Context: an optimization exercise on an open-source flow, tuned for small area. The choices shown serve that exercise and are no tape-out recipe. RTL that was checked went through simulation tests only; none was proved equivalent to the original. The series may have gaps, and a smaller design here may also do less where the tests do not look. The RTL of run 4 was laid out without a check of its function. The flow treats the clock pin as an ideal source, which a real chip does not have.

Run 1, routing congestion map:
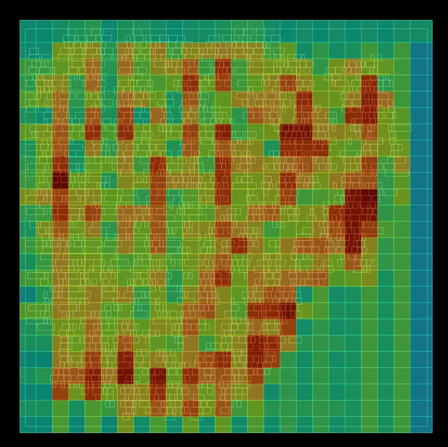
Run 1, metal 1:
Drawn at 4 px/um.
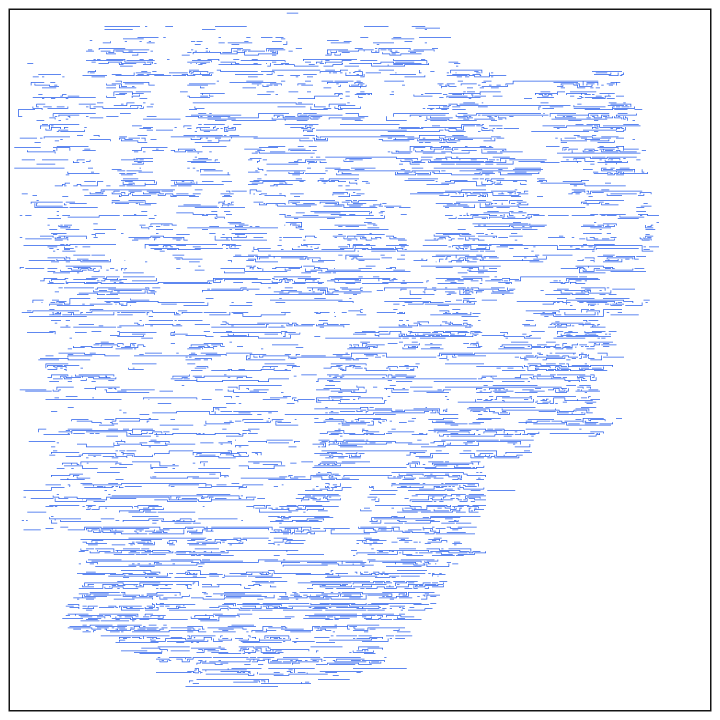
Run 1, clock network drawn from the DEF:
Drawn at 3 px/um.
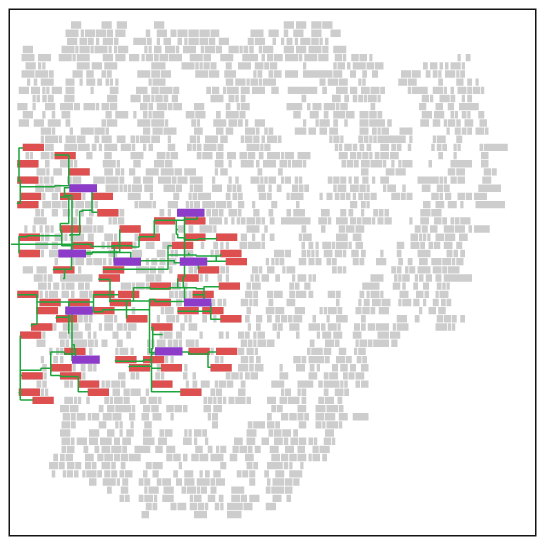
Run 1, metal layers overlaid:
Drawn at 3 px/um.
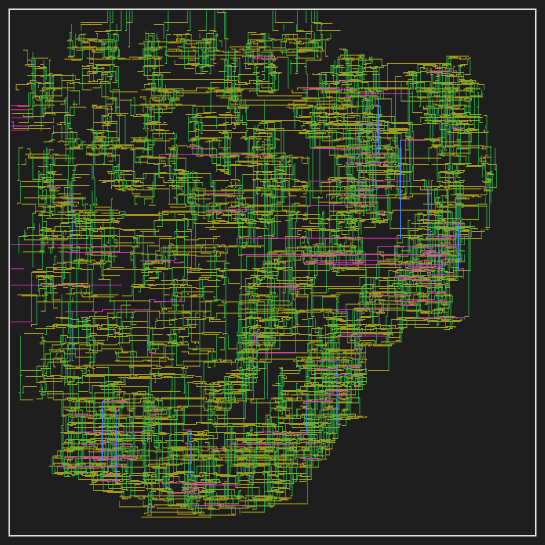
**config.mk**
```make
export PLATFORM = sky130hd
export DESIGN_NAME = DistanceSensor
export DESIGN_NICKNAME = DistanceSensor
export VERILOG_FILES = /design/flow/design.v
export SDC_FILE = /design/flow/constraint.sdc
export NUM_CORES = 4
export LEC_CHECK = 0
export CAP_MARGIN = 20
export CORE_MARGIN = 2
export CORE_UTILIZATION = 40
export SLEW_MARGIN = 20
```
**constraint.sdc**
```tcl
create_clock -name core_clock -period 30.0 [get_ports {CLOCK_50}]
set_input_delay 6.0000 -clock core_clock [delete_from_list [all_inputs] [get_ports {CLOCK_50}]]
set_output_delay 6.0000 -clock core_clock [all_outputs]
set_load 0.01 [all_outputs]
```
**design.v**
```verilog
module Binary2BCD #( parameter W = 18)(input [W-1:0]val, output reg [W+(W-4)/3:0]bcd);
	integer i, j;
	always @(val) begin
		for (i = 0; i <= W+(W-4)/3; i = i + 1) bcd[i] = 0;
		bcd[W-1:0] = val;
		for (i = 0; i <= W-4; i = i + 1)
			for (j = 0; j <= i / 3; j = j + 1)
				if (bcd[W - i + 4 * j -: 4] > 4)
					bcd[W - i + 4 * j -: 4] = bcd[W - i + 4 * j -: 4] + 4'd3;
	end
endmodule
module BCD2SevenSegment(input [3:0] bcd, output reg [6:0] out);
	always @(bcd) begin
		case (bcd)
			4'h0   : out = 7'b1000000;
			4'h1   : out = 7'b1111001;
			4'h2   : out = 7'b0100100;
			4'h3   : out = 7'b0110000;
			4'h4   : out = 7'b0011001;
			4'h5   : out = 7'b0010010;
			4'h6   : out = 7'b0000010;
			4'h7   : out = 7'b1111000;
			4'h8   : out = 7'b0000000;
			4'h9   : out = 7'b0011000;
			default: out = 7'bXXXXXXX;
		endcase
	end
endmodule
module DistanceSensor(input CLOCK_50, input reset, input echo, output reg trig, output [6:0] HEX3, HEX2, HEX1, HEX0);
	reg [21:0]counter;
	reg [21:0]distanceCounter;
	reg [21:0]distance;
	wire [15:0]bcd;
	always @(posedge CLOCK_50) begin
		if (reset) begin
			counter <= 0;
			distanceCounter <= 0;
			distance <= 0;
			trig <= 0;
		end else begin
			counter <= counter + 1;
			if (counter == 500) trig <= 0;
			if (echo) distanceCounter <= distanceCounter + 1;
			if (counter == 24'b1111111111111111111111) begin
				distance <= distanceCounter;
				counter <= 0;
				distanceCounter <= 0;
				trig <= 1;
			end
		end
	end
	Binary2BCD #(14) b2bcd(distance/50 >= 38000 ? 9999 : distance/50/58, bcd);
	BCD2SevenSegment seg3(bcd[15:12], HEX3);
	BCD2SevenSegment seg2(bcd[11:8], HEX2);
	BCD2SevenSegment seg1(bcd[7:4], HEX1);
	BCD2SevenSegment seg0(bcd[3:0], HEX0);
endmodule
```
**run.sh**
```bash
#!/bin/bash
# synth_recipe.tcl (not shown) runs the flow's synth.tcl, then flattens the netlist and writes it again
# the make line also repeats each setting of config.mk as NAME=value (left out here)
make -C /OpenROAD-flow-scripts/flow DESIGN_CONFIG=/design/flow/config.mk WORK_HOME=/design/flow/orfs CLKGATE_MAP_FILE= SYNTH_SCRIPT=/design/flow/synth_recipe.tcl finish
```
==> flow_summary.json, run 1 <==
{
  "synth_area_um2": 11700,
  "grt_antenna_before_repair": 0,
  "port_buffers": 31,
  "crit_path_top_delay_cell": "dfxtp_1",
  "critPathBufInv": 5,
  "rsz0062_at_grt": "false",
  "post-cts-setup-buffers": 0,
  "fmax_ghz": 0.0407,
  "async_reset_ff_share_pct": 0,
  "dr.max_layer_used": "met4",
  "stdcell_count": 1989,
  "grt_usage_pct": 19.1,
  "drive_above_1_share_pct": 7.60,
  "final-max-slew-violation-count": 0,
  "io_pins": 32,
  "numCtsBuffers": 9,
  "final_common_cell": "nor2_1",
  "finClkSkew_ns": 0.00552,
  "diodes": 0,
  "cts_buffer_depth": 2,
  "worst_pin_slew_ns": 1.05,
  "drt_iter0_drc": 820,
  "htree_levels": 3,
  "grt_pass1_vias": 10900,
  "cp_top_family": "compound AO/OA/AOI/OAI gates",
  "crit_type": "reg2out",
  "overflow": 0,
  "finalCritPeriodShare_pct": 81.9,
  "hold_path_class": "reg2reg",
  "synth_top_area_share_pct": 11.3,
  "drt-pass1-iter-count": 6,
  "dieWidth_um": 175,
  "clk_pin_slew_worst_paths_ns": 0.05,
  "syn_inst": 1622,
  "postCtsHoldBufs": 0,
  "slowest_delay_ns": 0.84,
  "ys_seq_area_share_pct": 11.3,
  "die_area_um2": 30600,
  "crit_top_cell": "ha_1",
  "arrival_ns": 18.56,
  "synth_edf_count": 0,
  "wl_per_cell_um": 14.9,
  "initial_utilization_pct": 40.6,
  "cts_tree": "built",
  "gp_congestion": 0.870,
  "finalSetupTns_ns": 0,
  "slew_headroom_pct": 29.6,
  "avgSynthCellArea_um2": 7.21,
  "dp_cells": 1973,
  "cts.sinks": 66,
  "whs_ns": 0.466,
  "clkLatencyLatePin_ns": 0.33,
  "cts-resized-gates": 0,
  "ys_ff_latch": 66,
  "worst_ep_required_time_ns": 24.00,
  "most-common-layout-cells": "nor2_1 (174), nand2_1 (158), a21oi_1 (136)",
  "end_kind": "primary output",
  "synth_top_area_cell": "dfxtp_1",
  "place_hpwl_um": 22600,
  "route.met3.wl_um": 1360,
  "synth-main-ff-cell": "dfxtp_1",
  "cap_violations": 0,
  "drcViolationCount": 0,
  "yosys_warnings": 5,
  "fin_crit_ns": 24.56,
  "dr_wl_met2_um": 13300,
  "setup_viol": 0,
  "die_h_um": 175,
  "row_count": 62,
  "core-area_um2": 28800,
  "area_growth_pct": 6.95,
  "reg2reg_setup_slack_ns": 27.04,
  "via_per_inst": 5.99,
  "outcome": "complete, no violations",
  "grt_pass1_wl_um": 51600,
  "cp-start-kind": "flop",
  "final_hold_viol_count": 0,
  "ys_types": 128,
  "ant_nets": 0,
  "m1WireLength_um": 14600,
  "final_nets": 1676,
  "yosys-top-cells-area": "dfxtp_1 (11%), ha_1 (7.8%), a21oi_1 (5.8%)",
  "fin_util_pct": 43.5,
  "critPathMaxFanout": 26,
  "grt_start_max_net_pins": 27,
  "root_buffer": "clkbuf_16",
  "vias": 11900
}
-- 'routing congestion map' (at the start) --
Most Crowded Layer GR: met2
met3 Use GR: 2.05%

-- 'metal 1' (at the start) --
longest straight run	39.6 um
share of all routed wire	49%
drt total wl: 29700 um
met1 global-route usage: 26.8%

-- 'clock network drawn from the DEF' (at the start) --
[flip-flops] red | count: 66
[clock-net drivers] purple | count: 9
[clock wires] green | length: 842 um
flops lie	west
routed clock nets	10

-- 'metal layers overlaid' (at the start) --
layer	colour	wire length
M2	green	13300 um
M3	magenta	1360 um
M4	blue	438 um
M1	yellow	14600 um

run 1: registers in the layout, summed over array words and instances (netlist names):
register	flops
counter	22
distance	21
distanceCounter	22
trig	1
run 1: metrics by stage:
stage | area [um2] | worst slack, ns
floorplan | 11700 | 9.86
global placement | 12200 | 6.68
detailed placement | 12200 | 6.00
CTS | 12500 | 5.59
global route | 12500 | 3.51
finish | 12500 | 5.44
run 1: layout make-up:
class | instances | area (um2)
clock inverter | 3 | 46.3
clock buffer | 13 | 270
fill | 2928 | 16300
multi-input combinational | 1420 | 9800
sequential | 66 | 1320
timing repair buffer | 34 | 333
inverter | 69 | 259
tap | 384 | 480
run 1: routing by layer:
metal  global-route usage, %  vias up
met3                    2.05       52
li1                        -     6038
met2                    31.4      310
met4                    4.06        0
met1                    26.8     5514
met5                       0        -
run 1: Yosys cell counts (all sizes together) (29+ instances only):
master,count
o21a,29
nor3,42
xor2,39
mux2i,60
ha,73
nand3,52
xnor2,46
o21ai,74
clkbuf,43
nand2,161
nor2,176
buf,29
dfxtp,66
inv,69
a21oi,143
a211oi,30
run 1: final timing paths:
kind,startpoint,endpoint,cells after the start
worst max-delay path,distance[21],HEX1[4],61
worst min-delay path,counter[0],counter[0],1
worst max register to register,counter[4],distanceCounter[1],9
worst min register to register,counter[0],counter[0],1
run 1: logic make-up (layout without fill, tap and decap cells):
logic type | count (synthesis) | count (layout) | synth area share (%)
buffers and inverters | 141 | 119 | 5.08
multiplexers | 76 | 76 | 6.88
adder cells (fa/ha/maj) | 81 | 81 | 8.50
AO/OA/AOI/OAI | 563 | 563 | 36.3
AND/OR/NAND/NOR | 608 | 608 | 25.4
flip-flops | 66 | 66 | 11.3
other | 2 | 7 | 0.0642
XOR/XNOR | 85 | 85 | 6.52
run 1: worst reg2reg max path, delay by kind of cell (launching register included):
family / cells / cell delay (ns)
DFF: 1 / 0.37
and+or+nand+nor: 7 / 1.85
buffers and inverters: 2 / 0.63
Run 1, sequential cells coloured by netlist name:
Drawn at 4 px/um. Other sequential cells in the stronger grey, the rest of the logic in the fainter grey.
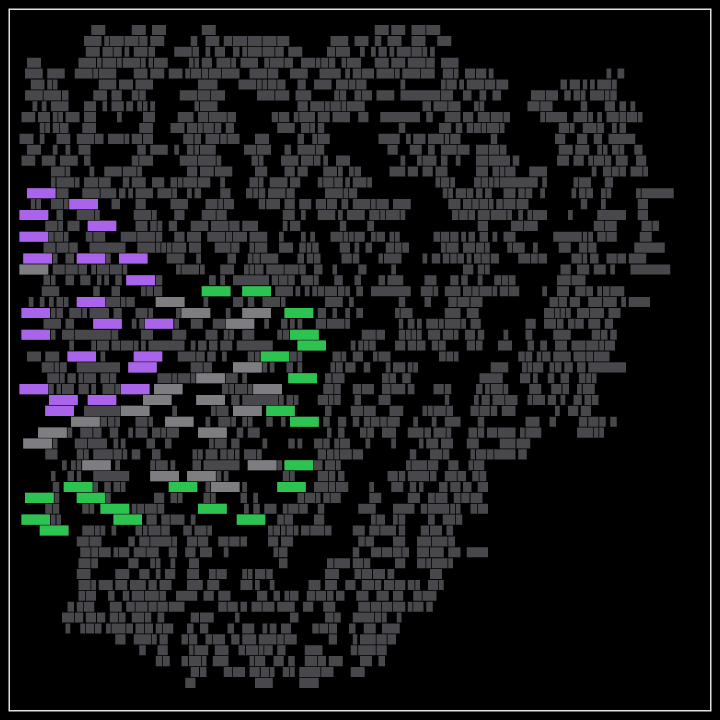

==> run 2: changes to the inputs <==
--- a/design.v
+++ b/design.v
@@ -27,31 +27,80 @@
 	end
 endmodule
 module DistanceSensor(input CLOCK_50, input reset, input echo, output reg trig, output [6:0] HEX3, HEX2, HEX1, HEX0);
-	reg [21:0]counter;
-	reg [21:0]distanceCounter;
-	reg [21:0]distance;
-	wire [15:0]bcd;
+	reg [21:0] w;         
+	reg [11:0] p;         
+	reg [3:0] u, t;       
+	reg [2:0] h;          
+	reg [3:0] du, dt;     
+	reg [2:0] dh;
+	wire z20 = ~|w[20:1];
+	wire z21 = z20 & ~w[0];
+	wire wrap = z21 & w[21];                  
+	wire first = z20 & w[0] & ~w[21] & ~trig;  
+	wire fb = w[21] ^ w[20] ^ z21;
+	wire end500 = w[21] & w[16] & w[10] & ~w[18];  
+	wire sat = &h;
+	wire pend = p[11] & p[9] & p[8] & p[6] & p[4] & p[1] & p[0];                    
+	wire p499 = p[8] & p[7] & p[6] & p[5] & p[4] & p[1] & p[0];                     
+	wire q655 = h[2] & h[1] & t[2] & t[0] & u[2] & u[0];                             
 	always @(posedge CLOCK_50) begin
 		if (reset) begin
-			counter <= 0;
-			distanceCounter <= 0;
-			distance <= 0;
+			w <= 0;
 			trig <= 0;
 		end else begin
-			counter <= counter + 1;
-			if (counter == 500) trig <= 0;
-			if (echo) distanceCounter <= distanceCounter + 1;
-			if (counter == 24'b1111111111111111111111) begin
-				distance <= distanceCounter;
-				counter <= 0;
-				distanceCounter <= 0;
-				trig <= 1;
-			end
+			w <= {w[20:0], fb};
+			if (wrap) trig <= 1;
+			else if (end500) trig <= 0;
+		end
+		if (z21) begin
+			p <= {11'b0, echo & ~w[21]};
+			u <= 0; t <= 0; h <= 0;
+		end else if (echo && !sat) begin
+			if (q655 && p499) begin
+				h <= 7; t <= 9; u <= 9;
+			end else if (pend) begin
+				p <= 0;
+				if (u == 9) begin
+					u <= 0;
+					if (t == 9) begin
+						t <= 0;
+						h <= h + 1;
+					end else t <= t + 1;
+				end else u <= u + 1;
+			end else p <= p + 1;
+		end
+		if (wrap || first) begin
+			du <= u; dt <= t; dh <= h;
 		end
 	end
-	Binary2BCD #(14) b2bcd(distance/50 >= 38000 ? 9999 : distance/50/58, bcd);
-	BCD2SevenSegment seg3(bcd[15:12], HEX3);
-	BCD2SevenSegment seg2(bcd[11:8], HEX2);
-	BCD2SevenSegment seg1(bcd[7:4], HEX1);
-	BCD2SevenSegment seg0(bcd[3:0], HEX0);
+	wire dsat = &dh;
+	assign HEX2 = seg3b(dh);
+	assign HEX1 = segbcd(dt);
+	assign HEX0 = segbcd(du);
+	assign HEX3 = {~dsat, 1'b0, dsat, dsat, 3'b000};
+	function [6:0] segbcd(input [3:0] x);
+		reg A, B, C, D;
+		begin
+			{A, B, C, D} = x;
+			segbcd[0] = (~A & ~B & ~C & D) | (B & ~C & ~D);
+			segbcd[1] = B & (C ^ D);
+			segbcd[2] = ~B & C & ~D;
+			segbcd[3] = (~C & (B ^ D)) | (B & C & D);
+			segbcd[4] = D | (B & ~C);
+			segbcd[5] = (~A & ~B & (C | D)) | (B & C & D);
+			segbcd[6] = (~A & ~B & ~C) | (B & C & D);
+		end
+	endfunction
+	function [6:0] seg3b(input [2:0] x);
+		case (x)
+			3'd0: seg3b = 7'b1000000;
+			3'd1: seg3b = 7'b1111001;
+			3'd2: seg3b = 7'b0100100;
+			3'd3: seg3b = 7'b0110000;
+			3'd4: seg3b = 7'b0011001;
+			3'd5: seg3b = 7'b0010010;
+			3'd6: seg3b = 7'b0000010;
+			default: seg3b = 7'b0011000;
+		endcase
+	endfunction
 endmodule
Run 2, sequential cells coloured by netlist name:
Drawn at 10 px/um. Other sequential cells in the stronger grey, the rest of the logic in the fainter grey.
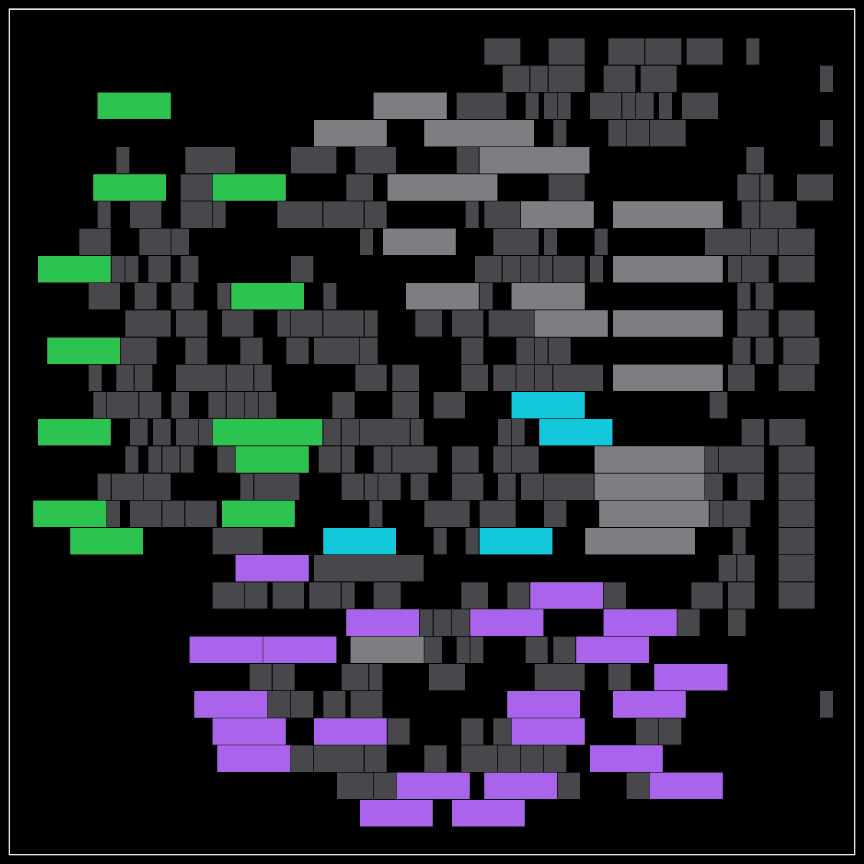
netlist name	colour	placed flops
`p`	green	12
`u`	cyan	4
`w`	purple	22
not coloured	19
total area of sequential cells: 1260 um2
register share of the cell area: 40.8%

Run 2, routing congestion map:
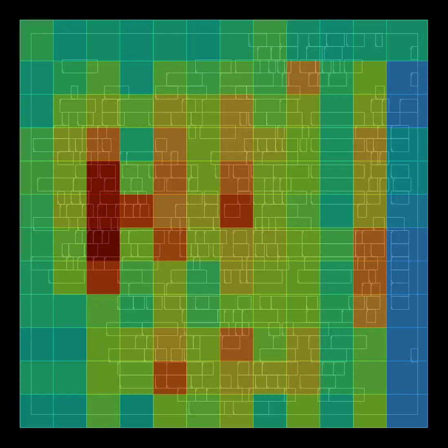
post-layout util: 48.9%
wire per inst: 12.1 um

==> run 2 against run 1 <==
Against the previous run:
- still clean on timing, DRC and antenna
- clock skew grew 0.0030 ns
- wire length down 84%
- utilization is 5.4 points higher
- die area decreased by 77%
- cell count is 81% lower
- via count down 84%
- global-route usage is 4.8 points lower
- register-to-register slack better by 0.56 ns
- critical path type unchanged
- highest routed layer unchanged
==> flow_summary.json, run 2 <==
{
  "async_reset_ff_share_pct": 0,
  "initial_utilization_pct": 40.9,
  "gp_congestion": 0.798,
  "cts_tree": "built",
  "ys_ff_latch": 57,
  "cap_violations": 0,
  "final_nets": 311,
  "crit_type": "reg2out",
  "synth_edf_count": 12,
  "via_per_inst": 5.14,
  "port_buffers": 27,
  "most-common-layout-cells": "dfxtp_1 (45), nor2_1 (28), clkdlybuf4s50_1 (27)",
  "synth_top_area_share_pct": 34.8,
  "yosys_warnings": 1,
  "drive_above_1_share_pct": 8.55,
  "finalInstanceArea_um2": 3090,
  "finalCritPeriodShare_pct": 26.0,
  "io_pins": 32,
  "ys_seq_area_share_pct": 48.8,
  "cts.sinks": 57,
  "diodes": 0,
  "ant_nets": 0,
  "grt_pass1_wl_um": 8110,
  "fillers": 589,
  "arrival_ns": 1.80,
  "post-cts-setup-buffers": 0,
  "htree_levels": 3,
  "drcViolationCount": 0,
  "synth-main-ff-cell": "dfxtp_1",
  "finalSetupTns_ns": 0,
  "drt_iter0_drc": 130,
  "worst_pin_slew_ns": 1.10,
  "root_buffer": "clkbuf_8",
  "vias": 1959,
  "largest_register_ffs": 22,
  "rsz0062_at_grt": "false",
  "die_area_um2": 7120,
  "worst_ep_required_time_ns": 24.00,
  "dpl_cell_area_um2": 2890,
  "final-max-slew-violation-count": 0,
  "end_kind": "primary output",
  "grt_start_max_net_pins": 24,
  "avgSynthCellArea_um2": 9.47,
  "slew_headroom_pct": 25.9,
  "setup_viol": 0,
  "dieWidth_um": 84.4,
  "fin_crit_ns": 7.80,
  "numCtsBuffers": 9,
  "outcome": "complete, no violations",
  "final_common_cell": "dfxtp_1",
  "synth_area_um2": 2580,
  "hold_path_class": "reg2reg",
  "die_h_um": 84.4,
  "synth_top_area_cell": "dfxtp_1",
  "grt_pass1_vias": 1827,
  "overflow": 0,
  "critPathMaxFanout": 5,
  "final_hold_viol_count": 0,
  "ys_types": 51,
  "fmax_ghz": 0.128,
  "cts_buffer_depth": 2,
  "row_count": 29,
  "syn_inst": 273,
  "top_register": "w",
  "core-area_um2": 6310,
  "postCtsHoldBufs": 0,
  "area_growth_pct": 19.5,
  "place_hpwl_um": 3340,
  "cp-start-kind": "flop",
  "cts-resized-gates": 0,
  "clkLatencyLatePin_ns": 0.34,
  "synth.most_common_cell": "dfxtp_1",
  "ys_top_cells_by_count": "dfxtp_1 (45), nor2_1 (28), nor2b_1 (21)",
  "grt_usage_pct": 14.2,
  "grt_antenna_before_repair": 0,
  "wirelength_um": 4630,
  "clk_pin_slew_worst_paths_ns": 0.07,
  "drt-pass1-iter-count": 4,
  "reg_top3": "w x22, p x12",
  "yosys-top-cells-area": "dfxtp_1 (35%), edfxtp_1 (14%), nor2b_1 (5.1%)"
}
Run 2, clock network drawn from the DEF:
Drawn at 6 px/um.
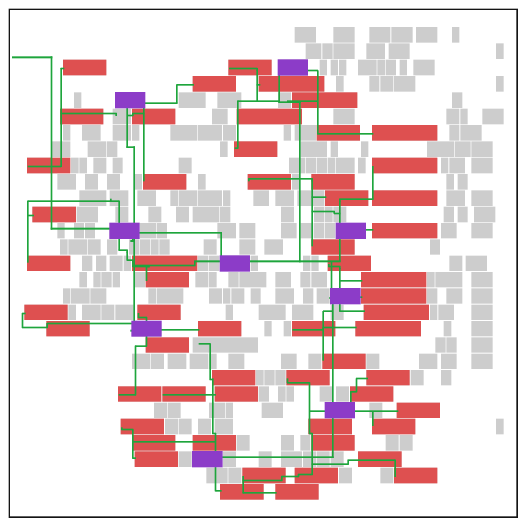
[flip-flops] red | count: 57
[clock-net drivers] purple | count: 9
[clock wires] green | length: 695 um
flops lie	spread over the die
Worst Skew: 0.00851 ns

-- run 2: cell types whose count changed after synthesis, moves of 54 or more --
cell	change
a21oi_1	-127
ha_1	-64
inv_1	-54
mux2i_1	-56
nand2_1	-147
nor2_1	-146
-- run 2: cells by family after synthesis --
logic type      after synthesis  share of synthesized area (%)
compound gates               41                           10.7
flops                        57                           48.8
xor+xnor                     15                           5.08
fa+ha+maj                     9                           4.36
buf+inv                      30                           5.32
other cells                   1                          0.145
mux                           1                          0.387
simple gates                119                           25.2
-- run 2: worst max-delay path, stage by stage, from the launching register on --
cell and delay, ns:
edfxtp_1 0.42, inv_1 0.10, ha_1 0.20, o31ai_1 0.18, clkdlybuf4s50_1 0.57
-- run 2: layout make-up --
| type | instances | area (um2) | area share (%) |
|---|---|---|---|
| flip-flops and latches | 57 | 1260 | 40.8 |
| multi-input cells | 189 | 1200 | 38.8 |
| repair buffers | 29 | 285 | 9.24 |
| clock buffers | 9 | 124 | 4.01 |
| well taps | 77 | 96.3 | 3.12 |
| clock inverters | 7 | 75.1 | 2.43 |
| inverters | 13 | 48.8 | 1.58 |
-- run 2: per-layer routing --
layer | vias to the layer above | GRT usage, % | share of wire [%]
li1 | 1010 | - | -
met1 | 895 | 18.7 | 51
met2 | 43 | 21.1 | 42
met3 | 11 | 3.83 | 4.6
met4 | 0 | 8.23 | 2.4
met5 | - | 0 | 0
-- run 2: metrics by stage --
stage | cells | hold slack, ns | utilization [%] | setup slack (ns)
after floorplan | 276 | 0.438 | - | 22.81
after global placement | 365 | 0.444 | 45.8 | 22.21
after detailed placement | 365 | 0.455 | 45.8 | 22.19
after CTS | 381 | 0.459 | 48.9 | 22.17
after global routing | 381 | 0.465 | 48.9 | 22.07
final | 381 | 0.457 | 48.9 | 22.20
-- run 2: path summary, 6_finish.rpt --
| kind | startpoint | end | slack, ns | depth (start not counted) |
|---|---|---|---|---|
| worst max-delay path | du[0] | HEX0[5] | 22.20 | 4 |
| worst min register to register | w[2] | w[3] | 0.46 | 1 |
| worst min-delay path | w[2] | w[3] | 0.46 | 1 |
| worst max register to register | p[6] | h[2] | 27.60 | 5 |
Run 2, metal 1:
Drawn at 8 px/um.
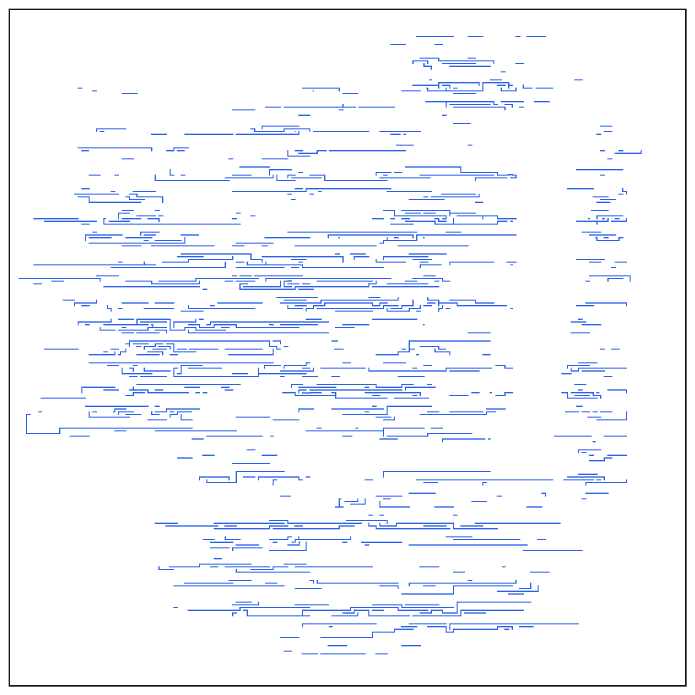

==> run 3: changes to the inputs <==
--- a/design.v
+++ b/design.v
@@ -40,8 +40,9 @@
 	wire fb = w[21] ^ w[20] ^ z21;
 	wire end500 = w[21] & w[16] & w[10] & ~w[18];  
 	wire sat = &h;
-	wire pend = p[11] & p[9] & p[8] & p[6] & p[4] & p[1] & p[0];                    
-	wire p499 = p[8] & p[7] & p[6] & p[5] & p[4] & p[1] & p[0];                     
+	wire pfb = ~(p[11] ^ p[10]);
+	wire pend = ~p[0] & p[1] & ~p[2] & p[3] & p[4] & ~p[5] & p[6] & ~p[8] & p[9] & p[11];  
+	wire p499 = p[0] & ~p[3] & p[4] & ~p[5] & ~p[6] & p[9] & ~p[11];                   
 	wire q655 = h[2] & h[1] & t[2] & t[0] & u[2] & u[0];                             
 	always @(posedge CLOCK_50) begin
 		if (reset) begin
@@ -67,7 +68,7 @@
 						h <= h + 1;
 					end else t <= t + 1;
 				end else u <= u + 1;
-			end else p <= p + 1;
+			end else p <= {p[10:0], pfb};
 		end
 		if (wrap || first) begin
 			du <= u; dt <= t; dh <= h;
==> flow/run.sh (new file) <==
#!/bin/bash
# Own layout flow: the standard synthesis, then a stronger area-oriented
# re-mapping of the combinational logic only (every flip-flop instance of the
# standard synthesis is kept as it is, with its name and cell type), then the
# standard ORFS layout with small port buffers and a small clock tree.
set -euo pipefail
HERE=$(pwd)
LIB=$FLOW_HOME/platforms/sky130hd/lib/sky130_fd_sc_hd__tt_025C_1v80.lib
RES=$HERE/orfs/results/$FLOW_PLATFORM/DistanceSensor/base

bash standard.sh synth > synth.log 2>&1

cp $RES/1_2_yosys.v $HERE/std_synth.v
sed -e "s#@LIB@#$LIB#g" -e "s#@IN@#$HERE/std_synth.v#" -e "s#@TOP@#$FLOW_TOP#g" \
    -e "s#@ABC@#$HERE/flow/deep.abc#" -e "s#@OUT@#$HERE/resyn.v#" flow/resyn.ys.in > resyn.ys
if yosys -l resyn.log resyn.ys > /dev/null 2>&1 && \
   yosys -l resyn_check.log -p "read_liberty -lib $LIB; read_verilog $HERE/resyn.v; hierarchy -top $FLOW_TOP; check -assert -mapped" > /dev/null 2>&1; then
  cp $HERE/resyn.v $RES/1_2_yosys.v
  rm -f $RES/1_synth.odb $RES/1_synth.sdc
else
  echo "re-mapping failed; keeping the standard synthesis" > resyn_failed.txt
fi

bash standard.sh \
  BUFFER_PORTS_ARGS="-buffer_cell sky130_fd_sc_hd__buf_1" \
  CTS_ARGS="-sink_clustering_enable -repair_clock_nets -dont_use_dummy_load -buf_list {sky130_fd_sc_hd__clkbuf_2 sky130_fd_sc_hd__clkbuf_4 sky130_fd_sc_hd__clkbuf_8} -root_buf sky130_fd_sc_hd__clkbuf_4 -sink_clustering_size 20" \
  finish > layout.log 2>&1
==> flow/deep.abc (new file) <==
strash
&get -n
&deepsyn -T 30
&put
strash
&get -n
&dch -f
&nf -a
&put
topo
==> flow/resyn.ys.in (new file) <==
read_liberty -ignore_miss_func @LIB@
read_verilog @IN@
hierarchy -top @TOP@
setattr -mod -set blackbox 1 sky130_fd_sc_hd__df* sky130_fd_sc_hd__edf* sky130_fd_sc_hd__sdf* sky130_fd_sc_hd__sedf* sky130_fd_sc_hd__dl*
flatten
opt_clean -purge
opt -fast
abc -liberty @LIB@ -dont_use sky130_fd_sc_hd__probe_p_8 -dont_use sky130_fd_sc_hd__probec_p_8 -dont_use sky130_fd_sc_hd__lpflow_* -script @ABC@
opt_clean -purge
hilomap -singleton -hicell sky130_fd_sc_hd__conb_1 HI -locell sky130_fd_sc_hd__conb_1 LO
insbuf -buf sky130_fd_sc_hd__buf_4 A X
opt_clean -purge
rename -hide w:*:*
rename -hide w:*/*
select -module @TOP@
stat -liberty @LIB@
write_verilog -noattr -nohex -nodec -selected @OUT@
==> standard.sh (new file) <==
#!/bin/bash
# synth_recipe.tcl (not shown) runs the flow's synth.tcl, then flattens the netlist and writes it again
# the make line also repeats each setting of config.mk as NAME=value (left out here)
make -C /OpenROAD-flow-scripts/flow DESIGN_CONFIG=/design/flow/config.mk WORK_HOME=/design/flow/orfs CLKGATE_MAP_FILE= SYNTH_SCRIPT=/design/flow/synth_recipe.tcl "${@:-finish}"
removed: run.sh
Run 3, metal 1:
Drawn at 8 px/um.
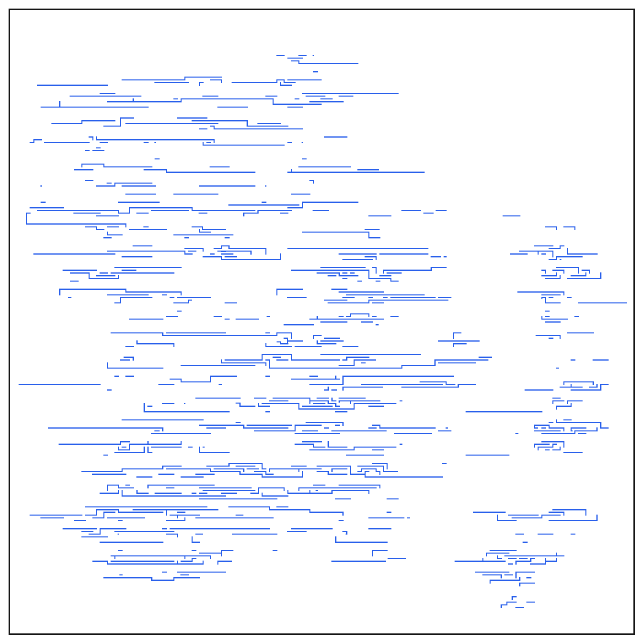
longest straight run	17.5 um
share of all routed wire	52%
nets with wire on the layer	218
main direction	horizontal
drt total wl: 3690 um
DR vias: 1600

Run 3, sequential cells coloured by netlist name:
Drawn at 10 px/um. Other sequential cells in the stronger grey, the rest of the logic in the fainter grey.
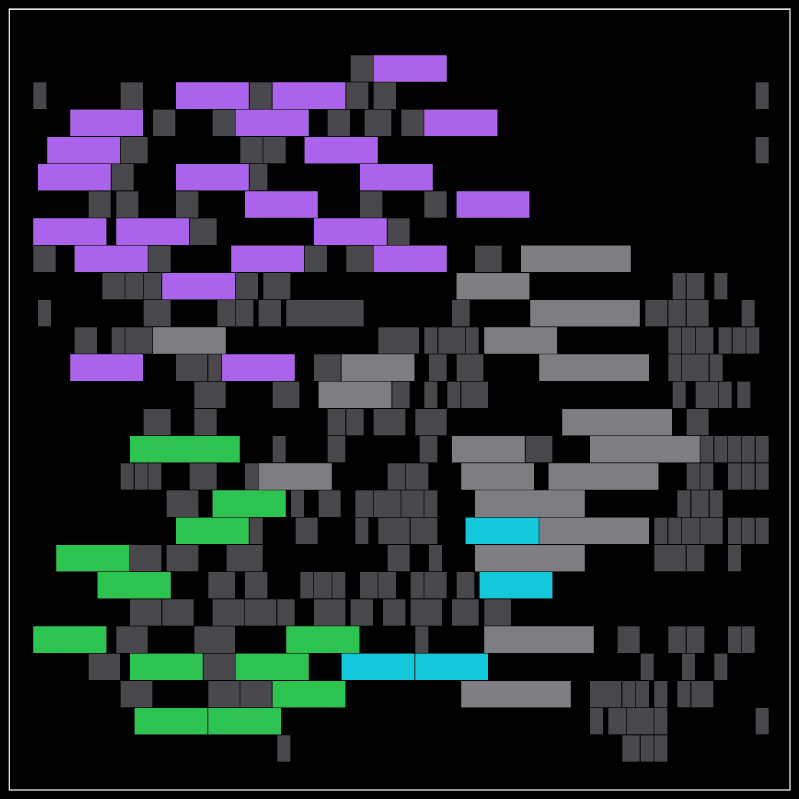
netlist name	colour	placed flops
`w`	purple	22
`p`	green	12
`u`	cyan	4
not coloured	19

Run 3, clock network drawn from the DEF:
Drawn at 6 px/um.
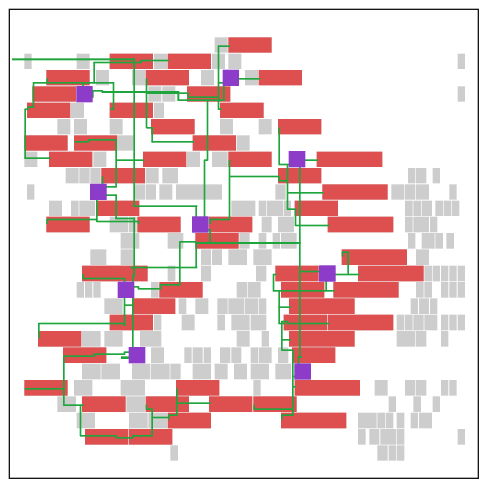
[clock-net drivers] purple | count: 9
[flip-flops] red | count: 57
[clock wires] green | length: 629 um
flops lie	spread over the die

==> run 3 against run 2 <==
Against the previous run:
- via count is 18% lower
- hold slack lost 0.0029 ns
- still clean on timing, DRC and antenna
- cell count fell by 17%
- sequential share of layout area rose by 11 points
- non-clock buffer count is 1 lower
- critical path type unchanged
- utilization is 2.1 points lower
==> flow_summary.json, run 3 <==
{
  "grt_antenna_before_repair": 0,
  "numCtsBuffers": 9,
  "area_growth_pct": 11.6,
  "dp_cells": 308,
  "initial_utilization_pct": 42.0,
  "clk_pin_slew_worst_paths_ns": 0.08,
  "ant_nets": 0,
  "largest_register_ffs": 22,
  "worst_ep_required_time_ns": 24.00,
  "cts_buffer_depth": 2,
  "drive_above_1_share_pct": 4.45,
  "core-area_um2": 5200,
  "worst_pin_slew_ns": 0.986,
  "cap_violations": 0,
  "overflow": 0,
  "outcome": "complete, no violations",
  "drt_iter0_drc": 99,
  "drcViolationCount": 0,
  "top_register": "w",
  "arrival_ns": 1.74,
  "diodes": 0,
  "final_hold_viol_count": 0,
  "whs_ns": 0.454,
  "place_hpwl_um": 2570,
  "die_area_um2": 6070,
  "finalCritPeriodShare_pct": 25.8,
  "avgSynthCellArea_um2": 10.3,
  "slew_headroom_pct": 33.7,
  "cp-start-kind": "flop",
  "postCtsHoldBufs": 0,
  "route.met3.wl_um": 203,
  "dr.max_layer_used": "met4",
  "clkLatencyLatePin_ns": 0.39,
  "gp_congestion": 0.764,
  "cts.sinks": 57,
  "rsz0062_at_grt": "false",
  "critPathMaxFanout": 6,
  "finClkSkew_ns": 0.0205,
  "dr_wl_met2_um": 1490,
  "post-cts-setup-buffers": 0,
  "grt_pass1_wl_um": 6380,
  "grt_start_max_net_pins": 24,
  "yosys_warnings": 1,
  "end_kind": "primary output",
  "most-common-layout-cells": "dfxtp_1 (45), buf_1 (27), nor2b_1 (21)",
  "port_buffers": 27,
  "cts_tree": "built",
  "grt_usage_pct": 13.5,
  "root_buffer": "clkbuf_4",
  "hold_path_class": "reg2reg",
  "stdcell_count": 317,
  "die_h_um": 77.9,
  "synth_area_um2": 2190,
  "setup_viol": 0,
  "grt_pass1_vias": 1428,
  "fin_crit_ns": 7.74,
  "fmax_ghz": 0.129,
  "row_count": 26,
  "crit_type": "reg2out",
  "htree_levels": 3,
  "finalSetupTns_ns": 0,
  "syn_inst": 212,
  "wl_per_cell_um": 11.6,
  "io_pins": 32,
  "final-max-slew-violation-count": 0,
  "m1WireLength_um": 1940,
  "dieWidth_um": 77.9,
  "drt-pass1-iter-count": 4,
  "cts-resized-gates": 0,
  "reg_top3": "w x22, p x12",
  "final_nets": 252,
  "via_per_inst": 5.05,
  "final_common_cell": "dfxtp_1"
}
-- run 3: final timing paths --
check | from | end | slack, ns | cells past startpoint
hold / removal | w[1] | w[2] | 0.45 | 1
hold reg to reg | w[1] | w[2] | 0.45 | 1
setup / recovery | du[0] | HEX0[5] | 22.26 | 7
setup reg to reg | p[0] | h[1] | 27.37 | 7
-- run 3: final cells by class --
class | instances | area [um2]
fillers | 503 | 2770
flip-flops and latches | 57 | 1260
multi-input cells | 144 | 880
repair buffers | 28 | 109
well taps | 70 | 87.6
clock buffers | 9 | 67.6
inverters | 9 | 33.8
-- run 3: metrics by stage --
step           setup WS (ns)  util, %  cell area [um2]
2_1_floorplan          22.60        -             2200
3_3_place_gp           22.41     45.4             2360
3_5_place_dp           22.38     45.4             2360
4_1_cts                22.24     46.7             2430
5_1_grt                22.06     46.9             2440
6_report               22.26     46.9             2440
-- run 3: worst max-delay path, cell delays in order (launching register included) --
cell      delay, ns
edfxtp_1       0.46
xor2_1         0.19
nand2_1        0.07
clkinv_1       0.09
nor2_1         0.16
nand2_1        0.09
a21oi_1        0.15
buf_1          0.16
-- run 3: per-layer routing --
metal,global-route usage [%],up-vias
met4,8.42,0
met3,4.53,8
met5,0,-
met2,17.5,44
li1,-,834
met1,19.2,714
Run 3, metal layers overlaid:
Drawn at 8 px/um.
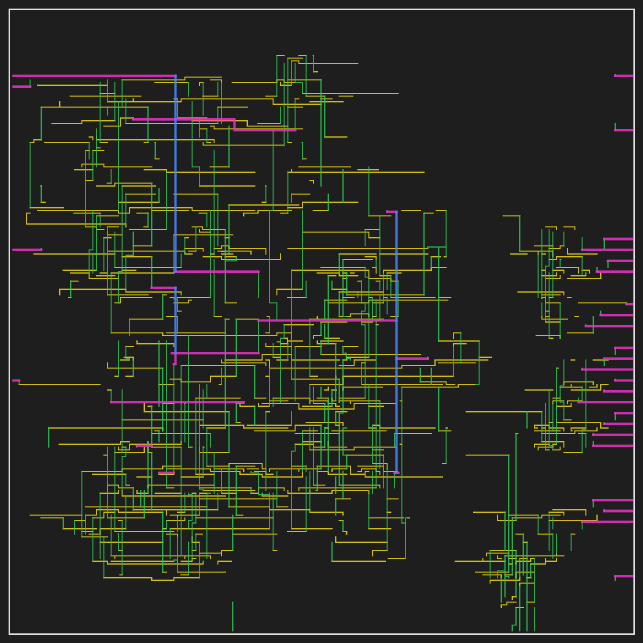

==> run 4: changes to the inputs <==
--- a/design.v
+++ b/design.v
@@ -27,18 +27,18 @@
 	end
 endmodule
 module DistanceSensor(input CLOCK_50, input reset, input echo, output reg trig, output [6:0] HEX3, HEX2, HEX1, HEX0);
-	reg [21:0] w;         
+	reg [21:0] r;         
 	reg [11:0] p;         
 	reg [3:0] u, t;       
 	reg [2:0] h;          
 	reg [3:0] du, dt;     
 	reg [2:0] dh;
-	wire z20 = ~|w[20:1];
-	wire z21 = z20 & ~w[0];
-	wire wrap = z21 & w[21];                  
-	wire first = z20 & w[0] & ~w[21] & ~trig;  
-	wire fb = w[21] ^ w[20] ^ z21;
-	wire end500 = w[21] & w[16] & w[10] & ~w[18];  
+	wire ones21 = &r[20:0];
+	wire wrap = ones21 & ~r[21];              
+	wire first = ones21 & r[21] & ~trig;      
+	wire z21 = ~|(r[20:0] ^ 21'h0AAAAA);      
+	wire fb = ~(r[21] ^ r[20]) ^ z21;
+	wire end500 = r[10] & r[11] & ~r[13] & ~r[19];  
 	wire sat = &h;
 	wire pfb = ~(p[11] ^ p[10]);
 	wire pend = ~p[0] & p[1] & ~p[2] & p[3] & p[4] & ~p[5] & p[6] & ~p[8] & p[9] & p[11];  
@@ -46,15 +46,15 @@
 	wire q655 = h[2] & h[1] & t[2] & t[0] & u[2] & u[0];                             
 	always @(posedge CLOCK_50) begin
 		if (reset) begin
-			w <= 0;
+			r <= 0;
 			trig <= 0;
 		end else begin
-			w <= {w[20:0], fb};
+			r <= {~r[20:0], fb};
 			if (wrap) trig <= 1;
 			else if (end500) trig <= 0;
 		end
-		if (z21) begin
-			p <= {11'b0, echo & ~w[21]};
+		if (wrap || reset) begin
+			p <= 0;
 			u <= 0; t <= 0; h <= 0;
 		end else if (echo && !sat) begin
 			if (q655 && p499) begin
--- a/flow/run.sh
+++ b/flow/run.sh
@@ -23,5 +23,5 @@
 
 bash standard.sh \
   BUFFER_PORTS_ARGS="-buffer_cell sky130_fd_sc_hd__buf_1" \
-  CTS_ARGS="-sink_clustering_enable -repair_clock_nets -dont_use_dummy_load -buf_list {sky130_fd_sc_hd__clkbuf_2 sky130_fd_sc_hd__clkbuf_4 sky130_fd_sc_hd__clkbuf_8} -root_buf sky130_fd_sc_hd__clkbuf_4 -sink_clustering_size 20" \
+  CTS_ARGS="$(cat flow/cts.args)" \
   finish > layout.log 2>&1
==> flow/cts.args (new file) <==
-sink_clustering_enable -repair_clock_nets -dont_use_dummy_load -buf_list {sky130_fd_sc_hd__clkbuf_8} -root_buf sky130_fd_sc_hd__clkbuf_8 -sink_clustering_size 30 -sink_clustering_max_diameter 200
Run 4, metal layers overlaid:
Drawn at 8 px/um.
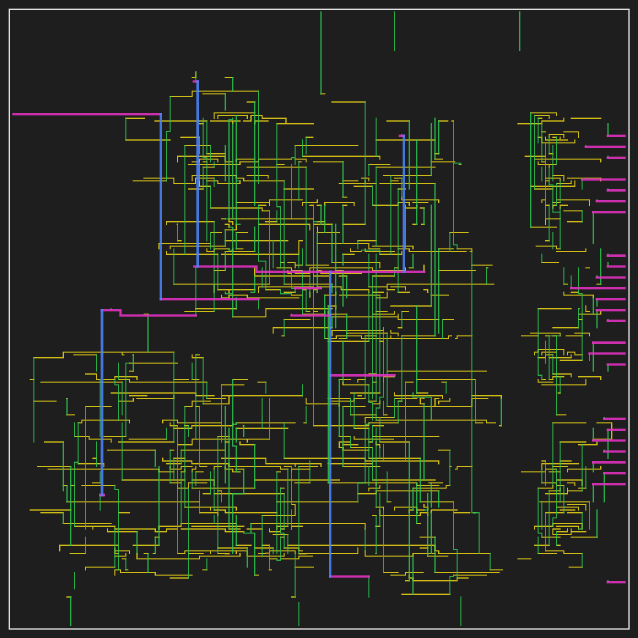
layer	colour	wire length
M2	green	1670 um
M3	magenta	175 um
M1	yellow	1860 um
M4	blue	124 um
drt total wl: 3830 um
GRT Overall Usage: 14.3%
wire per inst: 11.6 um
DR vias: 1645

Run 4, routing congestion map:
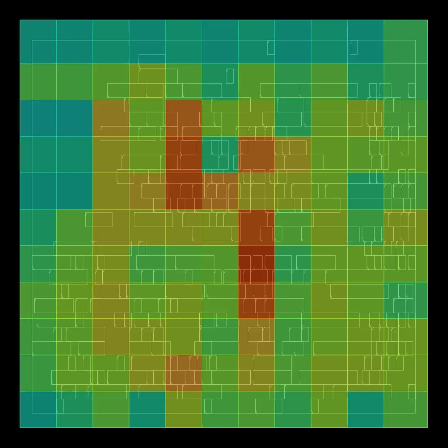
met1 global-route usage: 17.9%
GR Util met2: 20.7%

Run 4, metal 1:
Drawn at 8 px/um.
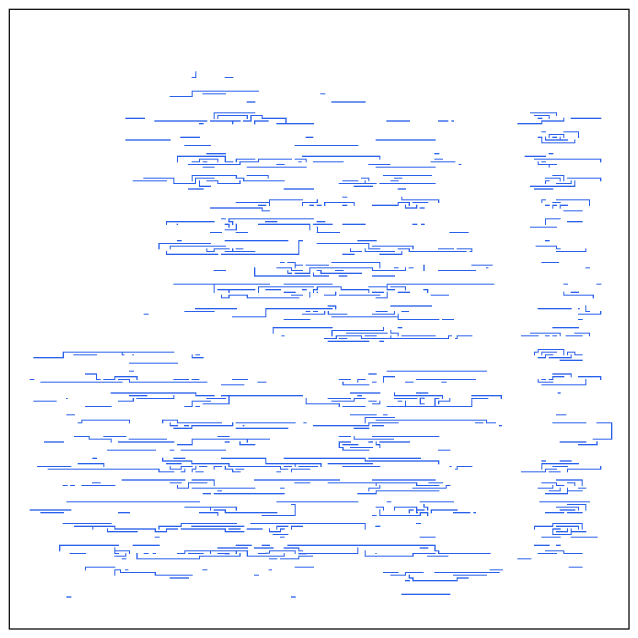
longest straight run	18.4 um
wire length on this layer	1860 um
nets with wire on the layer	228
share of all routed wire	49%
main direction	horizontal

==> run 4 against run 3 <==
Against the previous run:
- still clean on timing, DRC and antenna
- wire length up 3.8%
- clock-buffer cell count is the same
- via count grew 2.8%
- critical path type unchanged
- highest routed layer unchanged
==> flow_summary.json, run 4 <==
{
  "setup.worst_path.end": "HEX2[1]",
  "grt_start_max_net_pins": 25,
  "drive_above_1_share_pct": 3.85,
  "fmax_ghz": 0.131,
  "post-cts-setup-buffers": 0,
  "r2r_start": "t[0]",
  "worst_ep_required_time_ns": 24.00,
  "numCtsBuffers": 9,
  "cap_violations": 0,
  "die_area_um2": 5970,
  "end_kind": "primary output",
  "final_common_cell": "nor2_1",
  "cp-start-kind": "flop",
  "rsz0062_at_grt": "false",
  "synth_area_um2": 2150,
  "rr_endpoint": "t[3]",
  "most-common-layout-cells": "nor2_1 (51), dfxtp_1 (46), buf_1 (27)",
  "slowest_delay_ns": 0.43,
  "clkLatencyLatePin_ns": 0.34,
  "gp_congestion": 0.782,
  "port_buffers": 27,
  "cp_top_family": "simple AND/OR/NAND/NOR gates",
  "overflow": 0,
  "dieWidth_um": 77.3,
  "cts.sinks": 57,
  "cp.depth": 4,
  "startpoint": "dh[2]",
  "cts-resized-gates": 0,
  "crit_chain": "and2_0, or3_1, and3_1, buf_1",
  "root_buffer": "clkbuf_8",
  "area_growth_pct": 13.7,
  "largest_register_ffs": 22,
  "row_count": 26,
  "critPathMaxFanout": 5,
  "worst_pin_slew_ns": 1.04,
  "cts_buffer_depth": 2,
  "finalCritPeriodShare_pct": 25.5,
  "reg2reg_setup_slack_ns": 27.41,
  "cts_tree": "built",
  "avgSynthCellArea_um2": 9.55,
  "clk_pin_slew_worst_paths_ns": 0.05,
  "outcome": "complete, no violations",
  "finClkSkew_ns": 0.0264,
  "grt_antenna_before_repair": 0,
  "fin_crit_ns": 7.64,
  "postCtsHoldBufs": 0,
  "syn_inst": 225,
  "drcViolationCount": 0,
  "min_from": "r[17]",
  "multi_input_area_um2": 826,
  "crit_path_top_delay_cell": "edfxtp_1",
  "arrival_ns": 1.64,
  "final-max-slew-violation-count": 0,
  "crit_type": "reg2out",
  "initial_utilization_pct": 41.8,
  "top_register": "r",
  "reg2reg_depth": 6,
  "place_hpwl_um": 2680,
  "die_h_um": 77.3,
  "final_hold_viol_count": 0,
  "htree_levels": 3,
  "finalSetupTns_ns": 0,
  "drt-pass1-iter-count": 4,
  "via_per_inst": 4.98,
  "setup_viol": 0,
  "register_area_um2": 1250,
  "critPathBufInv": 1,
  "core-area_um2": 5140,
  "fillers": 494,
  "hold_path_class": "reg2reg",
  "reg_top3": "r x22, p x12",
  "io_pins": 32,
  "final_nets": 265,
  "min_path_cells": 1,
  "diodes": 0,
  "grt_pass1_vias": 1427,
  "drt_iter0_drc": 77,
  "grt_pass1_wl_um": 6600,
  "slew_headroom_pct": 30.9,
  "yosys_warnings": 1,
  "ant_nets": 0
}
run 4: worst min-delay path by stage:
stage	slack (ns)	endpoint
3_5_place_dp	0.39	r[18]
2_1_floorplan	0.38	r[16]
4_1_cts	0.40	r[18]
5_1_grt	0.42	r[8]
6_report	0.40	r[18]
3_3_place_gp	0.39	r[6]
run 4: layer usage:
metal | part of all wire (%) | GRT usage, % | wire length [um]
met5 | 0 | 0 | 0
met4 | 3.2 | 9.64 | 124
met3 | 4.5 | 4.94 | 174
met2 | 44 | 20.7 | 1670
met1 | 49 | 17.9 | 1860
run 4: final cells by class:
cell class / count / area share (%)
Tap cell: 70 / 3.59
Timing Repair Buffer: 28 / 4.46
Inverter: 12 / 1.84
Multi-Input combinational cell: 154 / 33.8
Clock buffer: 9 / 5.07
Sequential cell: 57 / 51.2
run 4: metrics by stage:
step | utilization [%] | cell area, um2 | instances | hold slack [ns] | setup WS (ns)
detailed placement | 45.1 | 2320 | 321 | 0.391 | 22.40
floorplan | - | 2160 | 228 | 0.385 | 22.72
global route | 47.5 | 2440 | 330 | 0.417 | 22.24
global placement | 45.1 | 2320 | 321 | 0.394 | 22.42
CTS | 47.5 | 2440 | 330 | 0.399 | 22.34
finish | 47.5 | 2440 | 330 | 0.399 | 22.36
Run 4, clock network drawn from the DEF:
Drawn at 6 px/um.
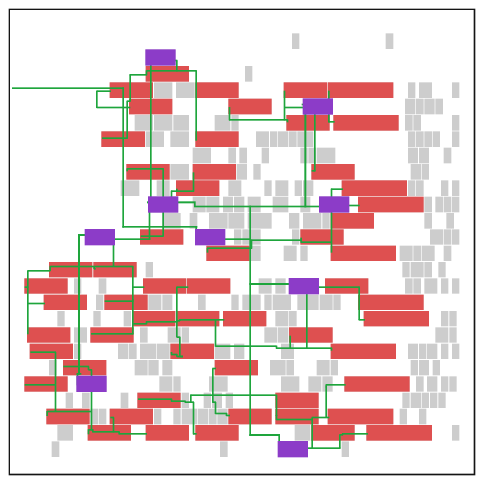

==> run 5: changes to the inputs <==
--- a/design.v
+++ b/design.v
@@ -58,7 +58,7 @@
 			u <= 0; t <= 0; h <= 0;
 		end else if (echo && !sat) begin
 			if (q655 && p499) begin
-				h <= 7; t <= 9; u <= 9;
+				h <= 7;
 			end else if (pend) begin
 				p <= 0;
 				if (u == 9) begin
@@ -76,8 +76,8 @@
 	end
 	wire dsat = &dh;
 	assign HEX2 = seg3b(dh);
-	assign HEX1 = segbcd(dt);
-	assign HEX0 = segbcd(du);
+	assign HEX1 = dsat ? 7'b0011000 : segbcd(dt);
+	assign HEX0 = dsat ? 7'b0011000 : segbcd(du);
 	assign HEX3 = {~dsat, 1'b0, dsat, dsat, 3'b000};
 	function [6:0] segbcd(input [3:0] x);
 		reg A, B, C, D;
==> flow/run.sh (replaced) <==
#!/bin/bash
# Own layout flow: the standard synthesis, then a stronger area-oriented
# re-mapping of the combinational logic only (every flip-flop instance of the
# standard synthesis is kept as it is, with its name and cell type), then the
# standard ORFS layout with small port buffers and clock buffers.
set -euo pipefail
HERE=$(pwd)
PLAT=$FLOW_HOME/platforms/$FLOW_PLATFORM
LIB=$PLAT/lib/sky130_fd_sc_hd__tt_025C_1v80.lib
RES=$HERE/orfs/results/$FLOW_PLATFORM/DistanceSensor/base
PORTBUF="BUFFER_PORTS_ARGS=-buffer_cell sky130_fd_sc_hd__buf_1"

bash standard.sh synth > synth.log 2>&1
cp $RES/1_2_yosys.v $HERE/std_synth.v

# Re-map with a few random seeds in parallel; keep the smallest netlist that
# passes yosys's check.
for S in 0 1 2 3; do
  sed -e "s#@T@#60#" -e "s#@S@#$S#" flow/deep.abc.in > deep_$S.abc
  sed -e "s#@LIB@#$LIB#g" -e "s#@IN@#$HERE/std_synth.v#" -e "s#@TOP@#$FLOW_TOP#g" \
      -e "s#@ABC@#$HERE/deep_$S.abc#" -e "s#@OUT@#$HERE/resyn_$S.v#" flow/resyn.ys.in > resyn_$S.ys
  ( yosys -l resyn_$S.log resyn_$S.ys > /dev/null 2>&1 || true ) &
done
wait
BEST=""; BESTA=""
for S in 0 1 2 3; do
  [[ -f resyn_$S.v ]] || continue
  if yosys -l resyn_check_$S.log -p "read_liberty -lib $LIB; read_verilog $HERE/resyn_$S.v; hierarchy -top $FLOW_TOP; check -assert -mapped" > /dev/null 2>&1; then
    A=$(grep 'Chip area' resyn_$S.log | awk '{print $NF}')
    if [[ -z "$BEST" ]] || awk "BEGIN{exit !($A < $BESTA)}"; then BEST=$S; BESTA=$A; fi
  fi
done
echo "best seed: ${BEST:-none} area ${BESTA:-}" > resyn_choice.txt
if [[ -n "$BEST" ]]; then
  cp $HERE/resyn_$BEST.v $RES/1_2_yosys.v
  rm -f $RES/1_synth.odb $RES/1_synth.sdc
fi

bash standard.sh "$PORTBUF" CTS_ARGS="$(cat flow/cts.args)" finish > layout.log 2>&1
==> flow/cts.args (replaced) <==
-sink_clustering_enable -repair_clock_nets -dont_use_dummy_load -buf_list {sky130_fd_sc_hd__clkbuf_4} -root_buf sky130_fd_sc_hd__clkbuf_4 -sink_clustering_size 20
==> flow/deep.abc.in (new file) <==
strash
&get -n
&deepsyn -T @T@ -S @S@
&put
strash
&get -n
&dch -f
&nf -a
&put
topo
removed: flow/deep.abc
Run 5, clock network drawn from the DEF:
Drawn at 6 px/um.
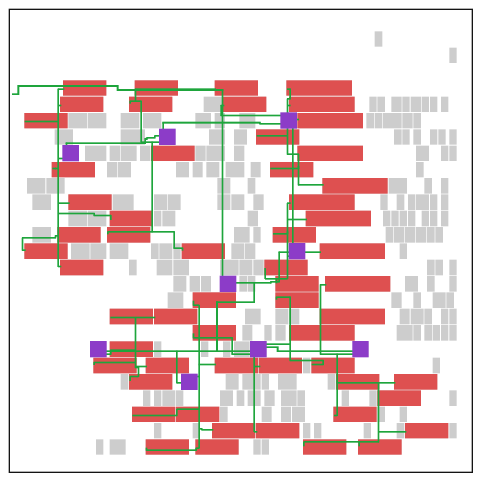
[clock wires] green | length: 628 um
[flip-flops] red | count: 57
[clock-net drivers] purple | count: 9
routed clock nets	10
Worst-Skew Late Latency: 0.38 ns
Worst Skew: 0.0235 ns

Run 5, metal layers overlaid:
Drawn at 8 px/um.
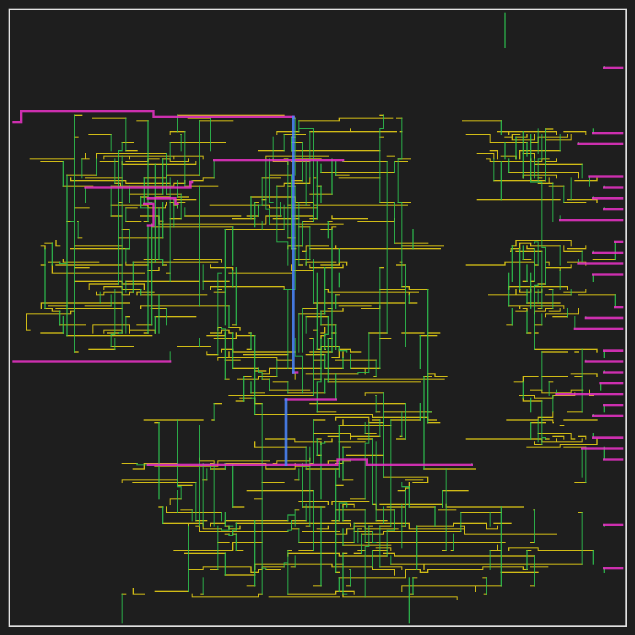
layer	colour	wire length
M3	magenta	241 um
M4	blue	40.1 um
M2	green	1420 um
M1	yellow	1950 um
drt total wl: 3650 um
wire per inst: 11.5 um
DR vias: 1601
GRT Overall Usage: 13.0%

Run 5, routing congestion map:
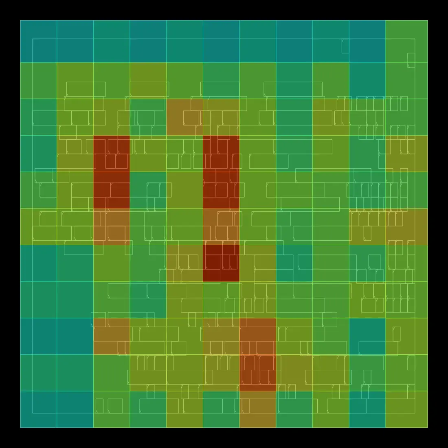
post-layout util: 46.3%
GR Util met2: 17.7%
met3 Use GR: 6.47%

==> run 5 against run 4 <==
Against the previous run:
- largest cell class unchanged
- critical path type unchanged
- first-iteration DRC count is 2.6% lower
- synthesized cell count is 5.3% lower
- design area is 3.2% lower
- critical endpoint is now HEX1[2]
- via count is 2.7% lower
- area after synthesis is 0.99% lower
- clock-buffer cell count stayed put
- highest routed layer unchanged
==> flow_summary.json, run 5 <==
{
  "crit_type": "reg2out",
  "die_h_um": 76.9,
  "reg_top3": "r x22, p x12",
  "most-common-layout-cells": "dfxtp_1 (46), nor2_1 (35), buf_1 (27)",
  "drt_iter0_drc": 75,
  "clk_pin_slew_worst_paths_ns": 0.09,
  "place_hpwl_um": 2620,
  "initial_utilization_pct": 41.6,
  "area_growth_pct": 11.2,
  "multi_input_area_um2": 823,
  "dpl_cell_area_um2": 2300,
  "end_kind": "primary output",
  "grt_pass1_wl_um": 6000,
  "post-cts-setup-buffers": 0,
  "htree_levels": 3,
  "fmax_ghz": 0.128,
  "finalCritPeriodShare_pct": 25.9,
  "dp_cells": 309,
  "cts-resized-gates": 0,
  "slew_headroom_pct": 35.9,
  "grt_antenna_before_repair": 0,
  "root_buffer": "clkbuf_4",
  "critPathMaxFanout": 9,
  "slowest_delay_ns": 0.47,
  "worst_pin_slew_ns": 0.962,
  "largest_register_ffs": 22,
  "dieWidth_um": 76.9,
  "via_per_inst": 5.03,
  "grt_start_max_net_pins": 25,
  "port_buffers": 27,
  "finalSetupTns_ns": 0,
  "cts_buffer_depth": 2,
  "overflow": 0,
  "top_register": "r",
  "core-area_um2": 5110,
  "crit_chain": "and3_1, clkinv_1, nand2_1, or2_0, nor2_1, buf_1",
  "die_area_um2": 5920,
  "hold_path_class": "reg2reg",
  "setup_viol": 0,
  "drive_above_1_share_pct": 4.03,
  "arrival_ns": 1.78,
  "rsz0062_at_grt": "false",
  "avgSynthCellArea_um2": 9.99,
  "stdcell_count": 318,
  "fillers": 506,
  "finalInstanceArea_um2": 2360,
  "cts.sinks": 57,
  "fin_crit_ns": 7.78,
  "cts_tree": "built",
  "diodes": 0,
  "drcViolationCount": 0,
  "register_area_um2": 1250,
  "crit_path_top_delay_cell": "edfxtp_1",
  "synth_area_um2": 2130,
  "outcome": "complete, no violations",
  "cp-start-kind": "flop",
  "worst_ep_required_time_ns": 24.00,
  "drt-pass1-iter-count": 4,
  "gp_congestion": 0.793,
  "syn_inst": 213,
  "row_count": 26,
  "final-max-slew-violation-count": 0,
  "numCtsBuffers": 9,
  "final_common_cell": "dfxtp_1",
  "io_pins": 32,
  "postCtsHoldBufs": 0,
  "final_nets": 253,
  "cap_violations": 0,
  "ant_nets": 0,
  "final_hold_viol_count": 0,
  "grt_pass1_vias": 1328,
  "yosys_warnings": 1
}
==> run 5: cell type report <==
cell class                 instances  area share, %
clock buffer                       9           2.86
inverter                           7           1.11
multi-input combinational        147           34.8
sequential                        57           52.9
tap                               70           3.70
timing repair buffer              28           4.60
==> run 5: layer usage <==
layer | up-vias | GRT usage [%] | wire [um]
li1 | 838 | - | -
met1 | 717 | 16.8 | 1950
met2 | 42 | 17.7 | 1420
met4 | 0 | 6.91 | 40
met5 | - | 0 | 0
met3 | 4 | 6.47 | 240
==> run 5: worst max-delay path, delay by kind of cell, from the launching register on <==
kind,cells,cell delay [ns]
buffers and inverters,2,0.30
AND/OR/NAND/NOR,4,0.65
flip-flops,1,0.47
==> run 5: final timing paths <==
kind         startpoint      end  slack [ns]  cells past startpoint
max               dh[2]  HEX1[2]       22.22                      6
min                r[9]    r[10]        0.40                      1
max reg2reg       r[18]     p[4]       27.51                      7
min reg2reg        r[9]    r[10]        0.40                      1
==> run 5: metrics by stage <==
step | utilization, % | hold slack [ns] | worst slack [ns]
6_report | 46.3 | 0.400 | 22.22
5_1_grt | 46.3 | 0.429 | 22.02
4_1_cts | 46.3 | 0.398 | 22.18
3_5_place_dp | 45.0 | 0.399 | 21.97
3_3_place_gp | 45.0 | 0.390 | 22.00
2_1_floorplan | - | 0.386 | 22.37
Run 5, sequential cells coloured by netlist name:
Drawn at 10 px/um. Other sequential cells in the stronger grey, the rest of the logic in the fainter grey.
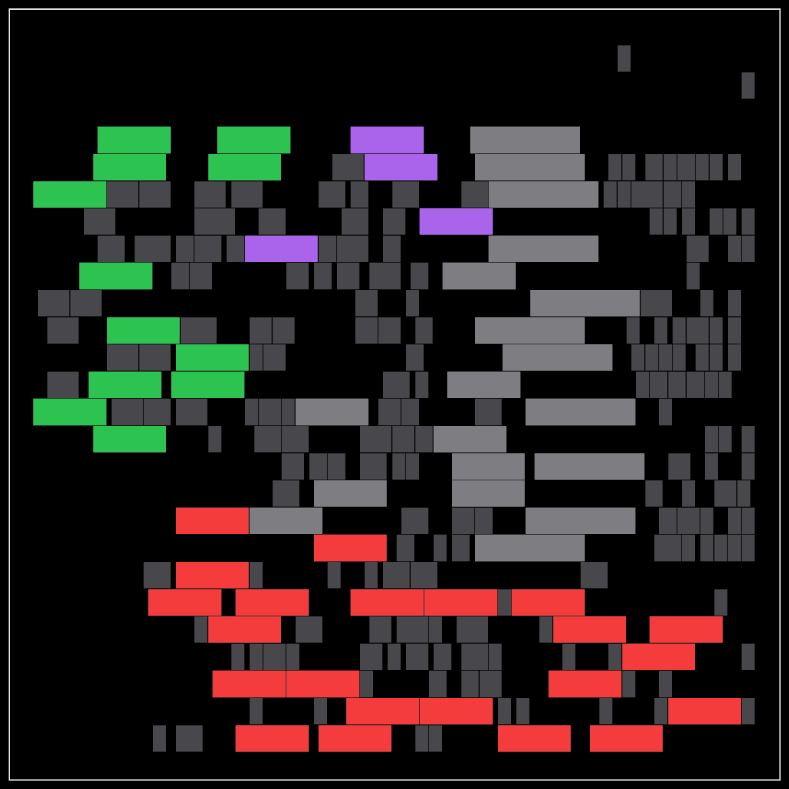

==> run 6: a larger rewrite; changed files in full <==
==> design.v <==
module Binary2BCD #( parameter W = 18)(input [W-1:0]val, output reg [W+(W-4)/3:0]bcd);
	integer i, j;
	always @(val) begin
		for (i = 0; i <= W+(W-4)/3; i = i + 1) bcd[i] = 0;
		bcd[W-1:0] = val;
		for (i = 0; i <= W-4; i = i + 1)
			for (j = 0; j <= i / 3; j = j + 1)
				if (bcd[W - i + 4 * j -: 4] > 4)
					bcd[W - i + 4 * j -: 4] = bcd[W - i + 4 * j -: 4] + 4'd3;
	end
endmodule
module BCD2SevenSegment(input [3:0] bcd, output reg [6:0] out);
	always @(bcd) begin
		case (bcd)
			4'h0   : out = 7'b1000000;
			4'h1   : out = 7'b1111001;
			4'h2   : out = 7'b0100100;
			4'h3   : out = 7'b0110000;
			4'h4   : out = 7'b0011001;
			4'h5   : out = 7'b0010010;
			4'h6   : out = 7'b0000010;
			4'h7   : out = 7'b1111000;
			4'h8   : out = 7'b0000000;
			4'h9   : out = 7'b0011000;
			default: out = 7'bXXXXXXX;
		endcase
	end
endmodule
module DistanceSensor(input CLOCK_50, input reset, input echo, output reg trig, output [6:0] HEX3, HEX2, HEX1, HEX0);
	reg [21:0] r;
	reg [11:0] p;
	reg [3:0] u, t;
	reg [2:0] h;
	reg [3:0] du, dt;
	reg [2:0] dh;
	wire ones21 = &r[20:0];
	wire wrap = ones21 & ~r[21];              
	wire first = ones21 & r[21] & ~trig;      
	wire splice = ~|(r[20:0] ^ 21'h0AAAAA);   
	wire fb = ~(r[21] ^ r[20]) ^ splice;
	wire end500 = r[10] & r[11] & ~r[13] & ~r[19];  
	wire pfb = ~(p[11] ^ p[10]);
	wire pend = ~p[0] & p[1] & ~p[2] & p[3] & p[4] & ~p[5] & p[6] & ~p[8] & p[9] & p[11];  
	wire p499 = p[0] & ~p[3] & p[4] & ~p[5] & ~p[6] & p[9] & ~p[11];                   
	wire [3:0] un, tn;
	wire [2:0] hn;
	assign un = {((u[0] & u[1]) | (~u[1] & ~u[2] & u[3]) | (u[1] & u[2])), ((~u[0] & ~u[2]) | (~u[0] & ~u[3])), ((~u[1] & ~u[2] & ~u[3]) | (u[1] & u[2])), ((u[0] & ~u[1]) | (~u[1] & u[2] & ~u[3]))};
	assign tn = {((t[0] & t[1]) | (~t[1] & ~t[2] & t[3]) | (t[1] & t[2])), ((~t[0] & ~t[2]) | (~t[0] & ~t[3])), ((~t[1] & ~t[2] & ~t[3]) | (t[1] & t[2])), ((t[0] & ~t[1]) | (~t[1] & t[2] & ~t[3]))};
	assign hn = {((h[0] & h[1]) | (h[2])), ((~h[0] & h[1]) | (h[0] & ~h[1])), ((~h[0]))};
	wire u9 = (~u[1] & u[2] & u[3]);
	wire t9 = (~t[1] & t[2] & t[3]);
	wire sat = (h[0] & h[1] & h[2]);
	wire q655 = ((h[1] & h[2])) & ((t[0])) & ((u[0]));  
	always @(posedge CLOCK_50) begin
		if (reset) begin
			r <= 0;
			trig <= 0;
		end else begin
			r <= {~r[20:0], fb};
			if (wrap) trig <= 1;
			else if (end500) trig <= 0;
		end
		if (wrap || reset) begin
			p <= 0;
			u <= 4'd0; t <= 4'd0; h <= 3'd0;
		end else if (echo && !sat) begin
			if (q655 && p499) begin
				h <= 3'd7;
			end else if (pend) begin
				p <= 0;
				u <= un;
				if (u9) begin
					t <= tn;
					if (t9) h <= hn;
				end
			end else p <= {p[10:0], pfb};
		end
		if (wrap || first) begin
			du <= u; dt <= t; dh <= h;
		end
	end
	wire dsat = (dh[0] & dh[1] & dh[2]);
	wire [6:0] su, st, sh;
	assign su[0] = (~du[0] & du[2] & ~du[3]);
	assign su[1] = (du[0] & ~du[1]);
	assign su[2] = (du[1] & du[2] & du[3]);
	assign su[3] = (~du[0] & ~du[1] & du[2]) | (du[1] & ~du[3]);
	assign su[4] = (~du[1] & du[2]) | (du[1] & ~du[2]) | (du[1] & ~du[3]);
	assign su[5] = (du[1]);
	assign su[6] = (~du[0] & ~du[2] & ~du[3]) | (du[1] & ~du[3]);
	assign st[0] = (~dt[0] & dt[2] & ~dt[3]);
	assign st[1] = (dt[0] & ~dt[1]);
	assign st[2] = (dt[1] & dt[2] & dt[3]);
	assign st[3] = (~dt[0] & ~dt[1] & dt[2]) | (dt[1] & ~dt[3]);
	assign st[4] = (~dt[1] & dt[2]) | (dt[1] & ~dt[2]) | (dt[1] & ~dt[3]);
	assign st[5] = (dt[1]);
	assign st[6] = (~dt[0] & ~dt[2] & ~dt[3]) | (dt[1] & ~dt[3]);
	assign sh[0] = (~dh[0] & ~dh[1] & dh[2]) | (dh[0] & ~dh[1] & ~dh[2]);
	assign sh[1] = (~dh[0] & dh[1] & dh[2]) | (dh[0] & ~dh[1] & dh[2]);
	assign sh[2] = (~dh[0] & dh[1] & ~dh[2]);
	assign sh[3] = (~dh[0] & ~dh[1] & dh[2]) | (dh[0] & ~dh[1] & ~dh[2]) | (dh[0] & dh[1] & dh[2]);
	assign sh[4] = (dh[0]) | (~dh[1] & dh[2]);
	assign sh[5] = (dh[0] & ~dh[2]) | (dh[1] & ~dh[2]);
	assign sh[6] = (~dh[1] & ~dh[2]);
	assign HEX3 = {~dsat, 1'b0, dsat, dsat, 3'b000};
	assign HEX2 = sh;
	assign HEX1 = dsat ? 7'b0011000 : st;
	assign HEX0 = dsat ? 7'b0011000 : su;
endmodule
==> flow/run.sh <==
#!/bin/bash
# Own layout flow: the standard synthesis, then a stronger area-oriented
# re-mapping of the combinational logic only (every flip-flop instance of the
# standard synthesis is kept as it is, with its name and cell type), then the
# standard ORFS layout with small port buffers and clock buffers.
set -euo pipefail
HERE=$(pwd)
PLAT=$FLOW_HOME/platforms/$FLOW_PLATFORM
LIB=$PLAT/lib/sky130_fd_sc_hd__tt_025C_1v80.lib
RES=$HERE/orfs/results/$FLOW_PLATFORM/DistanceSensor/base
PORTBUF="BUFFER_PORTS_ARGS=-buffer_cell sky130_fd_sc_hd__buf_1"

bash standard.sh synth > synth.log 2>&1
cp $RES/1_2_yosys.v $HERE/std_synth.v

# Re-map with several random seeds and two mappings, four at a time; keep
# the smallest netlist that passes yosys's check.
VARIANTS=""
for S in 0 1 2 3 4 5 6 7; do for D in 0 1; do VARIANTS="$VARIANTS ${S}_${D}"; done; done
run_one() {
  local V=$1 S=${1%_*} D=${1#*_} DCH=""
  [[ $D == 1 ]] && DCH="\&dch -f"
  sed -e "s#@T@#30#" -e "s#@S@#$S#" -e "s#@DCH@#$DCH#" flow/deep.abc.in > deep_$V.abc
  sed -e "s#@LIB@#$LIB#g" -e "s#@IN@#$HERE/std_synth.v#" -e "s#@TOP@#$FLOW_TOP#g" \
      -e "s#@ABC@#$HERE/deep_$V.abc#" -e "s#@OUT@#$HERE/resyn_$V.v#" flow/resyn.ys.in > resyn_$V.ys
  yosys -l resyn_$V.log resyn_$V.ys > /dev/null 2>&1 || true
}
N=0
for V in $VARIANTS; do
  run_one $V &
  N=$((N + 1))
  if (( N % 4 == 0 )); then wait; fi
done
wait
BEST=""; BESTA=""
for V in $VARIANTS; do
  [[ -f resyn_$V.v ]] || continue
  if yosys -l resyn_check_$V.log -p "read_liberty -lib $LIB; read_verilog $HERE/resyn_$V.v; hierarchy -top $FLOW_TOP; check -assert -mapped" > /dev/null 2>&1; then
    A=$(grep 'Chip area' resyn_$V.log | awk '{print $NF}')
    echo "$V $A" >> resyn_areas.txt
    if [[ -z "$BEST" ]] || awk "BEGIN{exit !($A < $BESTA)}"; then BEST=$V; BESTA=$A; fi
  fi
done
echo "best seed: ${BEST:-none} area ${BESTA:-}" > resyn_choice.txt
if [[ -n "$BEST" ]]; then
  cp $HERE/resyn_$BEST.v $RES/1_2_yosys.v
  rm -f $RES/1_synth.odb $RES/1_synth.sdc
fi

bash standard.sh "$PORTBUF" SKIP_REPAIR_TIE_FANOUT=1 CTS_ARGS="$(cat flow/cts.args)" finish > layout.log 2>&1
==> flow/deep.abc.in <==
strash
&get -n
&deepsyn -T @T@ -S @S@
&put
strash
&get -n
@DCH@
&nf -a -R 1000
&put
topo
==> flow/resyn.ys.in <==
read_liberty -ignore_miss_func @LIB@
read_verilog @IN@
hierarchy -top @TOP@
setattr -mod -set blackbox 1 sky130_fd_sc_hd__df* sky130_fd_sc_hd__edf* sky130_fd_sc_hd__sdf* sky130_fd_sc_hd__sedf* sky130_fd_sc_hd__dl*
flatten
opt_clean -purge
opt -fast
abc -liberty @LIB@ -dont_use sky130_fd_sc_hd__probe_p_8 -dont_use sky130_fd_sc_hd__probec_p_8 -dont_use sky130_fd_sc_hd__lpflow_* -script @ABC@
opt_clean -purge
hilomap -singleton -hicell sky130_fd_sc_hd__conb_1 HI -locell sky130_fd_sc_hd__conb_1 LO
insbuf -buf sky130_fd_sc_hd__buf_1 A X
opt_clean -purge
rename -hide w:*:*
rename -hide w:*/*
select -module @TOP@
stat -liberty @LIB@
write_verilog -noattr -nohex -nodec -selected @OUT@
Run 6, sequential cells coloured by netlist name:
Drawn at 10 px/um. Other sequential cells in the stronger grey, the rest of the logic in the fainter grey.
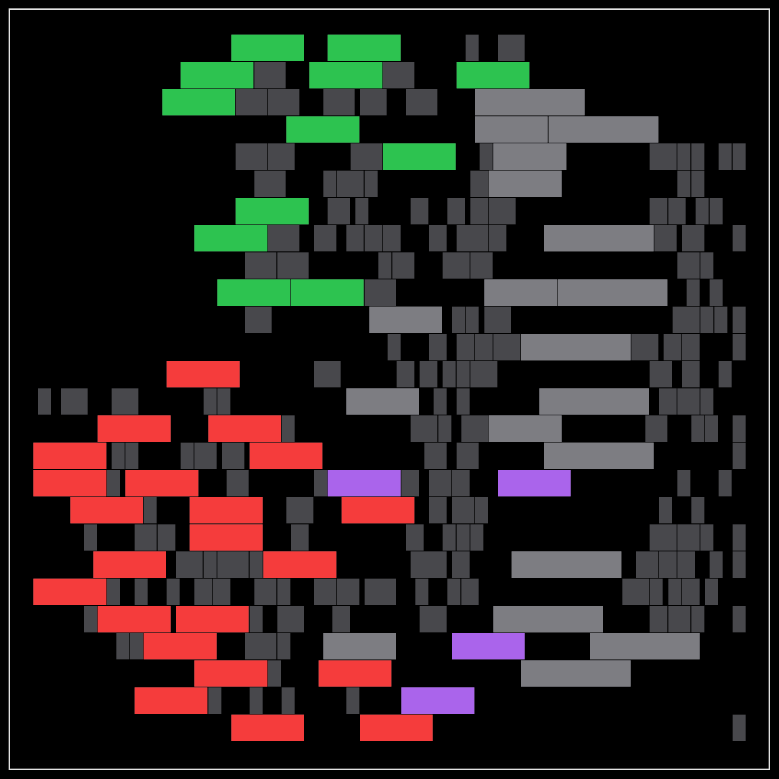
netlist name	colour	placed flops
`r`	red	22
`p`	green	12
`u`	purple	4
not coloured	19

Run 6, metal 1:
Drawn at 10 px/um.
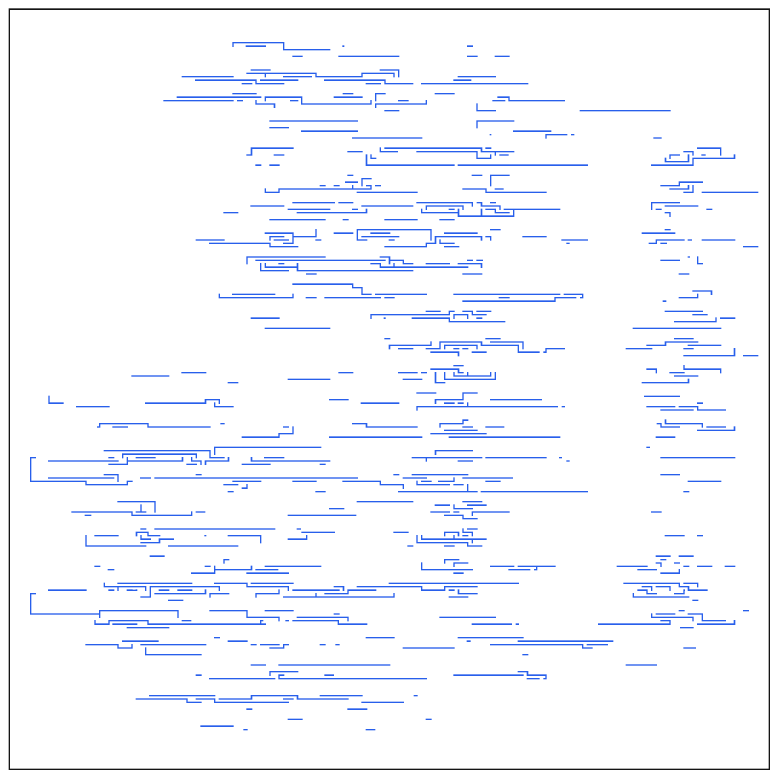
share of all routed wire	48%
nets with wire on the layer	217
longest straight run	20.2 um
main direction	horizontal

==> run 6 against run 5 <==
Against the previous run:
- wire length fell by 3.1%
- non-clock buffer count is the same
- synthesized cell count down 1.9%
- hold slack improved by 0.0028 ns
- utilization down 0.40 points
- sequential share of layout area grew 1.1 points
- clock-buffer cell count unchanged
- die area decreased by 2.7%
==> flow_summary.json, run 6 <==
{
  "crit_chain": "and3_1, clkinv_1, and2_0, and3_1, nor2_1, buf_1",
  "most-common-layout-cells": "dfxtp_1 (46), nor2_1 (41), buf_1 (27)",
  "cp-start-kind": "flop",
  "htree_levels": 3,
  "drt_iter0_drc": 86,
  "min_from": "r[9]",
  "largest_register_ffs": 22,
  "final_common_cell": "dfxtp_1",
  "cts_tree": "built",
  "stdcell_count": 311,
  "end_kind": "primary output",
  "clk_pin_slew_worst_paths_ns": 0.10,
  "cts.sinks": 57,
  "reg2reg_setup_slack_ns": 27.38,
  "numCtsBuffers": 9,
  "reg_top3": "r x22, p x12",
  "r2r_start": "p[0]",
  "worst_ep_required_time_ns": 24.00,
  "grt_util_met2_pct": 19.7,
  "busiest_layer": "met2",
  "fmax_ghz": 0.123,
  "setup_viol": 0,
  "grt_antenna_before_repair": 0,
  "row_count": 26,
  "finalCritPeriodShare_pct": 27.1,
  "root_buffer": "clkbuf_4",
  "fillers": 500,
  "wirelength_um": 3540,
  "via_per_inst": 4.99,
  "grt_pass1_vias": 1257,
  "syn_inst": 209,
  "overflow": 0,
  "ant_nets": 0,
  "yosys_warnings": 1,
  "finClkSkew_ns": 0.0315,
  "clkLatencyLatePin_ns": 0.39,
  "dieWidth_um": 75.9,
  "fin_crit_ns": 8.14,
  "cts_buffer_depth": 2,
  "core-area_um2": 5040,
  "top_register": "r",
  "final_hold_viol_count": 0,
  "vias": 1553,
  "die_h_um": 75.9,
  "place_hpwl_um": 2470,
  "startpoint": "dh[2]",
  "cap_violations": 0,
  "whs_ns": 0.403,
  "min_path_cells": 1,
  "worst_pin_slew_ns": 0.919,
  "grt_pass1_wl_um": 5500,
  "drt-pass1-iter-count": 4,
  "dp_cells": 302,
  "arrival_ns": 2.14,
  "cts-resized-gates": 0,
  "grt_usage_pct": 13.4,
  "crit_type": "reg2out",
  "crit_top_cell": "and3_1",
  "rr_endpoint": "h[1]",
  "synth_area_um2": 2070,
  "register_area_um2": 1250,
  "die_area_um2": 5760,
  "crit_path_top_delay_cell": "edfxtp_1",
  "port_buffers": 27,
  "initial_utilization_pct": 41.0,
  "slowest_delay_ns": 0.43,
  "final-max-slew-violation-count": 0,
  "critPathMaxFanout": 11,
  "avgSynthCellArea_um2": 9.88,
  "diodes": 0,
  "finalSetupTns_ns": 0,
  "drcViolationCount": 0,
  "io_pins": 32,
  "reg2reg_depth": 10,
  "outcome": "complete, no violations",
  "rsz0062_at_grt": "false",
  "multi_input_area_um2": 781,
  "holdPathEnd": "r[10]",
  "area_growth_pct": 12.1,
  "post-cts-setup-buffers": 0,
  "hold_path_class": "reg2reg",
  "gp_congestion": 0.826,
  "slew_headroom_pct": 38.3,
  "postCtsHoldBufs": 0,
  "grt_start_max_net_pins": 25,
  "drive_above_1_share_pct": 4.56,
  "final_nets": 246
}
Run 6, routing congestion map:
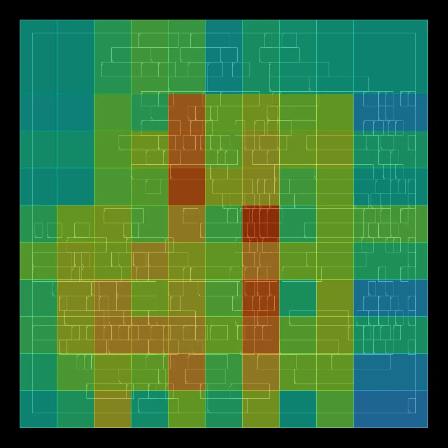
post-layout util: 45.9%
met3 Use GR: 6.75%
wire per inst: 11.4 um
met1 global-route usage: 15.8%

run 6: cell type report:
type | instances | share of cell area [%]
multi-input combinational | 142 | 33.7
clock buffer | 9 | 2.92
tap | 70 | 3.78
timing repair buffer | 28 | 4.70
inverter | 5 | 0.811
sequential | 57 | 54.1
run 6: layer usage:
metal,vias up,part of all wire [%]
met4,0,2.7
met1,687,48
li1,813,-
met2,44,43
met3,9,6.1
met5,-,0
run 6: worst max-delay path, delay by kind of cell (launching register included):
| kind | cells | cell delay, ns |
|---|---|---|
| AND/OR/NAND/NOR | 4 | 0.94 |
| flip-flops | 1 | 0.43 |
| buffers and inverters | 2 | 0.38 |
run 6: through the flow:
step / worst slack [ns] / instance area [um2]
4_1_cts: 21.80 / 2310
6_report: 21.86 / 2310
2_1_floorplan: 22.25 / 2070
5_1_grt: 21.62 / 2310
3_5_place_dp: 22.16 / 2240
3_3_place_gp: 22.14 / 2240
run 6: worst max-delay path by stage:
stage / to / slack (ns) / cells past startpoint
after floorplan: HEX0[4] / 22.25 / 5
after global placement: p[8] / 22.14 / 6
after detailed placement: p[8] / 22.16 / 6
after CTS: HEX0[4] / 21.80 / 6
after global routing: HEX0[4] / 21.62 / 6
final: HEX0[4] / 21.86 / 6
Run 6, clock network drawn from the DEF:
Drawn at 6 px/um.
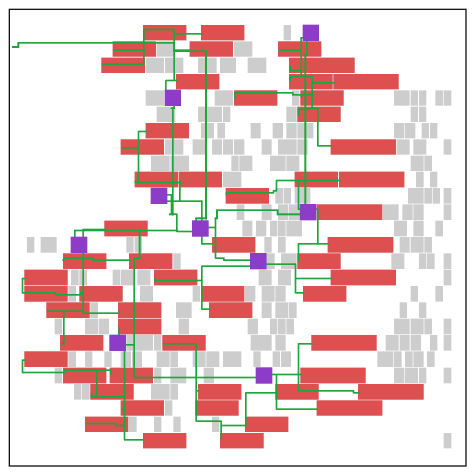

==> run 7: changes to the inputs <==
--- a/flow/run.sh
+++ b/flow/run.sh
@@ -47,4 +47,4 @@
   rm -f $RES/1_synth.odb $RES/1_synth.sdc
 fi
 
-bash standard.sh "$PORTBUF" SKIP_REPAIR_TIE_FANOUT=1 CTS_ARGS="$(cat flow/cts.args)" finish > layout.log 2>&1
+bash standard.sh "$PORTBUF" CTS_ARGS="$(cat flow/cts.args)" finish > layout.log 2>&1
Run 7, clock network drawn from the DEF:
Drawn at 6 px/um.
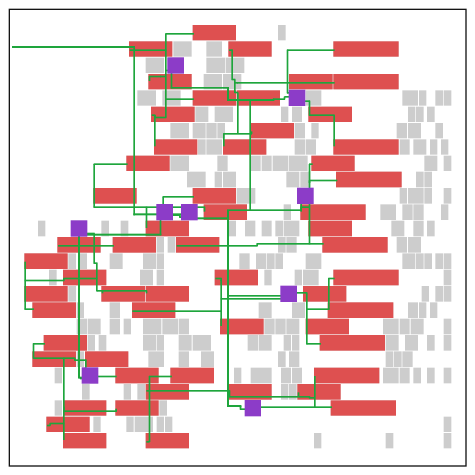
[clock-net drivers] purple | count: 9
[flip-flops] red | count: 57
[clock wires] green | length: 633 um
flops lie	spread over the die
Worst Skew: 0.0229 ns

Run 7, metal layers overlaid:
Drawn at 8 px/um.
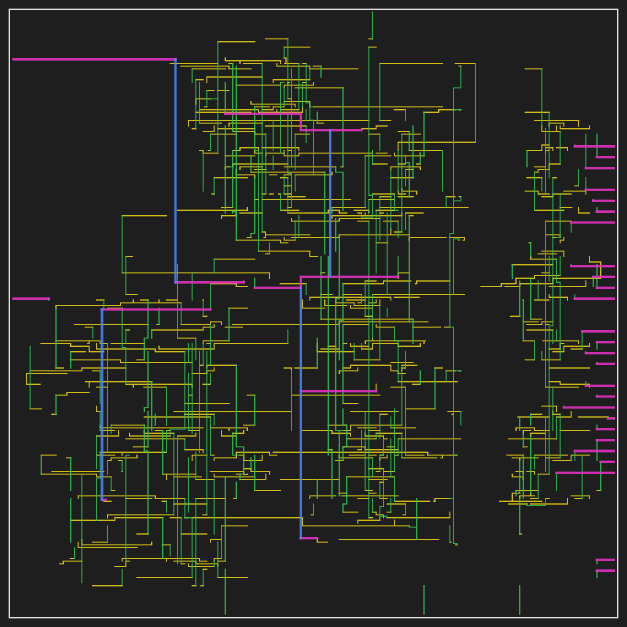
layer	colour	wire length
M1	yellow	1670 um
M2	green	1490 um
M4	blue	101 um
M3	magenta	182 um
DR vias: 1539
drt total wl: 3440 um
wire per inst: 11.0 um
GRT Overall Usage: 13.5%

==> run 7 against run 6 <==
Against the previous run:
- non-clock buffer count decreased by 1
- still clean on timing, DRC and antenna
- flip-flop and latch count unchanged
- critical endpoint unchanged
- die area unchanged
- synthesized cell count unchanged
- largest cell class unchanged
==> flow_summary.json, run 7 <==
{
  "stdcell_count": 313,
  "place_hpwl_um": 2460,
  "io_pins": 32,
  "root_buffer": "clkbuf_4",
  "reg_top3": "r x22, p x12",
  "setup_ws_ns": 21.82,
  "drcViolationCount": 0,
  "synth_area_um2": 2070,
  "core-area_um2": 5040,
  "grt_start_max_net_pins": 25,
  "finalInstanceArea_um2": 2320,
  "worst_ep_required_time_ns": 24.00,
  "route.met3.wl_um": 181,
  "dieWidth_um": 75.9,
  "drt-pass1-iter-count": 4,
  "crit_type": "reg2out",
  "finalSetupTns_ns": 0,
  "cts.sinks": 57,
  "grt_antenna_before_repair": 0,
  "cts-resized-gates": 0,
  "clkLatencyLatePin_ns": 0.38,
  "drt_iter0_drc": 61,
  "worst_pin_slew_ns": 0.907,
  "dpl_cell_area_um2": 2250,
  "avgSynthCellArea_um2": 9.88,
  "rsz0062_at_grt": "false",
  "grt_pass1_vias": 1300,
  "post-cts-setup-buffers": 0,
  "final-max-slew-violation-count": 0,
  "htree_levels": 3,
  "area_growth_pct": 12.2,
  "largest_register_ffs": 22,
  "end_kind": "primary output",
  "numCtsBuffers": 9,
  "initial_utilization_pct": 41.0,
  "m1WireLength_um": 1670,
  "cap_violations": 0,
  "critPathMaxFanout": 11,
  "most-common-layout-cells": "dfxtp_1 (46), nor2_1 (41), buf_1 (27)",
  "syn_inst": 209,
  "setup_viol": 0,
  "clk_pin_slew_worst_paths_ns": 0.09,
  "yosys_warnings": 1,
  "fin_crit_ns": 8.18,
  "post-place-ws_ns": 21.94,
  "dr.max_layer_used": "met4",
  "arrival_ns": 2.18,
  "postCtsHoldBufs": 0,
  "via_per_inst": 4.92,
  "diodes": 0,
  "cts_buffer_depth": 2,
  "top_register": "r",
  "ant_nets": 0,
  "dp_cells": 304,
  "final_nets": 248,
  "cp-start-kind": "flop",
  "hold_path_class": "reg2reg",
  "die_h_um": 75.9,
  "grt_pass1_wl_um": 5620,
  "finalCritPeriodShare_pct": 27.3,
  "final_common_cell": "dfxtp_1",
  "dr_wl_met2_um": 1490,
  "outcome": "complete, no violations",
  "fmax_ghz": 0.122,
  "row_count": 26,
  "overflow": 0,
  "gp_congestion": 0.771,
  "slew_headroom_pct": 39.1,
  "die_area_um2": 5760,
  "cts_tree": "built",
  "drive_above_1_share_pct": 4.12,
  "port_buffers": 27,
  "final_hold_viol_count": 0
}
Run 7, sequential cells coloured by netlist name:
Drawn at 10 px/um. Other sequential cells in the stronger grey, the rest of the logic in the fainter grey.
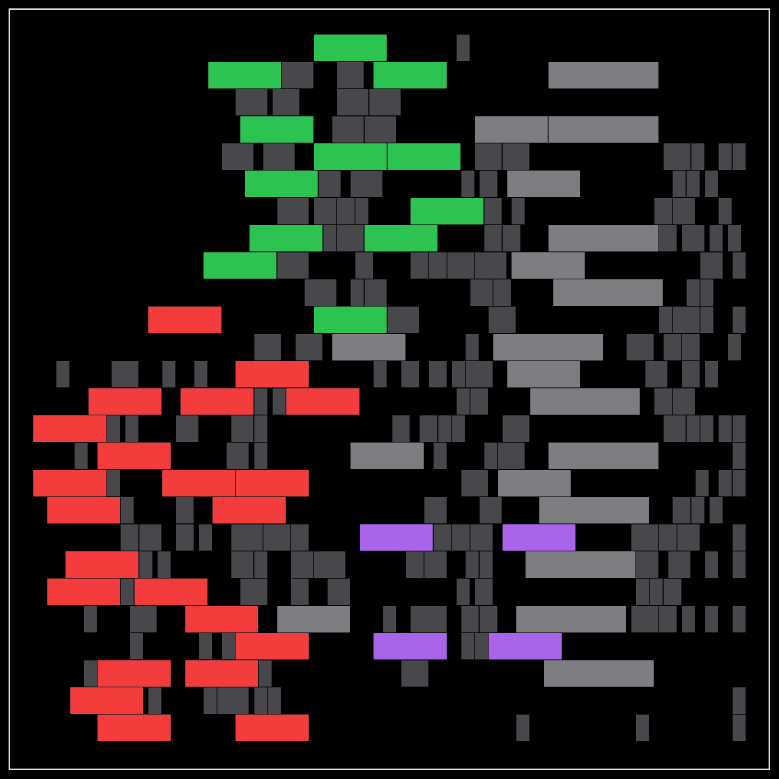
netlist name	colour	placed flops
`u`	purple	4
`r`	red	22
`p`	green	12
not coloured	19
register share of the cell area: 54.0%
post-layout util: 46.0%
total area of sequential cells: 1250 um2

[run 7: cell count changes in the layout (fill, tap and decap cells not counted)]
cell	previous run	this run
buf_4	1	0
conb_1	1	4
[run 7: worst paths after layout]
check	endpoint	cells past startpoint	slack, ns	startpoint
max	HEX0[4]	6	21.82	dh[2]
min	r[18]	1	0.42	r[17]
max reg2reg	h[1]	10	27.29	p[0]
min reg2reg	r[18]	1	0.42	r[17]
[run 7: per-layer routing]
layer / up-vias / global-route usage, %
li1: 818 / -
met1: 675 / 15.4
met2: 37 / 20.9
met3: 9 / 5.56
met4: 0 / 8.77
met5: - / 0
[run 7: cell type report]
class | instances | area (um2)
fillers | 509 | 2720
flip-flops and latches | 57 | 1250
multi-input cells | 145 | 792
repair buffers | 27 | 101
well taps | 70 | 87.6
clock buffers | 9 | 67.6
inverters | 5 | 18.8
[run 7: critical path, stage by stage (launching register included)]
cell,delay [ns]
edfxtp_1,0.44
and3_1,0.42
clkinv_1,0.24
and2_0,0.24
and3_1,0.20
nor2_1,0.10
buf_1,0.15
[run 7: through the flow]
| step | hold WS (ns) |
|---|---|
| after global placement | 0.401 |
| after CTS | 0.419 |
| after detailed placement | 0.408 |
| final | 0.418 |
| after global routing | 0.445 |
| after floorplan | 0.386 |
==> run 8: changes to the inputs <==
--- a/flow/run.sh
+++ b/flow/run.sh
@@ -13,10 +13,10 @@
 bash standard.sh synth > synth.log 2>&1
 cp $RES/1_2_yosys.v $HERE/std_synth.v
 
-# Re-map with several random seeds and two mappings, four at a time; keep
+# Re-map with 16 random seeds and two mappings, four at a time; keep
 # the smallest netlist that passes yosys's check.
 VARIANTS=""
-for S in 0 1 2 3 4 5 6 7; do for D in 0 1; do VARIANTS="$VARIANTS ${S}_${D}"; done; done
+for S in $(seq 0 15); do for D in 0 1; do VARIANTS="$VARIANTS ${S}_${D}"; done; done
 run_one() {
   local V=$1 S=${1%_*} D=${1#*_} DCH=""
   [[ $D == 1 ]] && DCH="\&dch -f"
@@ -47,4 +47,4 @@
   rm -f $RES/1_synth.odb $RES/1_synth.sdc
 fi
 
-bash standard.sh "$PORTBUF" CTS_ARGS="$(cat flow/cts.args)" finish > layout.log 2>&1
+bash standard.sh "$PORTBUF" SKIP_REPAIR_TIE_FANOUT=1 CTS_ARGS="$(cat flow/cts.args)" finish > layout.log 2>&1
Run 8, metal layers overlaid:
Drawn at 8 px/um.
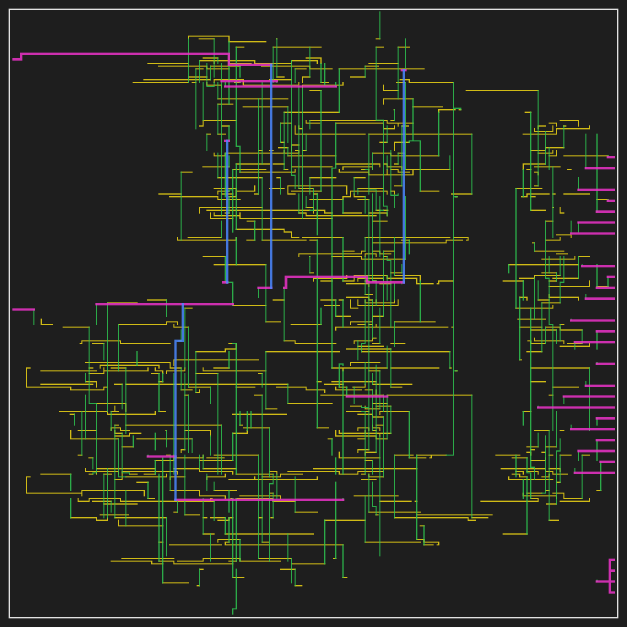
layer	colour	wire length
M1	yellow	1700 um
M4	blue	97.5 um
M3	magenta	216 um
M2	green	1530 um

==> run 8 against run 7 <==
Against the previous run:
- critical path depth is the same
- synthesized cell count is the same
- register-to-register slack gained 0.09 ns
- design area shrank 0.16%
- area after synthesis is the same
- worst setup slack gained 0.038 ns
==> flow_summary.json, run 8 <==
{
  "outcome": "complete, no violations",
  "end_kind": "primary output",
  "finalCritPeriodShare_pct": 27.1,
  "fmax_ghz": 0.123,
  "min_path_cells": 1,
  "holdPathEnd": "r[10]",
  "overflow": 0,
  "ant_nets": 0,
  "reg2reg_depth": 10,
  "grt_pass1_vias": 1257,
  "drive_above_1_share_pct": 4.56,
  "reg2reg_setup_slack_ns": 27.38,
  "synth_area_um2": 2070,
  "finalSetupTns_ns": 0,
  "initial_utilization_pct": 41.0,
  "arrival_ns": 2.14,
  "setup_viol": 0,
  "cp-start-kind": "flop",
  "dr_wl_met2_um": 1530,
  "cts-resized-gates": 0,
  "fin_crit_ns": 8.14,
  "route.met3.wl_um": 216,
  "postCtsHoldBufs": 0,
  "post-cts-setup-buffers": 0,
  "grt_pass1_wl_um": 5500,
  "crit_chain": "and3_1, clkinv_1, and2_0, and3_1, nor2_1, buf_1",
  "rr_endpoint": "h[1]",
  "most-common-layout-cells": "dfxtp_1 (46), nor2_1 (41), buf_1 (27)",
  "wirelength_um": 3540,
  "avgSynthCellArea_um2": 9.88,
  "diodes": 0,
  "multi_input_area_um2": 781,
  "worst_ep_required_time_ns": 24.00,
  "dr.max_layer_used": "met4",
  "final-max-slew-violation-count": 0,
  "cts_tree": "built",
  "reg_top3": "r x22, p x12",
  "dieWidth_um": 75.9,
  "m1WireLength_um": 1700,
  "die_area_um2": 5760,
  "largest_register_ffs": 22,
  "root_buffer": "clkbuf_4",
  "grt_antenna_before_repair": 0,
  "fillers": 500,
  "final_hold_viol_count": 0,
  "final_common_cell": "dfxtp_1",
  "rsz0062_at_grt": "false",
  "yosys_warnings": 1,
  "via_per_inst": 4.99,
  "hold_path_class": "reg2reg",
  "io_pins": 32,
  "clkLatencyLatePin_ns": 0.39,
  "finClkSkew_ns": 0.0315,
  "top_register": "r",
  "critPathMaxFanout": 11,
  "r2r_start": "p[0]",
  "post-place-ws_ns": 22.16,
  "crit_type": "reg2out",
  "cap_violations": 0,
  "core-area_um2": 5040,
  "syn_inst": 209,
  "crit_path_top_delay_cell": "edfxtp_1",
  "grt_start_max_net_pins": 25,
  "whs_ns": 0.403
}
==> run 8: cell type report <==
class	count	share of cell area (%)
flip-flops and latches	57	54.1
repair buffers	28	4.70
well taps	70	3.78
multi-input cells	142	33.7
inverters	5	0.811
clock buffers	9	2.92
==> run 8: per-stage QoR <==
| step | instance area (um2) | util [%] | instances |
|---|---|---|---|
| CTS | 2310 | 45.8 | 311 |
| global route | 2310 | 45.9 | 311 |
| finish | 2310 | 45.9 | 311 |
| global placement | 2240 | 44.5 | 302 |
| floorplan | 2070 | - | 209 |
| detailed placement | 2240 | 44.5 | 302 |
==> run 8: worst max-delay path by stage <==
stage / cells after the start / slack [ns] / startpoint / to
2_1_floorplan: 5 / 22.25 / dh[2] / HEX0[4]
3_3_place_gp: 6 / 22.14 / reset / p[8]
3_5_place_dp: 6 / 22.16 / reset / p[8]
4_1_cts: 6 / 21.80 / dh[2] / HEX0[4]
5_1_grt: 6 / 21.62 / dh[2] / HEX0[4]
6_report: 6 / 21.86 / dh[2] / HEX0[4]
==> run 8: layer usage <==
| metal | global-route usage (%) | vias up |
|---|---|---|
| li1 | - | 813 |
| met1 | 15.8 | 687 |
| met2 | 19.7 | 44 |
| met3 | 6.75 | 9 |
| met4 | 7.80 | 0 |
| met5 | 0 | - |
==> run 8: worst max-delay path, delay by kind of cell (launching register included) <==
kind                   cells  cell delay [ns]
buffers and inverters      2             0.38
AND/OR/NAND/NOR            4             0.94
flip-flops                 1             0.43
==> run 9: changes to the inputs <==
--- a/flow/run.sh
+++ b/flow/run.sh
@@ -13,10 +13,10 @@
 bash standard.sh synth > synth.log 2>&1
 cp $RES/1_2_yosys.v $HERE/std_synth.v
 
-# Re-map with 16 random seeds and two mappings, four at a time; keep
+# Re-map with 8 random seeds and two mappings, four at a time; keep
 # the smallest netlist that passes yosys's check.
 VARIANTS=""
-for S in $(seq 0 15); do for D in 0 1; do VARIANTS="$VARIANTS ${S}_${D}"; done; done
+for S in $(seq 0 7); do for D in 0 1; do VARIANTS="$VARIANTS ${S}_${D}"; done; done
 run_one() {
   local V=$1 S=${1%_*} D=${1#*_} DCH=""
   [[ $D == 1 ]] && DCH="\&dch -f"
@@ -47,4 +47,4 @@
   rm -f $RES/1_synth.odb $RES/1_synth.sdc
 fi
 
-bash standard.sh "$PORTBUF" SKIP_REPAIR_TIE_FANOUT=1 CTS_ARGS="$(cat flow/cts.args)" finish > layout.log 2>&1
+bash standard.sh "$PORTBUF" SKIP_REPAIR_TIE_FANOUT=1 POST_CTS_TCL=$HERE/flow/downsize_clk.tcl CTS_ARGS="$(cat flow/cts.args)" finish > layout.log 2>&1
==> flow/downsize_clk.tcl (new file) <==
# Runs after clock tree synthesis (POST_CTS_TCL).
# Downsize clock buffers while every flip-flop clock pin keeps a slew under
# the limit (estimated from placement).
proc worst_clk_slew {} {
  set worst 0
  foreach pin [get_pins -hierarchical */CLK] {
    set s [get_property $pin slew_max]
    if {$s > $worst} { set worst $s }
  }
  return $worst
}
set limit 0.110
estimate_parasitics -placement
puts "downsize_clk: start worst clock slew [worst_clk_slew]"
set smaller {sky130_fd_sc_hd__clkbuf_4 sky130_fd_sc_hd__clkbuf_2 sky130_fd_sc_hd__clkbuf_1}
foreach inst [get_cells *] {
  set m [get_property $inst ref_name]
  set idx [lsearch $smaller $m]
  if {$idx < 0} continue
  set out [get_pins -of_objects $inst -filter "direction == output"]
  set net [get_nets -of_objects $out]
  if {![string match "clknet*" [get_property $net name]]} continue
  while {$idx + 1 < [llength $smaller]} {
    set cand [lindex $smaller [expr {$idx + 1}]]
    replace_cell $inst $cand
    estimate_parasitics -placement
    set w [worst_clk_slew]
    if {$w > $limit} {
      replace_cell $inst [lindex $smaller $idx]
      estimate_parasitics -placement
      break
    }
    puts "downsize_clk: [get_property $inst name] -> $cand (worst $w)"
    incr idx
  }
}
puts "downsize_clk: end worst clock slew [worst_clk_slew]"
check_placement -verbose
--- a/config.mk
+++ b/config.mk
@@ -5,7 +5,7 @@
 export SDC_FILE = /design/flow/constraint.sdc
 export NUM_CORES = 4
 export LEC_CHECK = 0
-export CAP_MARGIN = 20
+export CAP_MARGIN = 0
 export CORE_MARGIN = 2
 export CORE_UTILIZATION = 40
-export SLEW_MARGIN = 20
+export SLEW_MARGIN = 0
Run 9, sequential cells coloured by netlist name:
Drawn at 10 px/um. Other sequential cells in the stronger grey, the rest of the logic in the fainter grey.
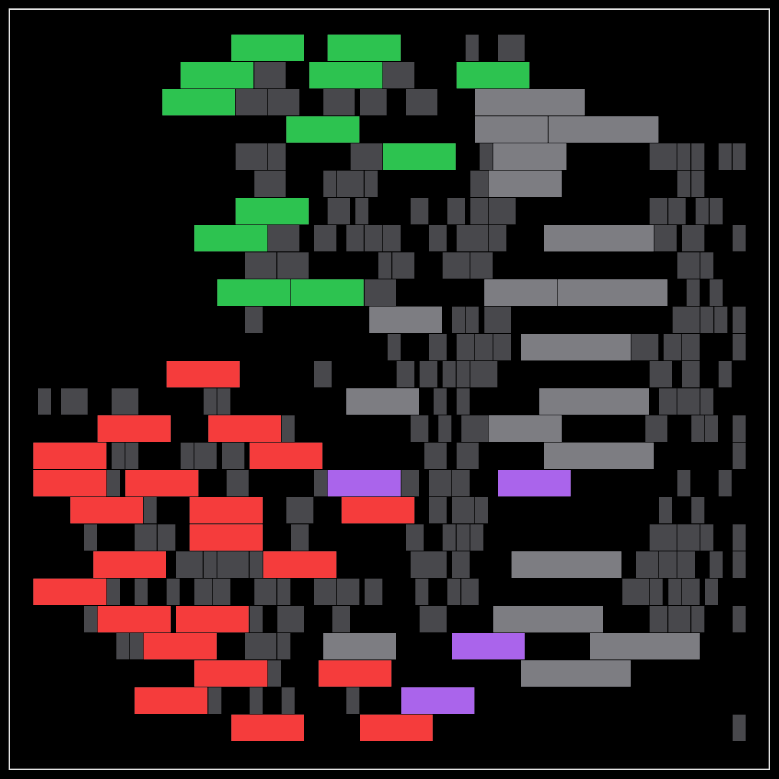
netlist name	colour	placed flops
`u`	purple	4
`r`	red	22
`p`	green	12

Run 9, metal layers overlaid:
Drawn at 8 px/um.
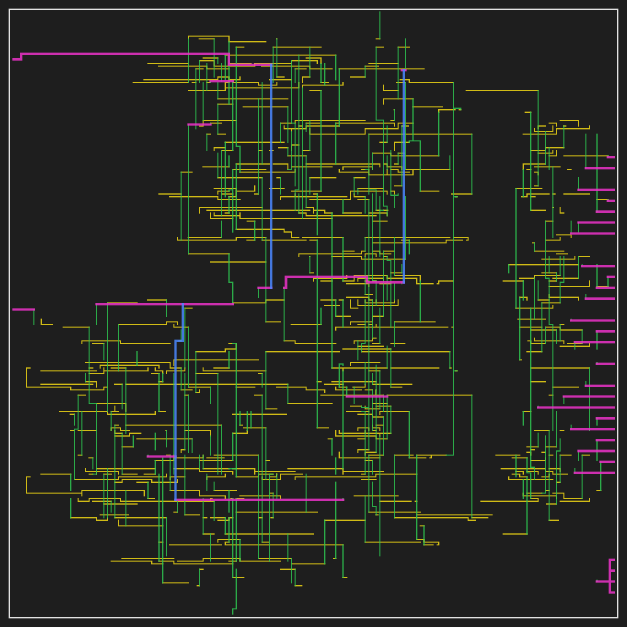
layer	colour	wire length
M1	yellow	1720 um
M4	blue	79.8 um
M3	magenta	200 um
M2	green	1550 um

==> run 9 against run 8 <==
Against the previous run:
- still clean
- area after synthesis is the same
- critical path depth unchanged
- non-clock buffer count unchanged
- cell count is the same
- wire length grew 0.37%
- synthesized cell count is the same
- hold slack lost 0.0012 ns
- sequential share of layout area rose by 0.38 points
- flip-flop and latch count unchanged
- critical path type unchanged
- critical endpoint unchanged
==> flow_summary.json, run 9 <==
{
  "grt_pass1_wl_um": 5500,
  "min_path_cells": 1,
  "via_per_inst": 4.96,
  "clk_pin_slew_worst_paths_ns": 0.10,
  "drt_iter0_drc": 86,
  "diodes": 0,
  "most-common-layout-cells": "dfxtp_1 (46), nor2_1 (41), buf_1 (27)",
  "dp_cells": 302,
  "finalSetupTns_ns": 0,
  "die_area_um2": 5760,
  "place_hpwl_um": 2470,
  "cp-start-kind": "flop",
  "r2r_start": "p[0]",
  "wl_per_cell_um": 11.4,
  "startpoint": "dh[2]",
  "final-max-slew-violation-count": 0,
  "reg_top3": "r x22, p x12",
  "yosys_warnings": 1,
  "dieWidth_um": 75.9,
  "grt_antenna_before_repair": 0,
  "crit_chain": "and3_1, clkinv_1, and2_0, and3_1, nor2_1, buf_1",
  "largest_register_ffs": 22,
  "syn_inst": 209,
  "setup_viol": 0,
  "initial_utilization_pct": 41.0,
  "setup.worst_path.end": "HEX0[4]",
  "ant_nets": 0,
  "arrival_ns": 2.20,
  "slowest_delay_ns": 0.43,
  "worst_ep_required_time_ns": 24.00,
  "final_nets": 246,
  "crit_type": "reg2out",
  "critPathMaxFanout": 11,
  "crit_path_top_delay_cell": "edfxtp_1",
  "io_pins": 32,
  "gp_congestion": 0.826,
  "clkLatencyLatePin_ns": 0.46,
  "finClkSkew_ns": 0.0464,
  "cap_violations": 0,
  "port_buffers": 27,
  "cp.depth": 6,
  "die_h_um": 75.9,
  "cp_top_family": "simple AND/OR/NAND/NOR gates",
  "drt-pass1-iter-count": 4,
  "final_hold_viol_count": 0,
  "worst_pin_slew_ns": 1.03,
  "crit_top_cell": "and3_1",
  "rsz0062_at_grt": "false",
  "fmax_ghz": 0.122,
  "reg2reg_depth": 10,
  "avgSynthCellArea_um2": 9.88,
  "critPathBufInv": 2,
  "fin_crit_ns": 8.20,
  "grt_usage_pct": 13.4,
  "top_register": "r",
  "core-area_um2": 5040,
  "drcViolationCount": 0,
  "cts_tree": "built",
  "end_kind": "primary output",
  "rr_endpoint": "h[1]",
  "synth_area_um2": 2070,
  "reg2reg_setup_slack_ns": 27.40,
  "grt_start_max_net_pins": 25,
  "hold_path_class": "reg2reg",
  "final_common_cell": "dfxtp_1",
  "stdcell_count": 311,
  "row_count": 26,
  "finalCritPeriodShare_pct": 27.3,
  "outcome": "complete, no violations",
  "overflow": 0,
  "fin_util_pct": 45.6,
  "area_growth_pct": 11.3,
  "cts.sinks": 57,
  "grt_pass1_vias": 1257,
  "slew_headroom_pct": 31.7,
  "drive_above_1_share_pct": 4.15
}
Run 9, metal 1:
Drawn at 10 px/um.
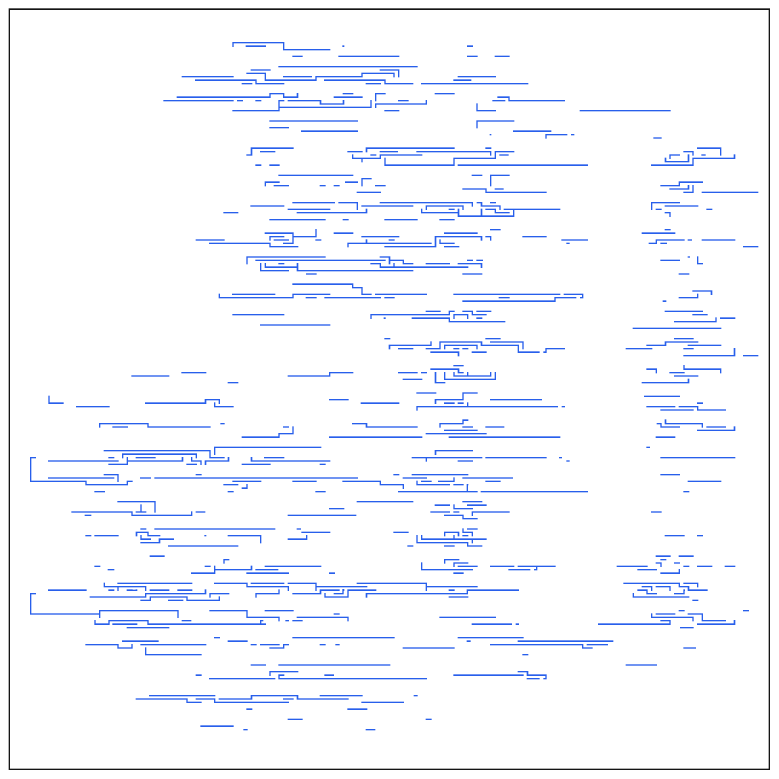
longest straight run	20.2 um
wire length on this layer	1720 um
nets with wire on the layer	217
main direction	horizontal
share of all routed wire	49%
DR vias: 1543
drt total wl: 3550 um

run 9: final cells by class:
| cell class | instances | area [um2] |
|---|---|---|
| Clock buffer | 9 | 55.1 |
| Inverter | 5 | 18.8 |
| Tap cell | 70 | 87.6 |
| Multi-Input combinational cell | 142 | 777 |
| Timing Repair Buffer | 28 | 109 |
| Fill cell | 506 | 2740 |
| Sequential cell | 57 | 1250 |
run 9: worst min-delay path by stage:
stage | end | start | slack [ns]
global placement | r[18] | r[17] | 0.40
finish | r[10] | r[9] | 0.40
floorplan | r[4] | r[3] | 0.39
detailed placement | r[18] | r[17] | 0.40
global route | r[18] | r[17] | 0.41
run 9: routing by layer:
layer | wire length (um) | track usage (%)
met1 | 1720 | 15.8
met2 | 1550 | 19.7
met3 | 200 | 6.75
met4 | 79 | 7.80
met5 | 0 | 0
run 9: worst reg2reg max path: stages, from the launching register on:
cell and delay (ns):
dfxtp_1 0.35, or3_1 0.37, nor3_1 0.24, nand3_1 0.27
nor3_1 0.35, and2_0 0.29, nand2_1 0.12, nor2_1 0.13
and3_1 0.23, a21oi_1 0.08, o21a_1 0.13
run 9: metrics by stage:
stage	instance area, um2	hold WS (ns)	worst slack, ns
global route	2300	0.410	21.52
floorplan	2070	0.386	22.25
finish	2300	0.402	21.80
global placement	2240	0.398	22.14
detailed placement	2240	0.401	22.16
Run 9, clock network drawn from the DEF:
Drawn at 6 px/um.
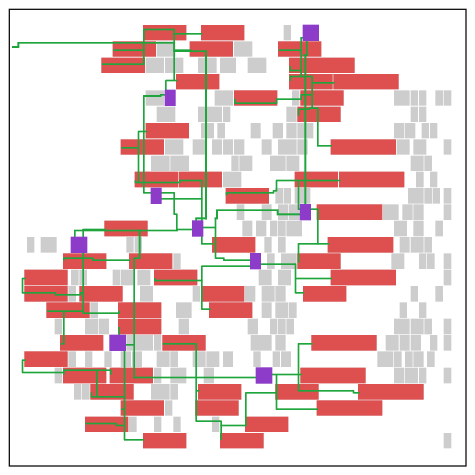

==> run 10: changes to the inputs <==
--- a/config.mk
+++ b/config.mk
@@ -5,7 +5,7 @@
 export SDC_FILE = /design/flow/constraint.sdc
 export NUM_CORES = 4
 export LEC_CHECK = 0
-export CAP_MARGIN = 0
+export CAP_MARGIN = 20
 export CORE_MARGIN = 2
 export CORE_UTILIZATION = 40
-export SLEW_MARGIN = 0
+export SLEW_MARGIN = 20
Run 10, clock network drawn from the DEF:
Drawn at 6 px/um.
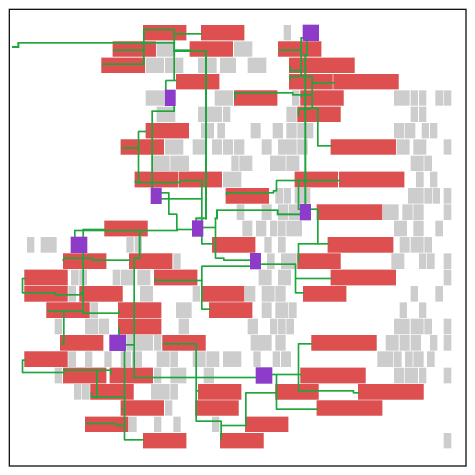
[clock wires] green | length: 663 um
[clock-net drivers] purple | count: 9
[flip-flops] red | count: 57
routed clock nets	10
Worst-Skew Late Latency: 0.46 ns

Run 10, metal layers overlaid:
Drawn at 8 px/um.
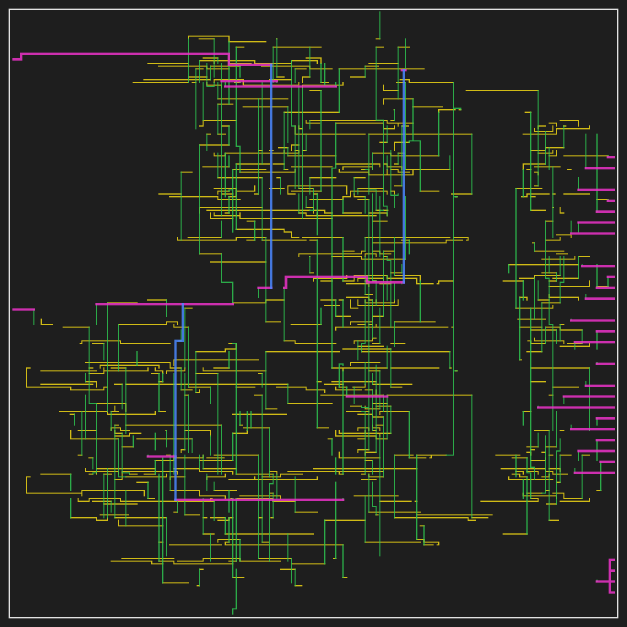
layer	colour	wire length
M2	green	1540 um
M4	blue	79.8 um
M1	yellow	1700 um
M3	magenta	216 um

==> run 10 against run 9 <==
Against the previous run:
- largest cell class unchanged
- global-route usage is the same
- clock-buffer cell count is the same
- critical path type unchanged
- sequential share of layout area shrank 0.089 points
==> flow_summary.json, run 10 <==
{
  "outcome": "complete, no violations",
  "top_register": "r",
  "setup_viol": 0,
  "drt_iter0_drc": 86,
  "fin_crit_ns": 8.20,
  "rsz0062_at_grt": "false",
  "hold_path_class": "reg2reg",
  "die_h_um": 75.9,
  "drt-pass1-iter-count": 4,
  "final_hold_viol_count": 0,
  "final-max-slew-violation-count": 0,
  "port_buffers": 27,
  "crit_chain": "and3_1, clkinv_1, and2_0, and3_1, nor2_1, buf_1",
  "die_area_um2": 5760,
  "dieWidth_um": 75.9,
  "wl_per_cell_um": 11.4,
  "dpl_cell_area_um2": 2240,
  "grt_pass1_vias": 1257,
  "grt_start_max_net_pins": 25,
  "via_per_inst": 4.98,
  "setup.worst_path.end": "HEX0[4]",
  "overflow": 0,
  "diodes": 0,
  "avgSynthCellArea_um2": 9.88,
  "crit_top_cell": "and3_1",
  "synth_area_um2": 2070,
  "reg2reg_setup_slack_ns": 27.39,
  "clk_pin_slew_worst_paths_ns": 0.10,
  "most-common-layout-cells": "dfxtp_1 (46), nor2_1 (41), buf_1 (27)",
  "drive_above_1_share_pct": 4.56,
  "startpoint": "dh[2]",
  "grt_pass1_wl_um": 5500,
  "cts.sinks": 57,
  "finalSetupTns_ns": 0,
  "end_kind": "primary output",
  "fillers": 504,
  "met3_usage_pct": 6.75,
  "cap_violations": 0,
  "arrival_ns": 2.20,
  "busiest_layer": "met2",
  "crit_type": "reg2out",
  "core-area_um2": 5040,
  "cts_tree": "built",
  "drcViolationCount": 0,
  "initial_utilization_pct": 41.0,
  "finClkSkew_ns": 0.0467,
  "grt_antenna_before_repair": 0,
  "worst_pin_slew_ns": 0.904,
  "largest_register_ffs": 22,
  "syn_inst": 209,
  "row_count": 26,
  "crit_path_top_delay_cell": "edfxtp_1",
  "rr_endpoint": "h[1]",
  "slew_headroom_pct": 39.3,
  "finalCritPeriodShare_pct": 27.3,
  "fin_util_pct": 45.7,
  "place_hpwl_um": 2470,
  "area_growth_pct": 11.4,
  "final_nets": 246,
  "fmax_ghz": 0.122,
  "reg2reg_depth": 10,
  "r2r_start": "p[0]",
  "met1_usage_pct": 15.8,
  "critPathMaxFanout": 11,
  "grt_util_met2_pct": 19.7,
  "ant_nets": 0,
  "worst_ep_required_time_ns": 24.00,
  "slowest_delay_ns": 0.44,
  "whs_ns": 0.401,
  "reg_top3": "r x22, p x12",
  "gp_congestion": 0.826,
  "cp-start-kind": "flop",
  "final_common_cell": "dfxtp_1",
  "yosys_warnings": 1,
  "io_pins": 32,
  "finalInstanceArea_um2": 2300,
  "grt_usage_pct": 13.4
}
Run 10, metal 1:
Drawn at 10 px/um.
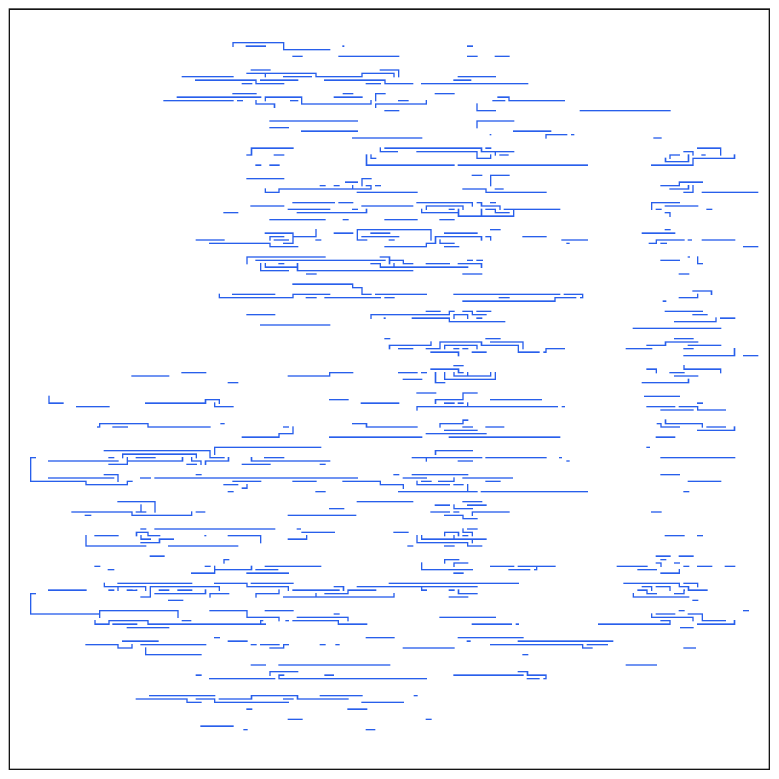
longest straight run	20.2 um
share of all routed wire	48%
wire length on this layer	1700 um
nets with wire on the layer	217
DR vias: 1548
drt total wl: 3540 um

[run 10: final cells by class]
class	count	area [um2]	area share, %
well taps	70	87.6	3.80
clock buffers	9	55.1	2.39
repair buffers	28	109	4.73
flip-flops and latches	57	1250	54.3
multi-input cells	142	781	33.9
inverters	5	18.8	0.815
[run 10: layer usage]
layer / vias up / share of wire, % / routed length (um)
met5: - / 0 / 0
met4: 0 / 2.2 / 79
met3: 7 / 6.1 / 215
met2: 42 / 43 / 1540
met1: 688 / 48 / 1700
li1: 811 / - / -
[run 10: how the worst min path moves through the flow]
stage | from | end | slack (ns) | cells past startpoint
5_1_grt | r[17] | r[18] | 0.41 | 1
3_3_place_gp | r[17] | r[18] | 0.40 | 1
2_1_floorplan | r[3] | r[4] | 0.39 | 1
6_report | r[9] | r[10] | 0.40 | 1
3_5_place_dp | r[17] | r[18] | 0.40 | 1
[run 10: stage by stage]
step,setup WS (ns),std cells
after floorplan,22.25,209
after global placement,22.14,302
after detailed placement,22.16,302
after global routing,21.52,311
final,21.80,311
[run 10: worst max-delay path: cells and delay by family, from the launching register on]
kind,cells,cell delay [ns]
buffers and inverters,2,0.38
and+or+nand+nor,4,0.94
DFF,1,0.44

afterwards: timing with drivers on the ports:
The flow's constraints put no driver on any port. The routed layouts listed below were extracted and timed again, unchanged, in two steps. Step 1: set_driving_cell puts a clkbuf_16 on CLOCK_50 and a buf_2 on each other input, an assumption about the parent block. Step 2, shift: input delay + t, output delay - t, t = (earliest + latest rising clock arrival at the registers) / 2. This alone moves slack from input paths to output paths. Slacks: ideal / step 1 / step 2; pairs: ideal / step 1.
run | shift t [ns] | slack for setup (ns) | worst slew at a driven data input, ns
run 1 | 0.350 | 5.439 / 5.412 / 5.762 | 0.05
run 2 | 0.368 | 22.196 / 22.169 / 22.168 | 0.03
run 3 | 0.400 | 22.264 / 22.241 / 22.355 | 0.03
run 4 | 0.350 | 22.359 / 22.334 / 22.363 | 0.03
run 5 | 0.396 | 22.216 / 22.189 / 21.948 | 0.04
run 6 | 0.404 | 21.862 / 21.837 / 22.129 | 0.03
run 7 | 0.395 | 21.825 / 21.802 / 21.935 | 0.03
run 8 | 0.404 | 21.862 / 21.837 / 22.129 | 0.03
run 9 | 0.461 | 21.800 / 21.775 / 22.125 | 0.03
run 10 | 0.460 | 21.798 / 21.773 / 22.137 | 0.03
After both steps setup and hold are still met in every run listed. For run 5, which loses most, drivers alone change the setup slack by -0.027 ns; drivers and shift together by -0.268 ns.
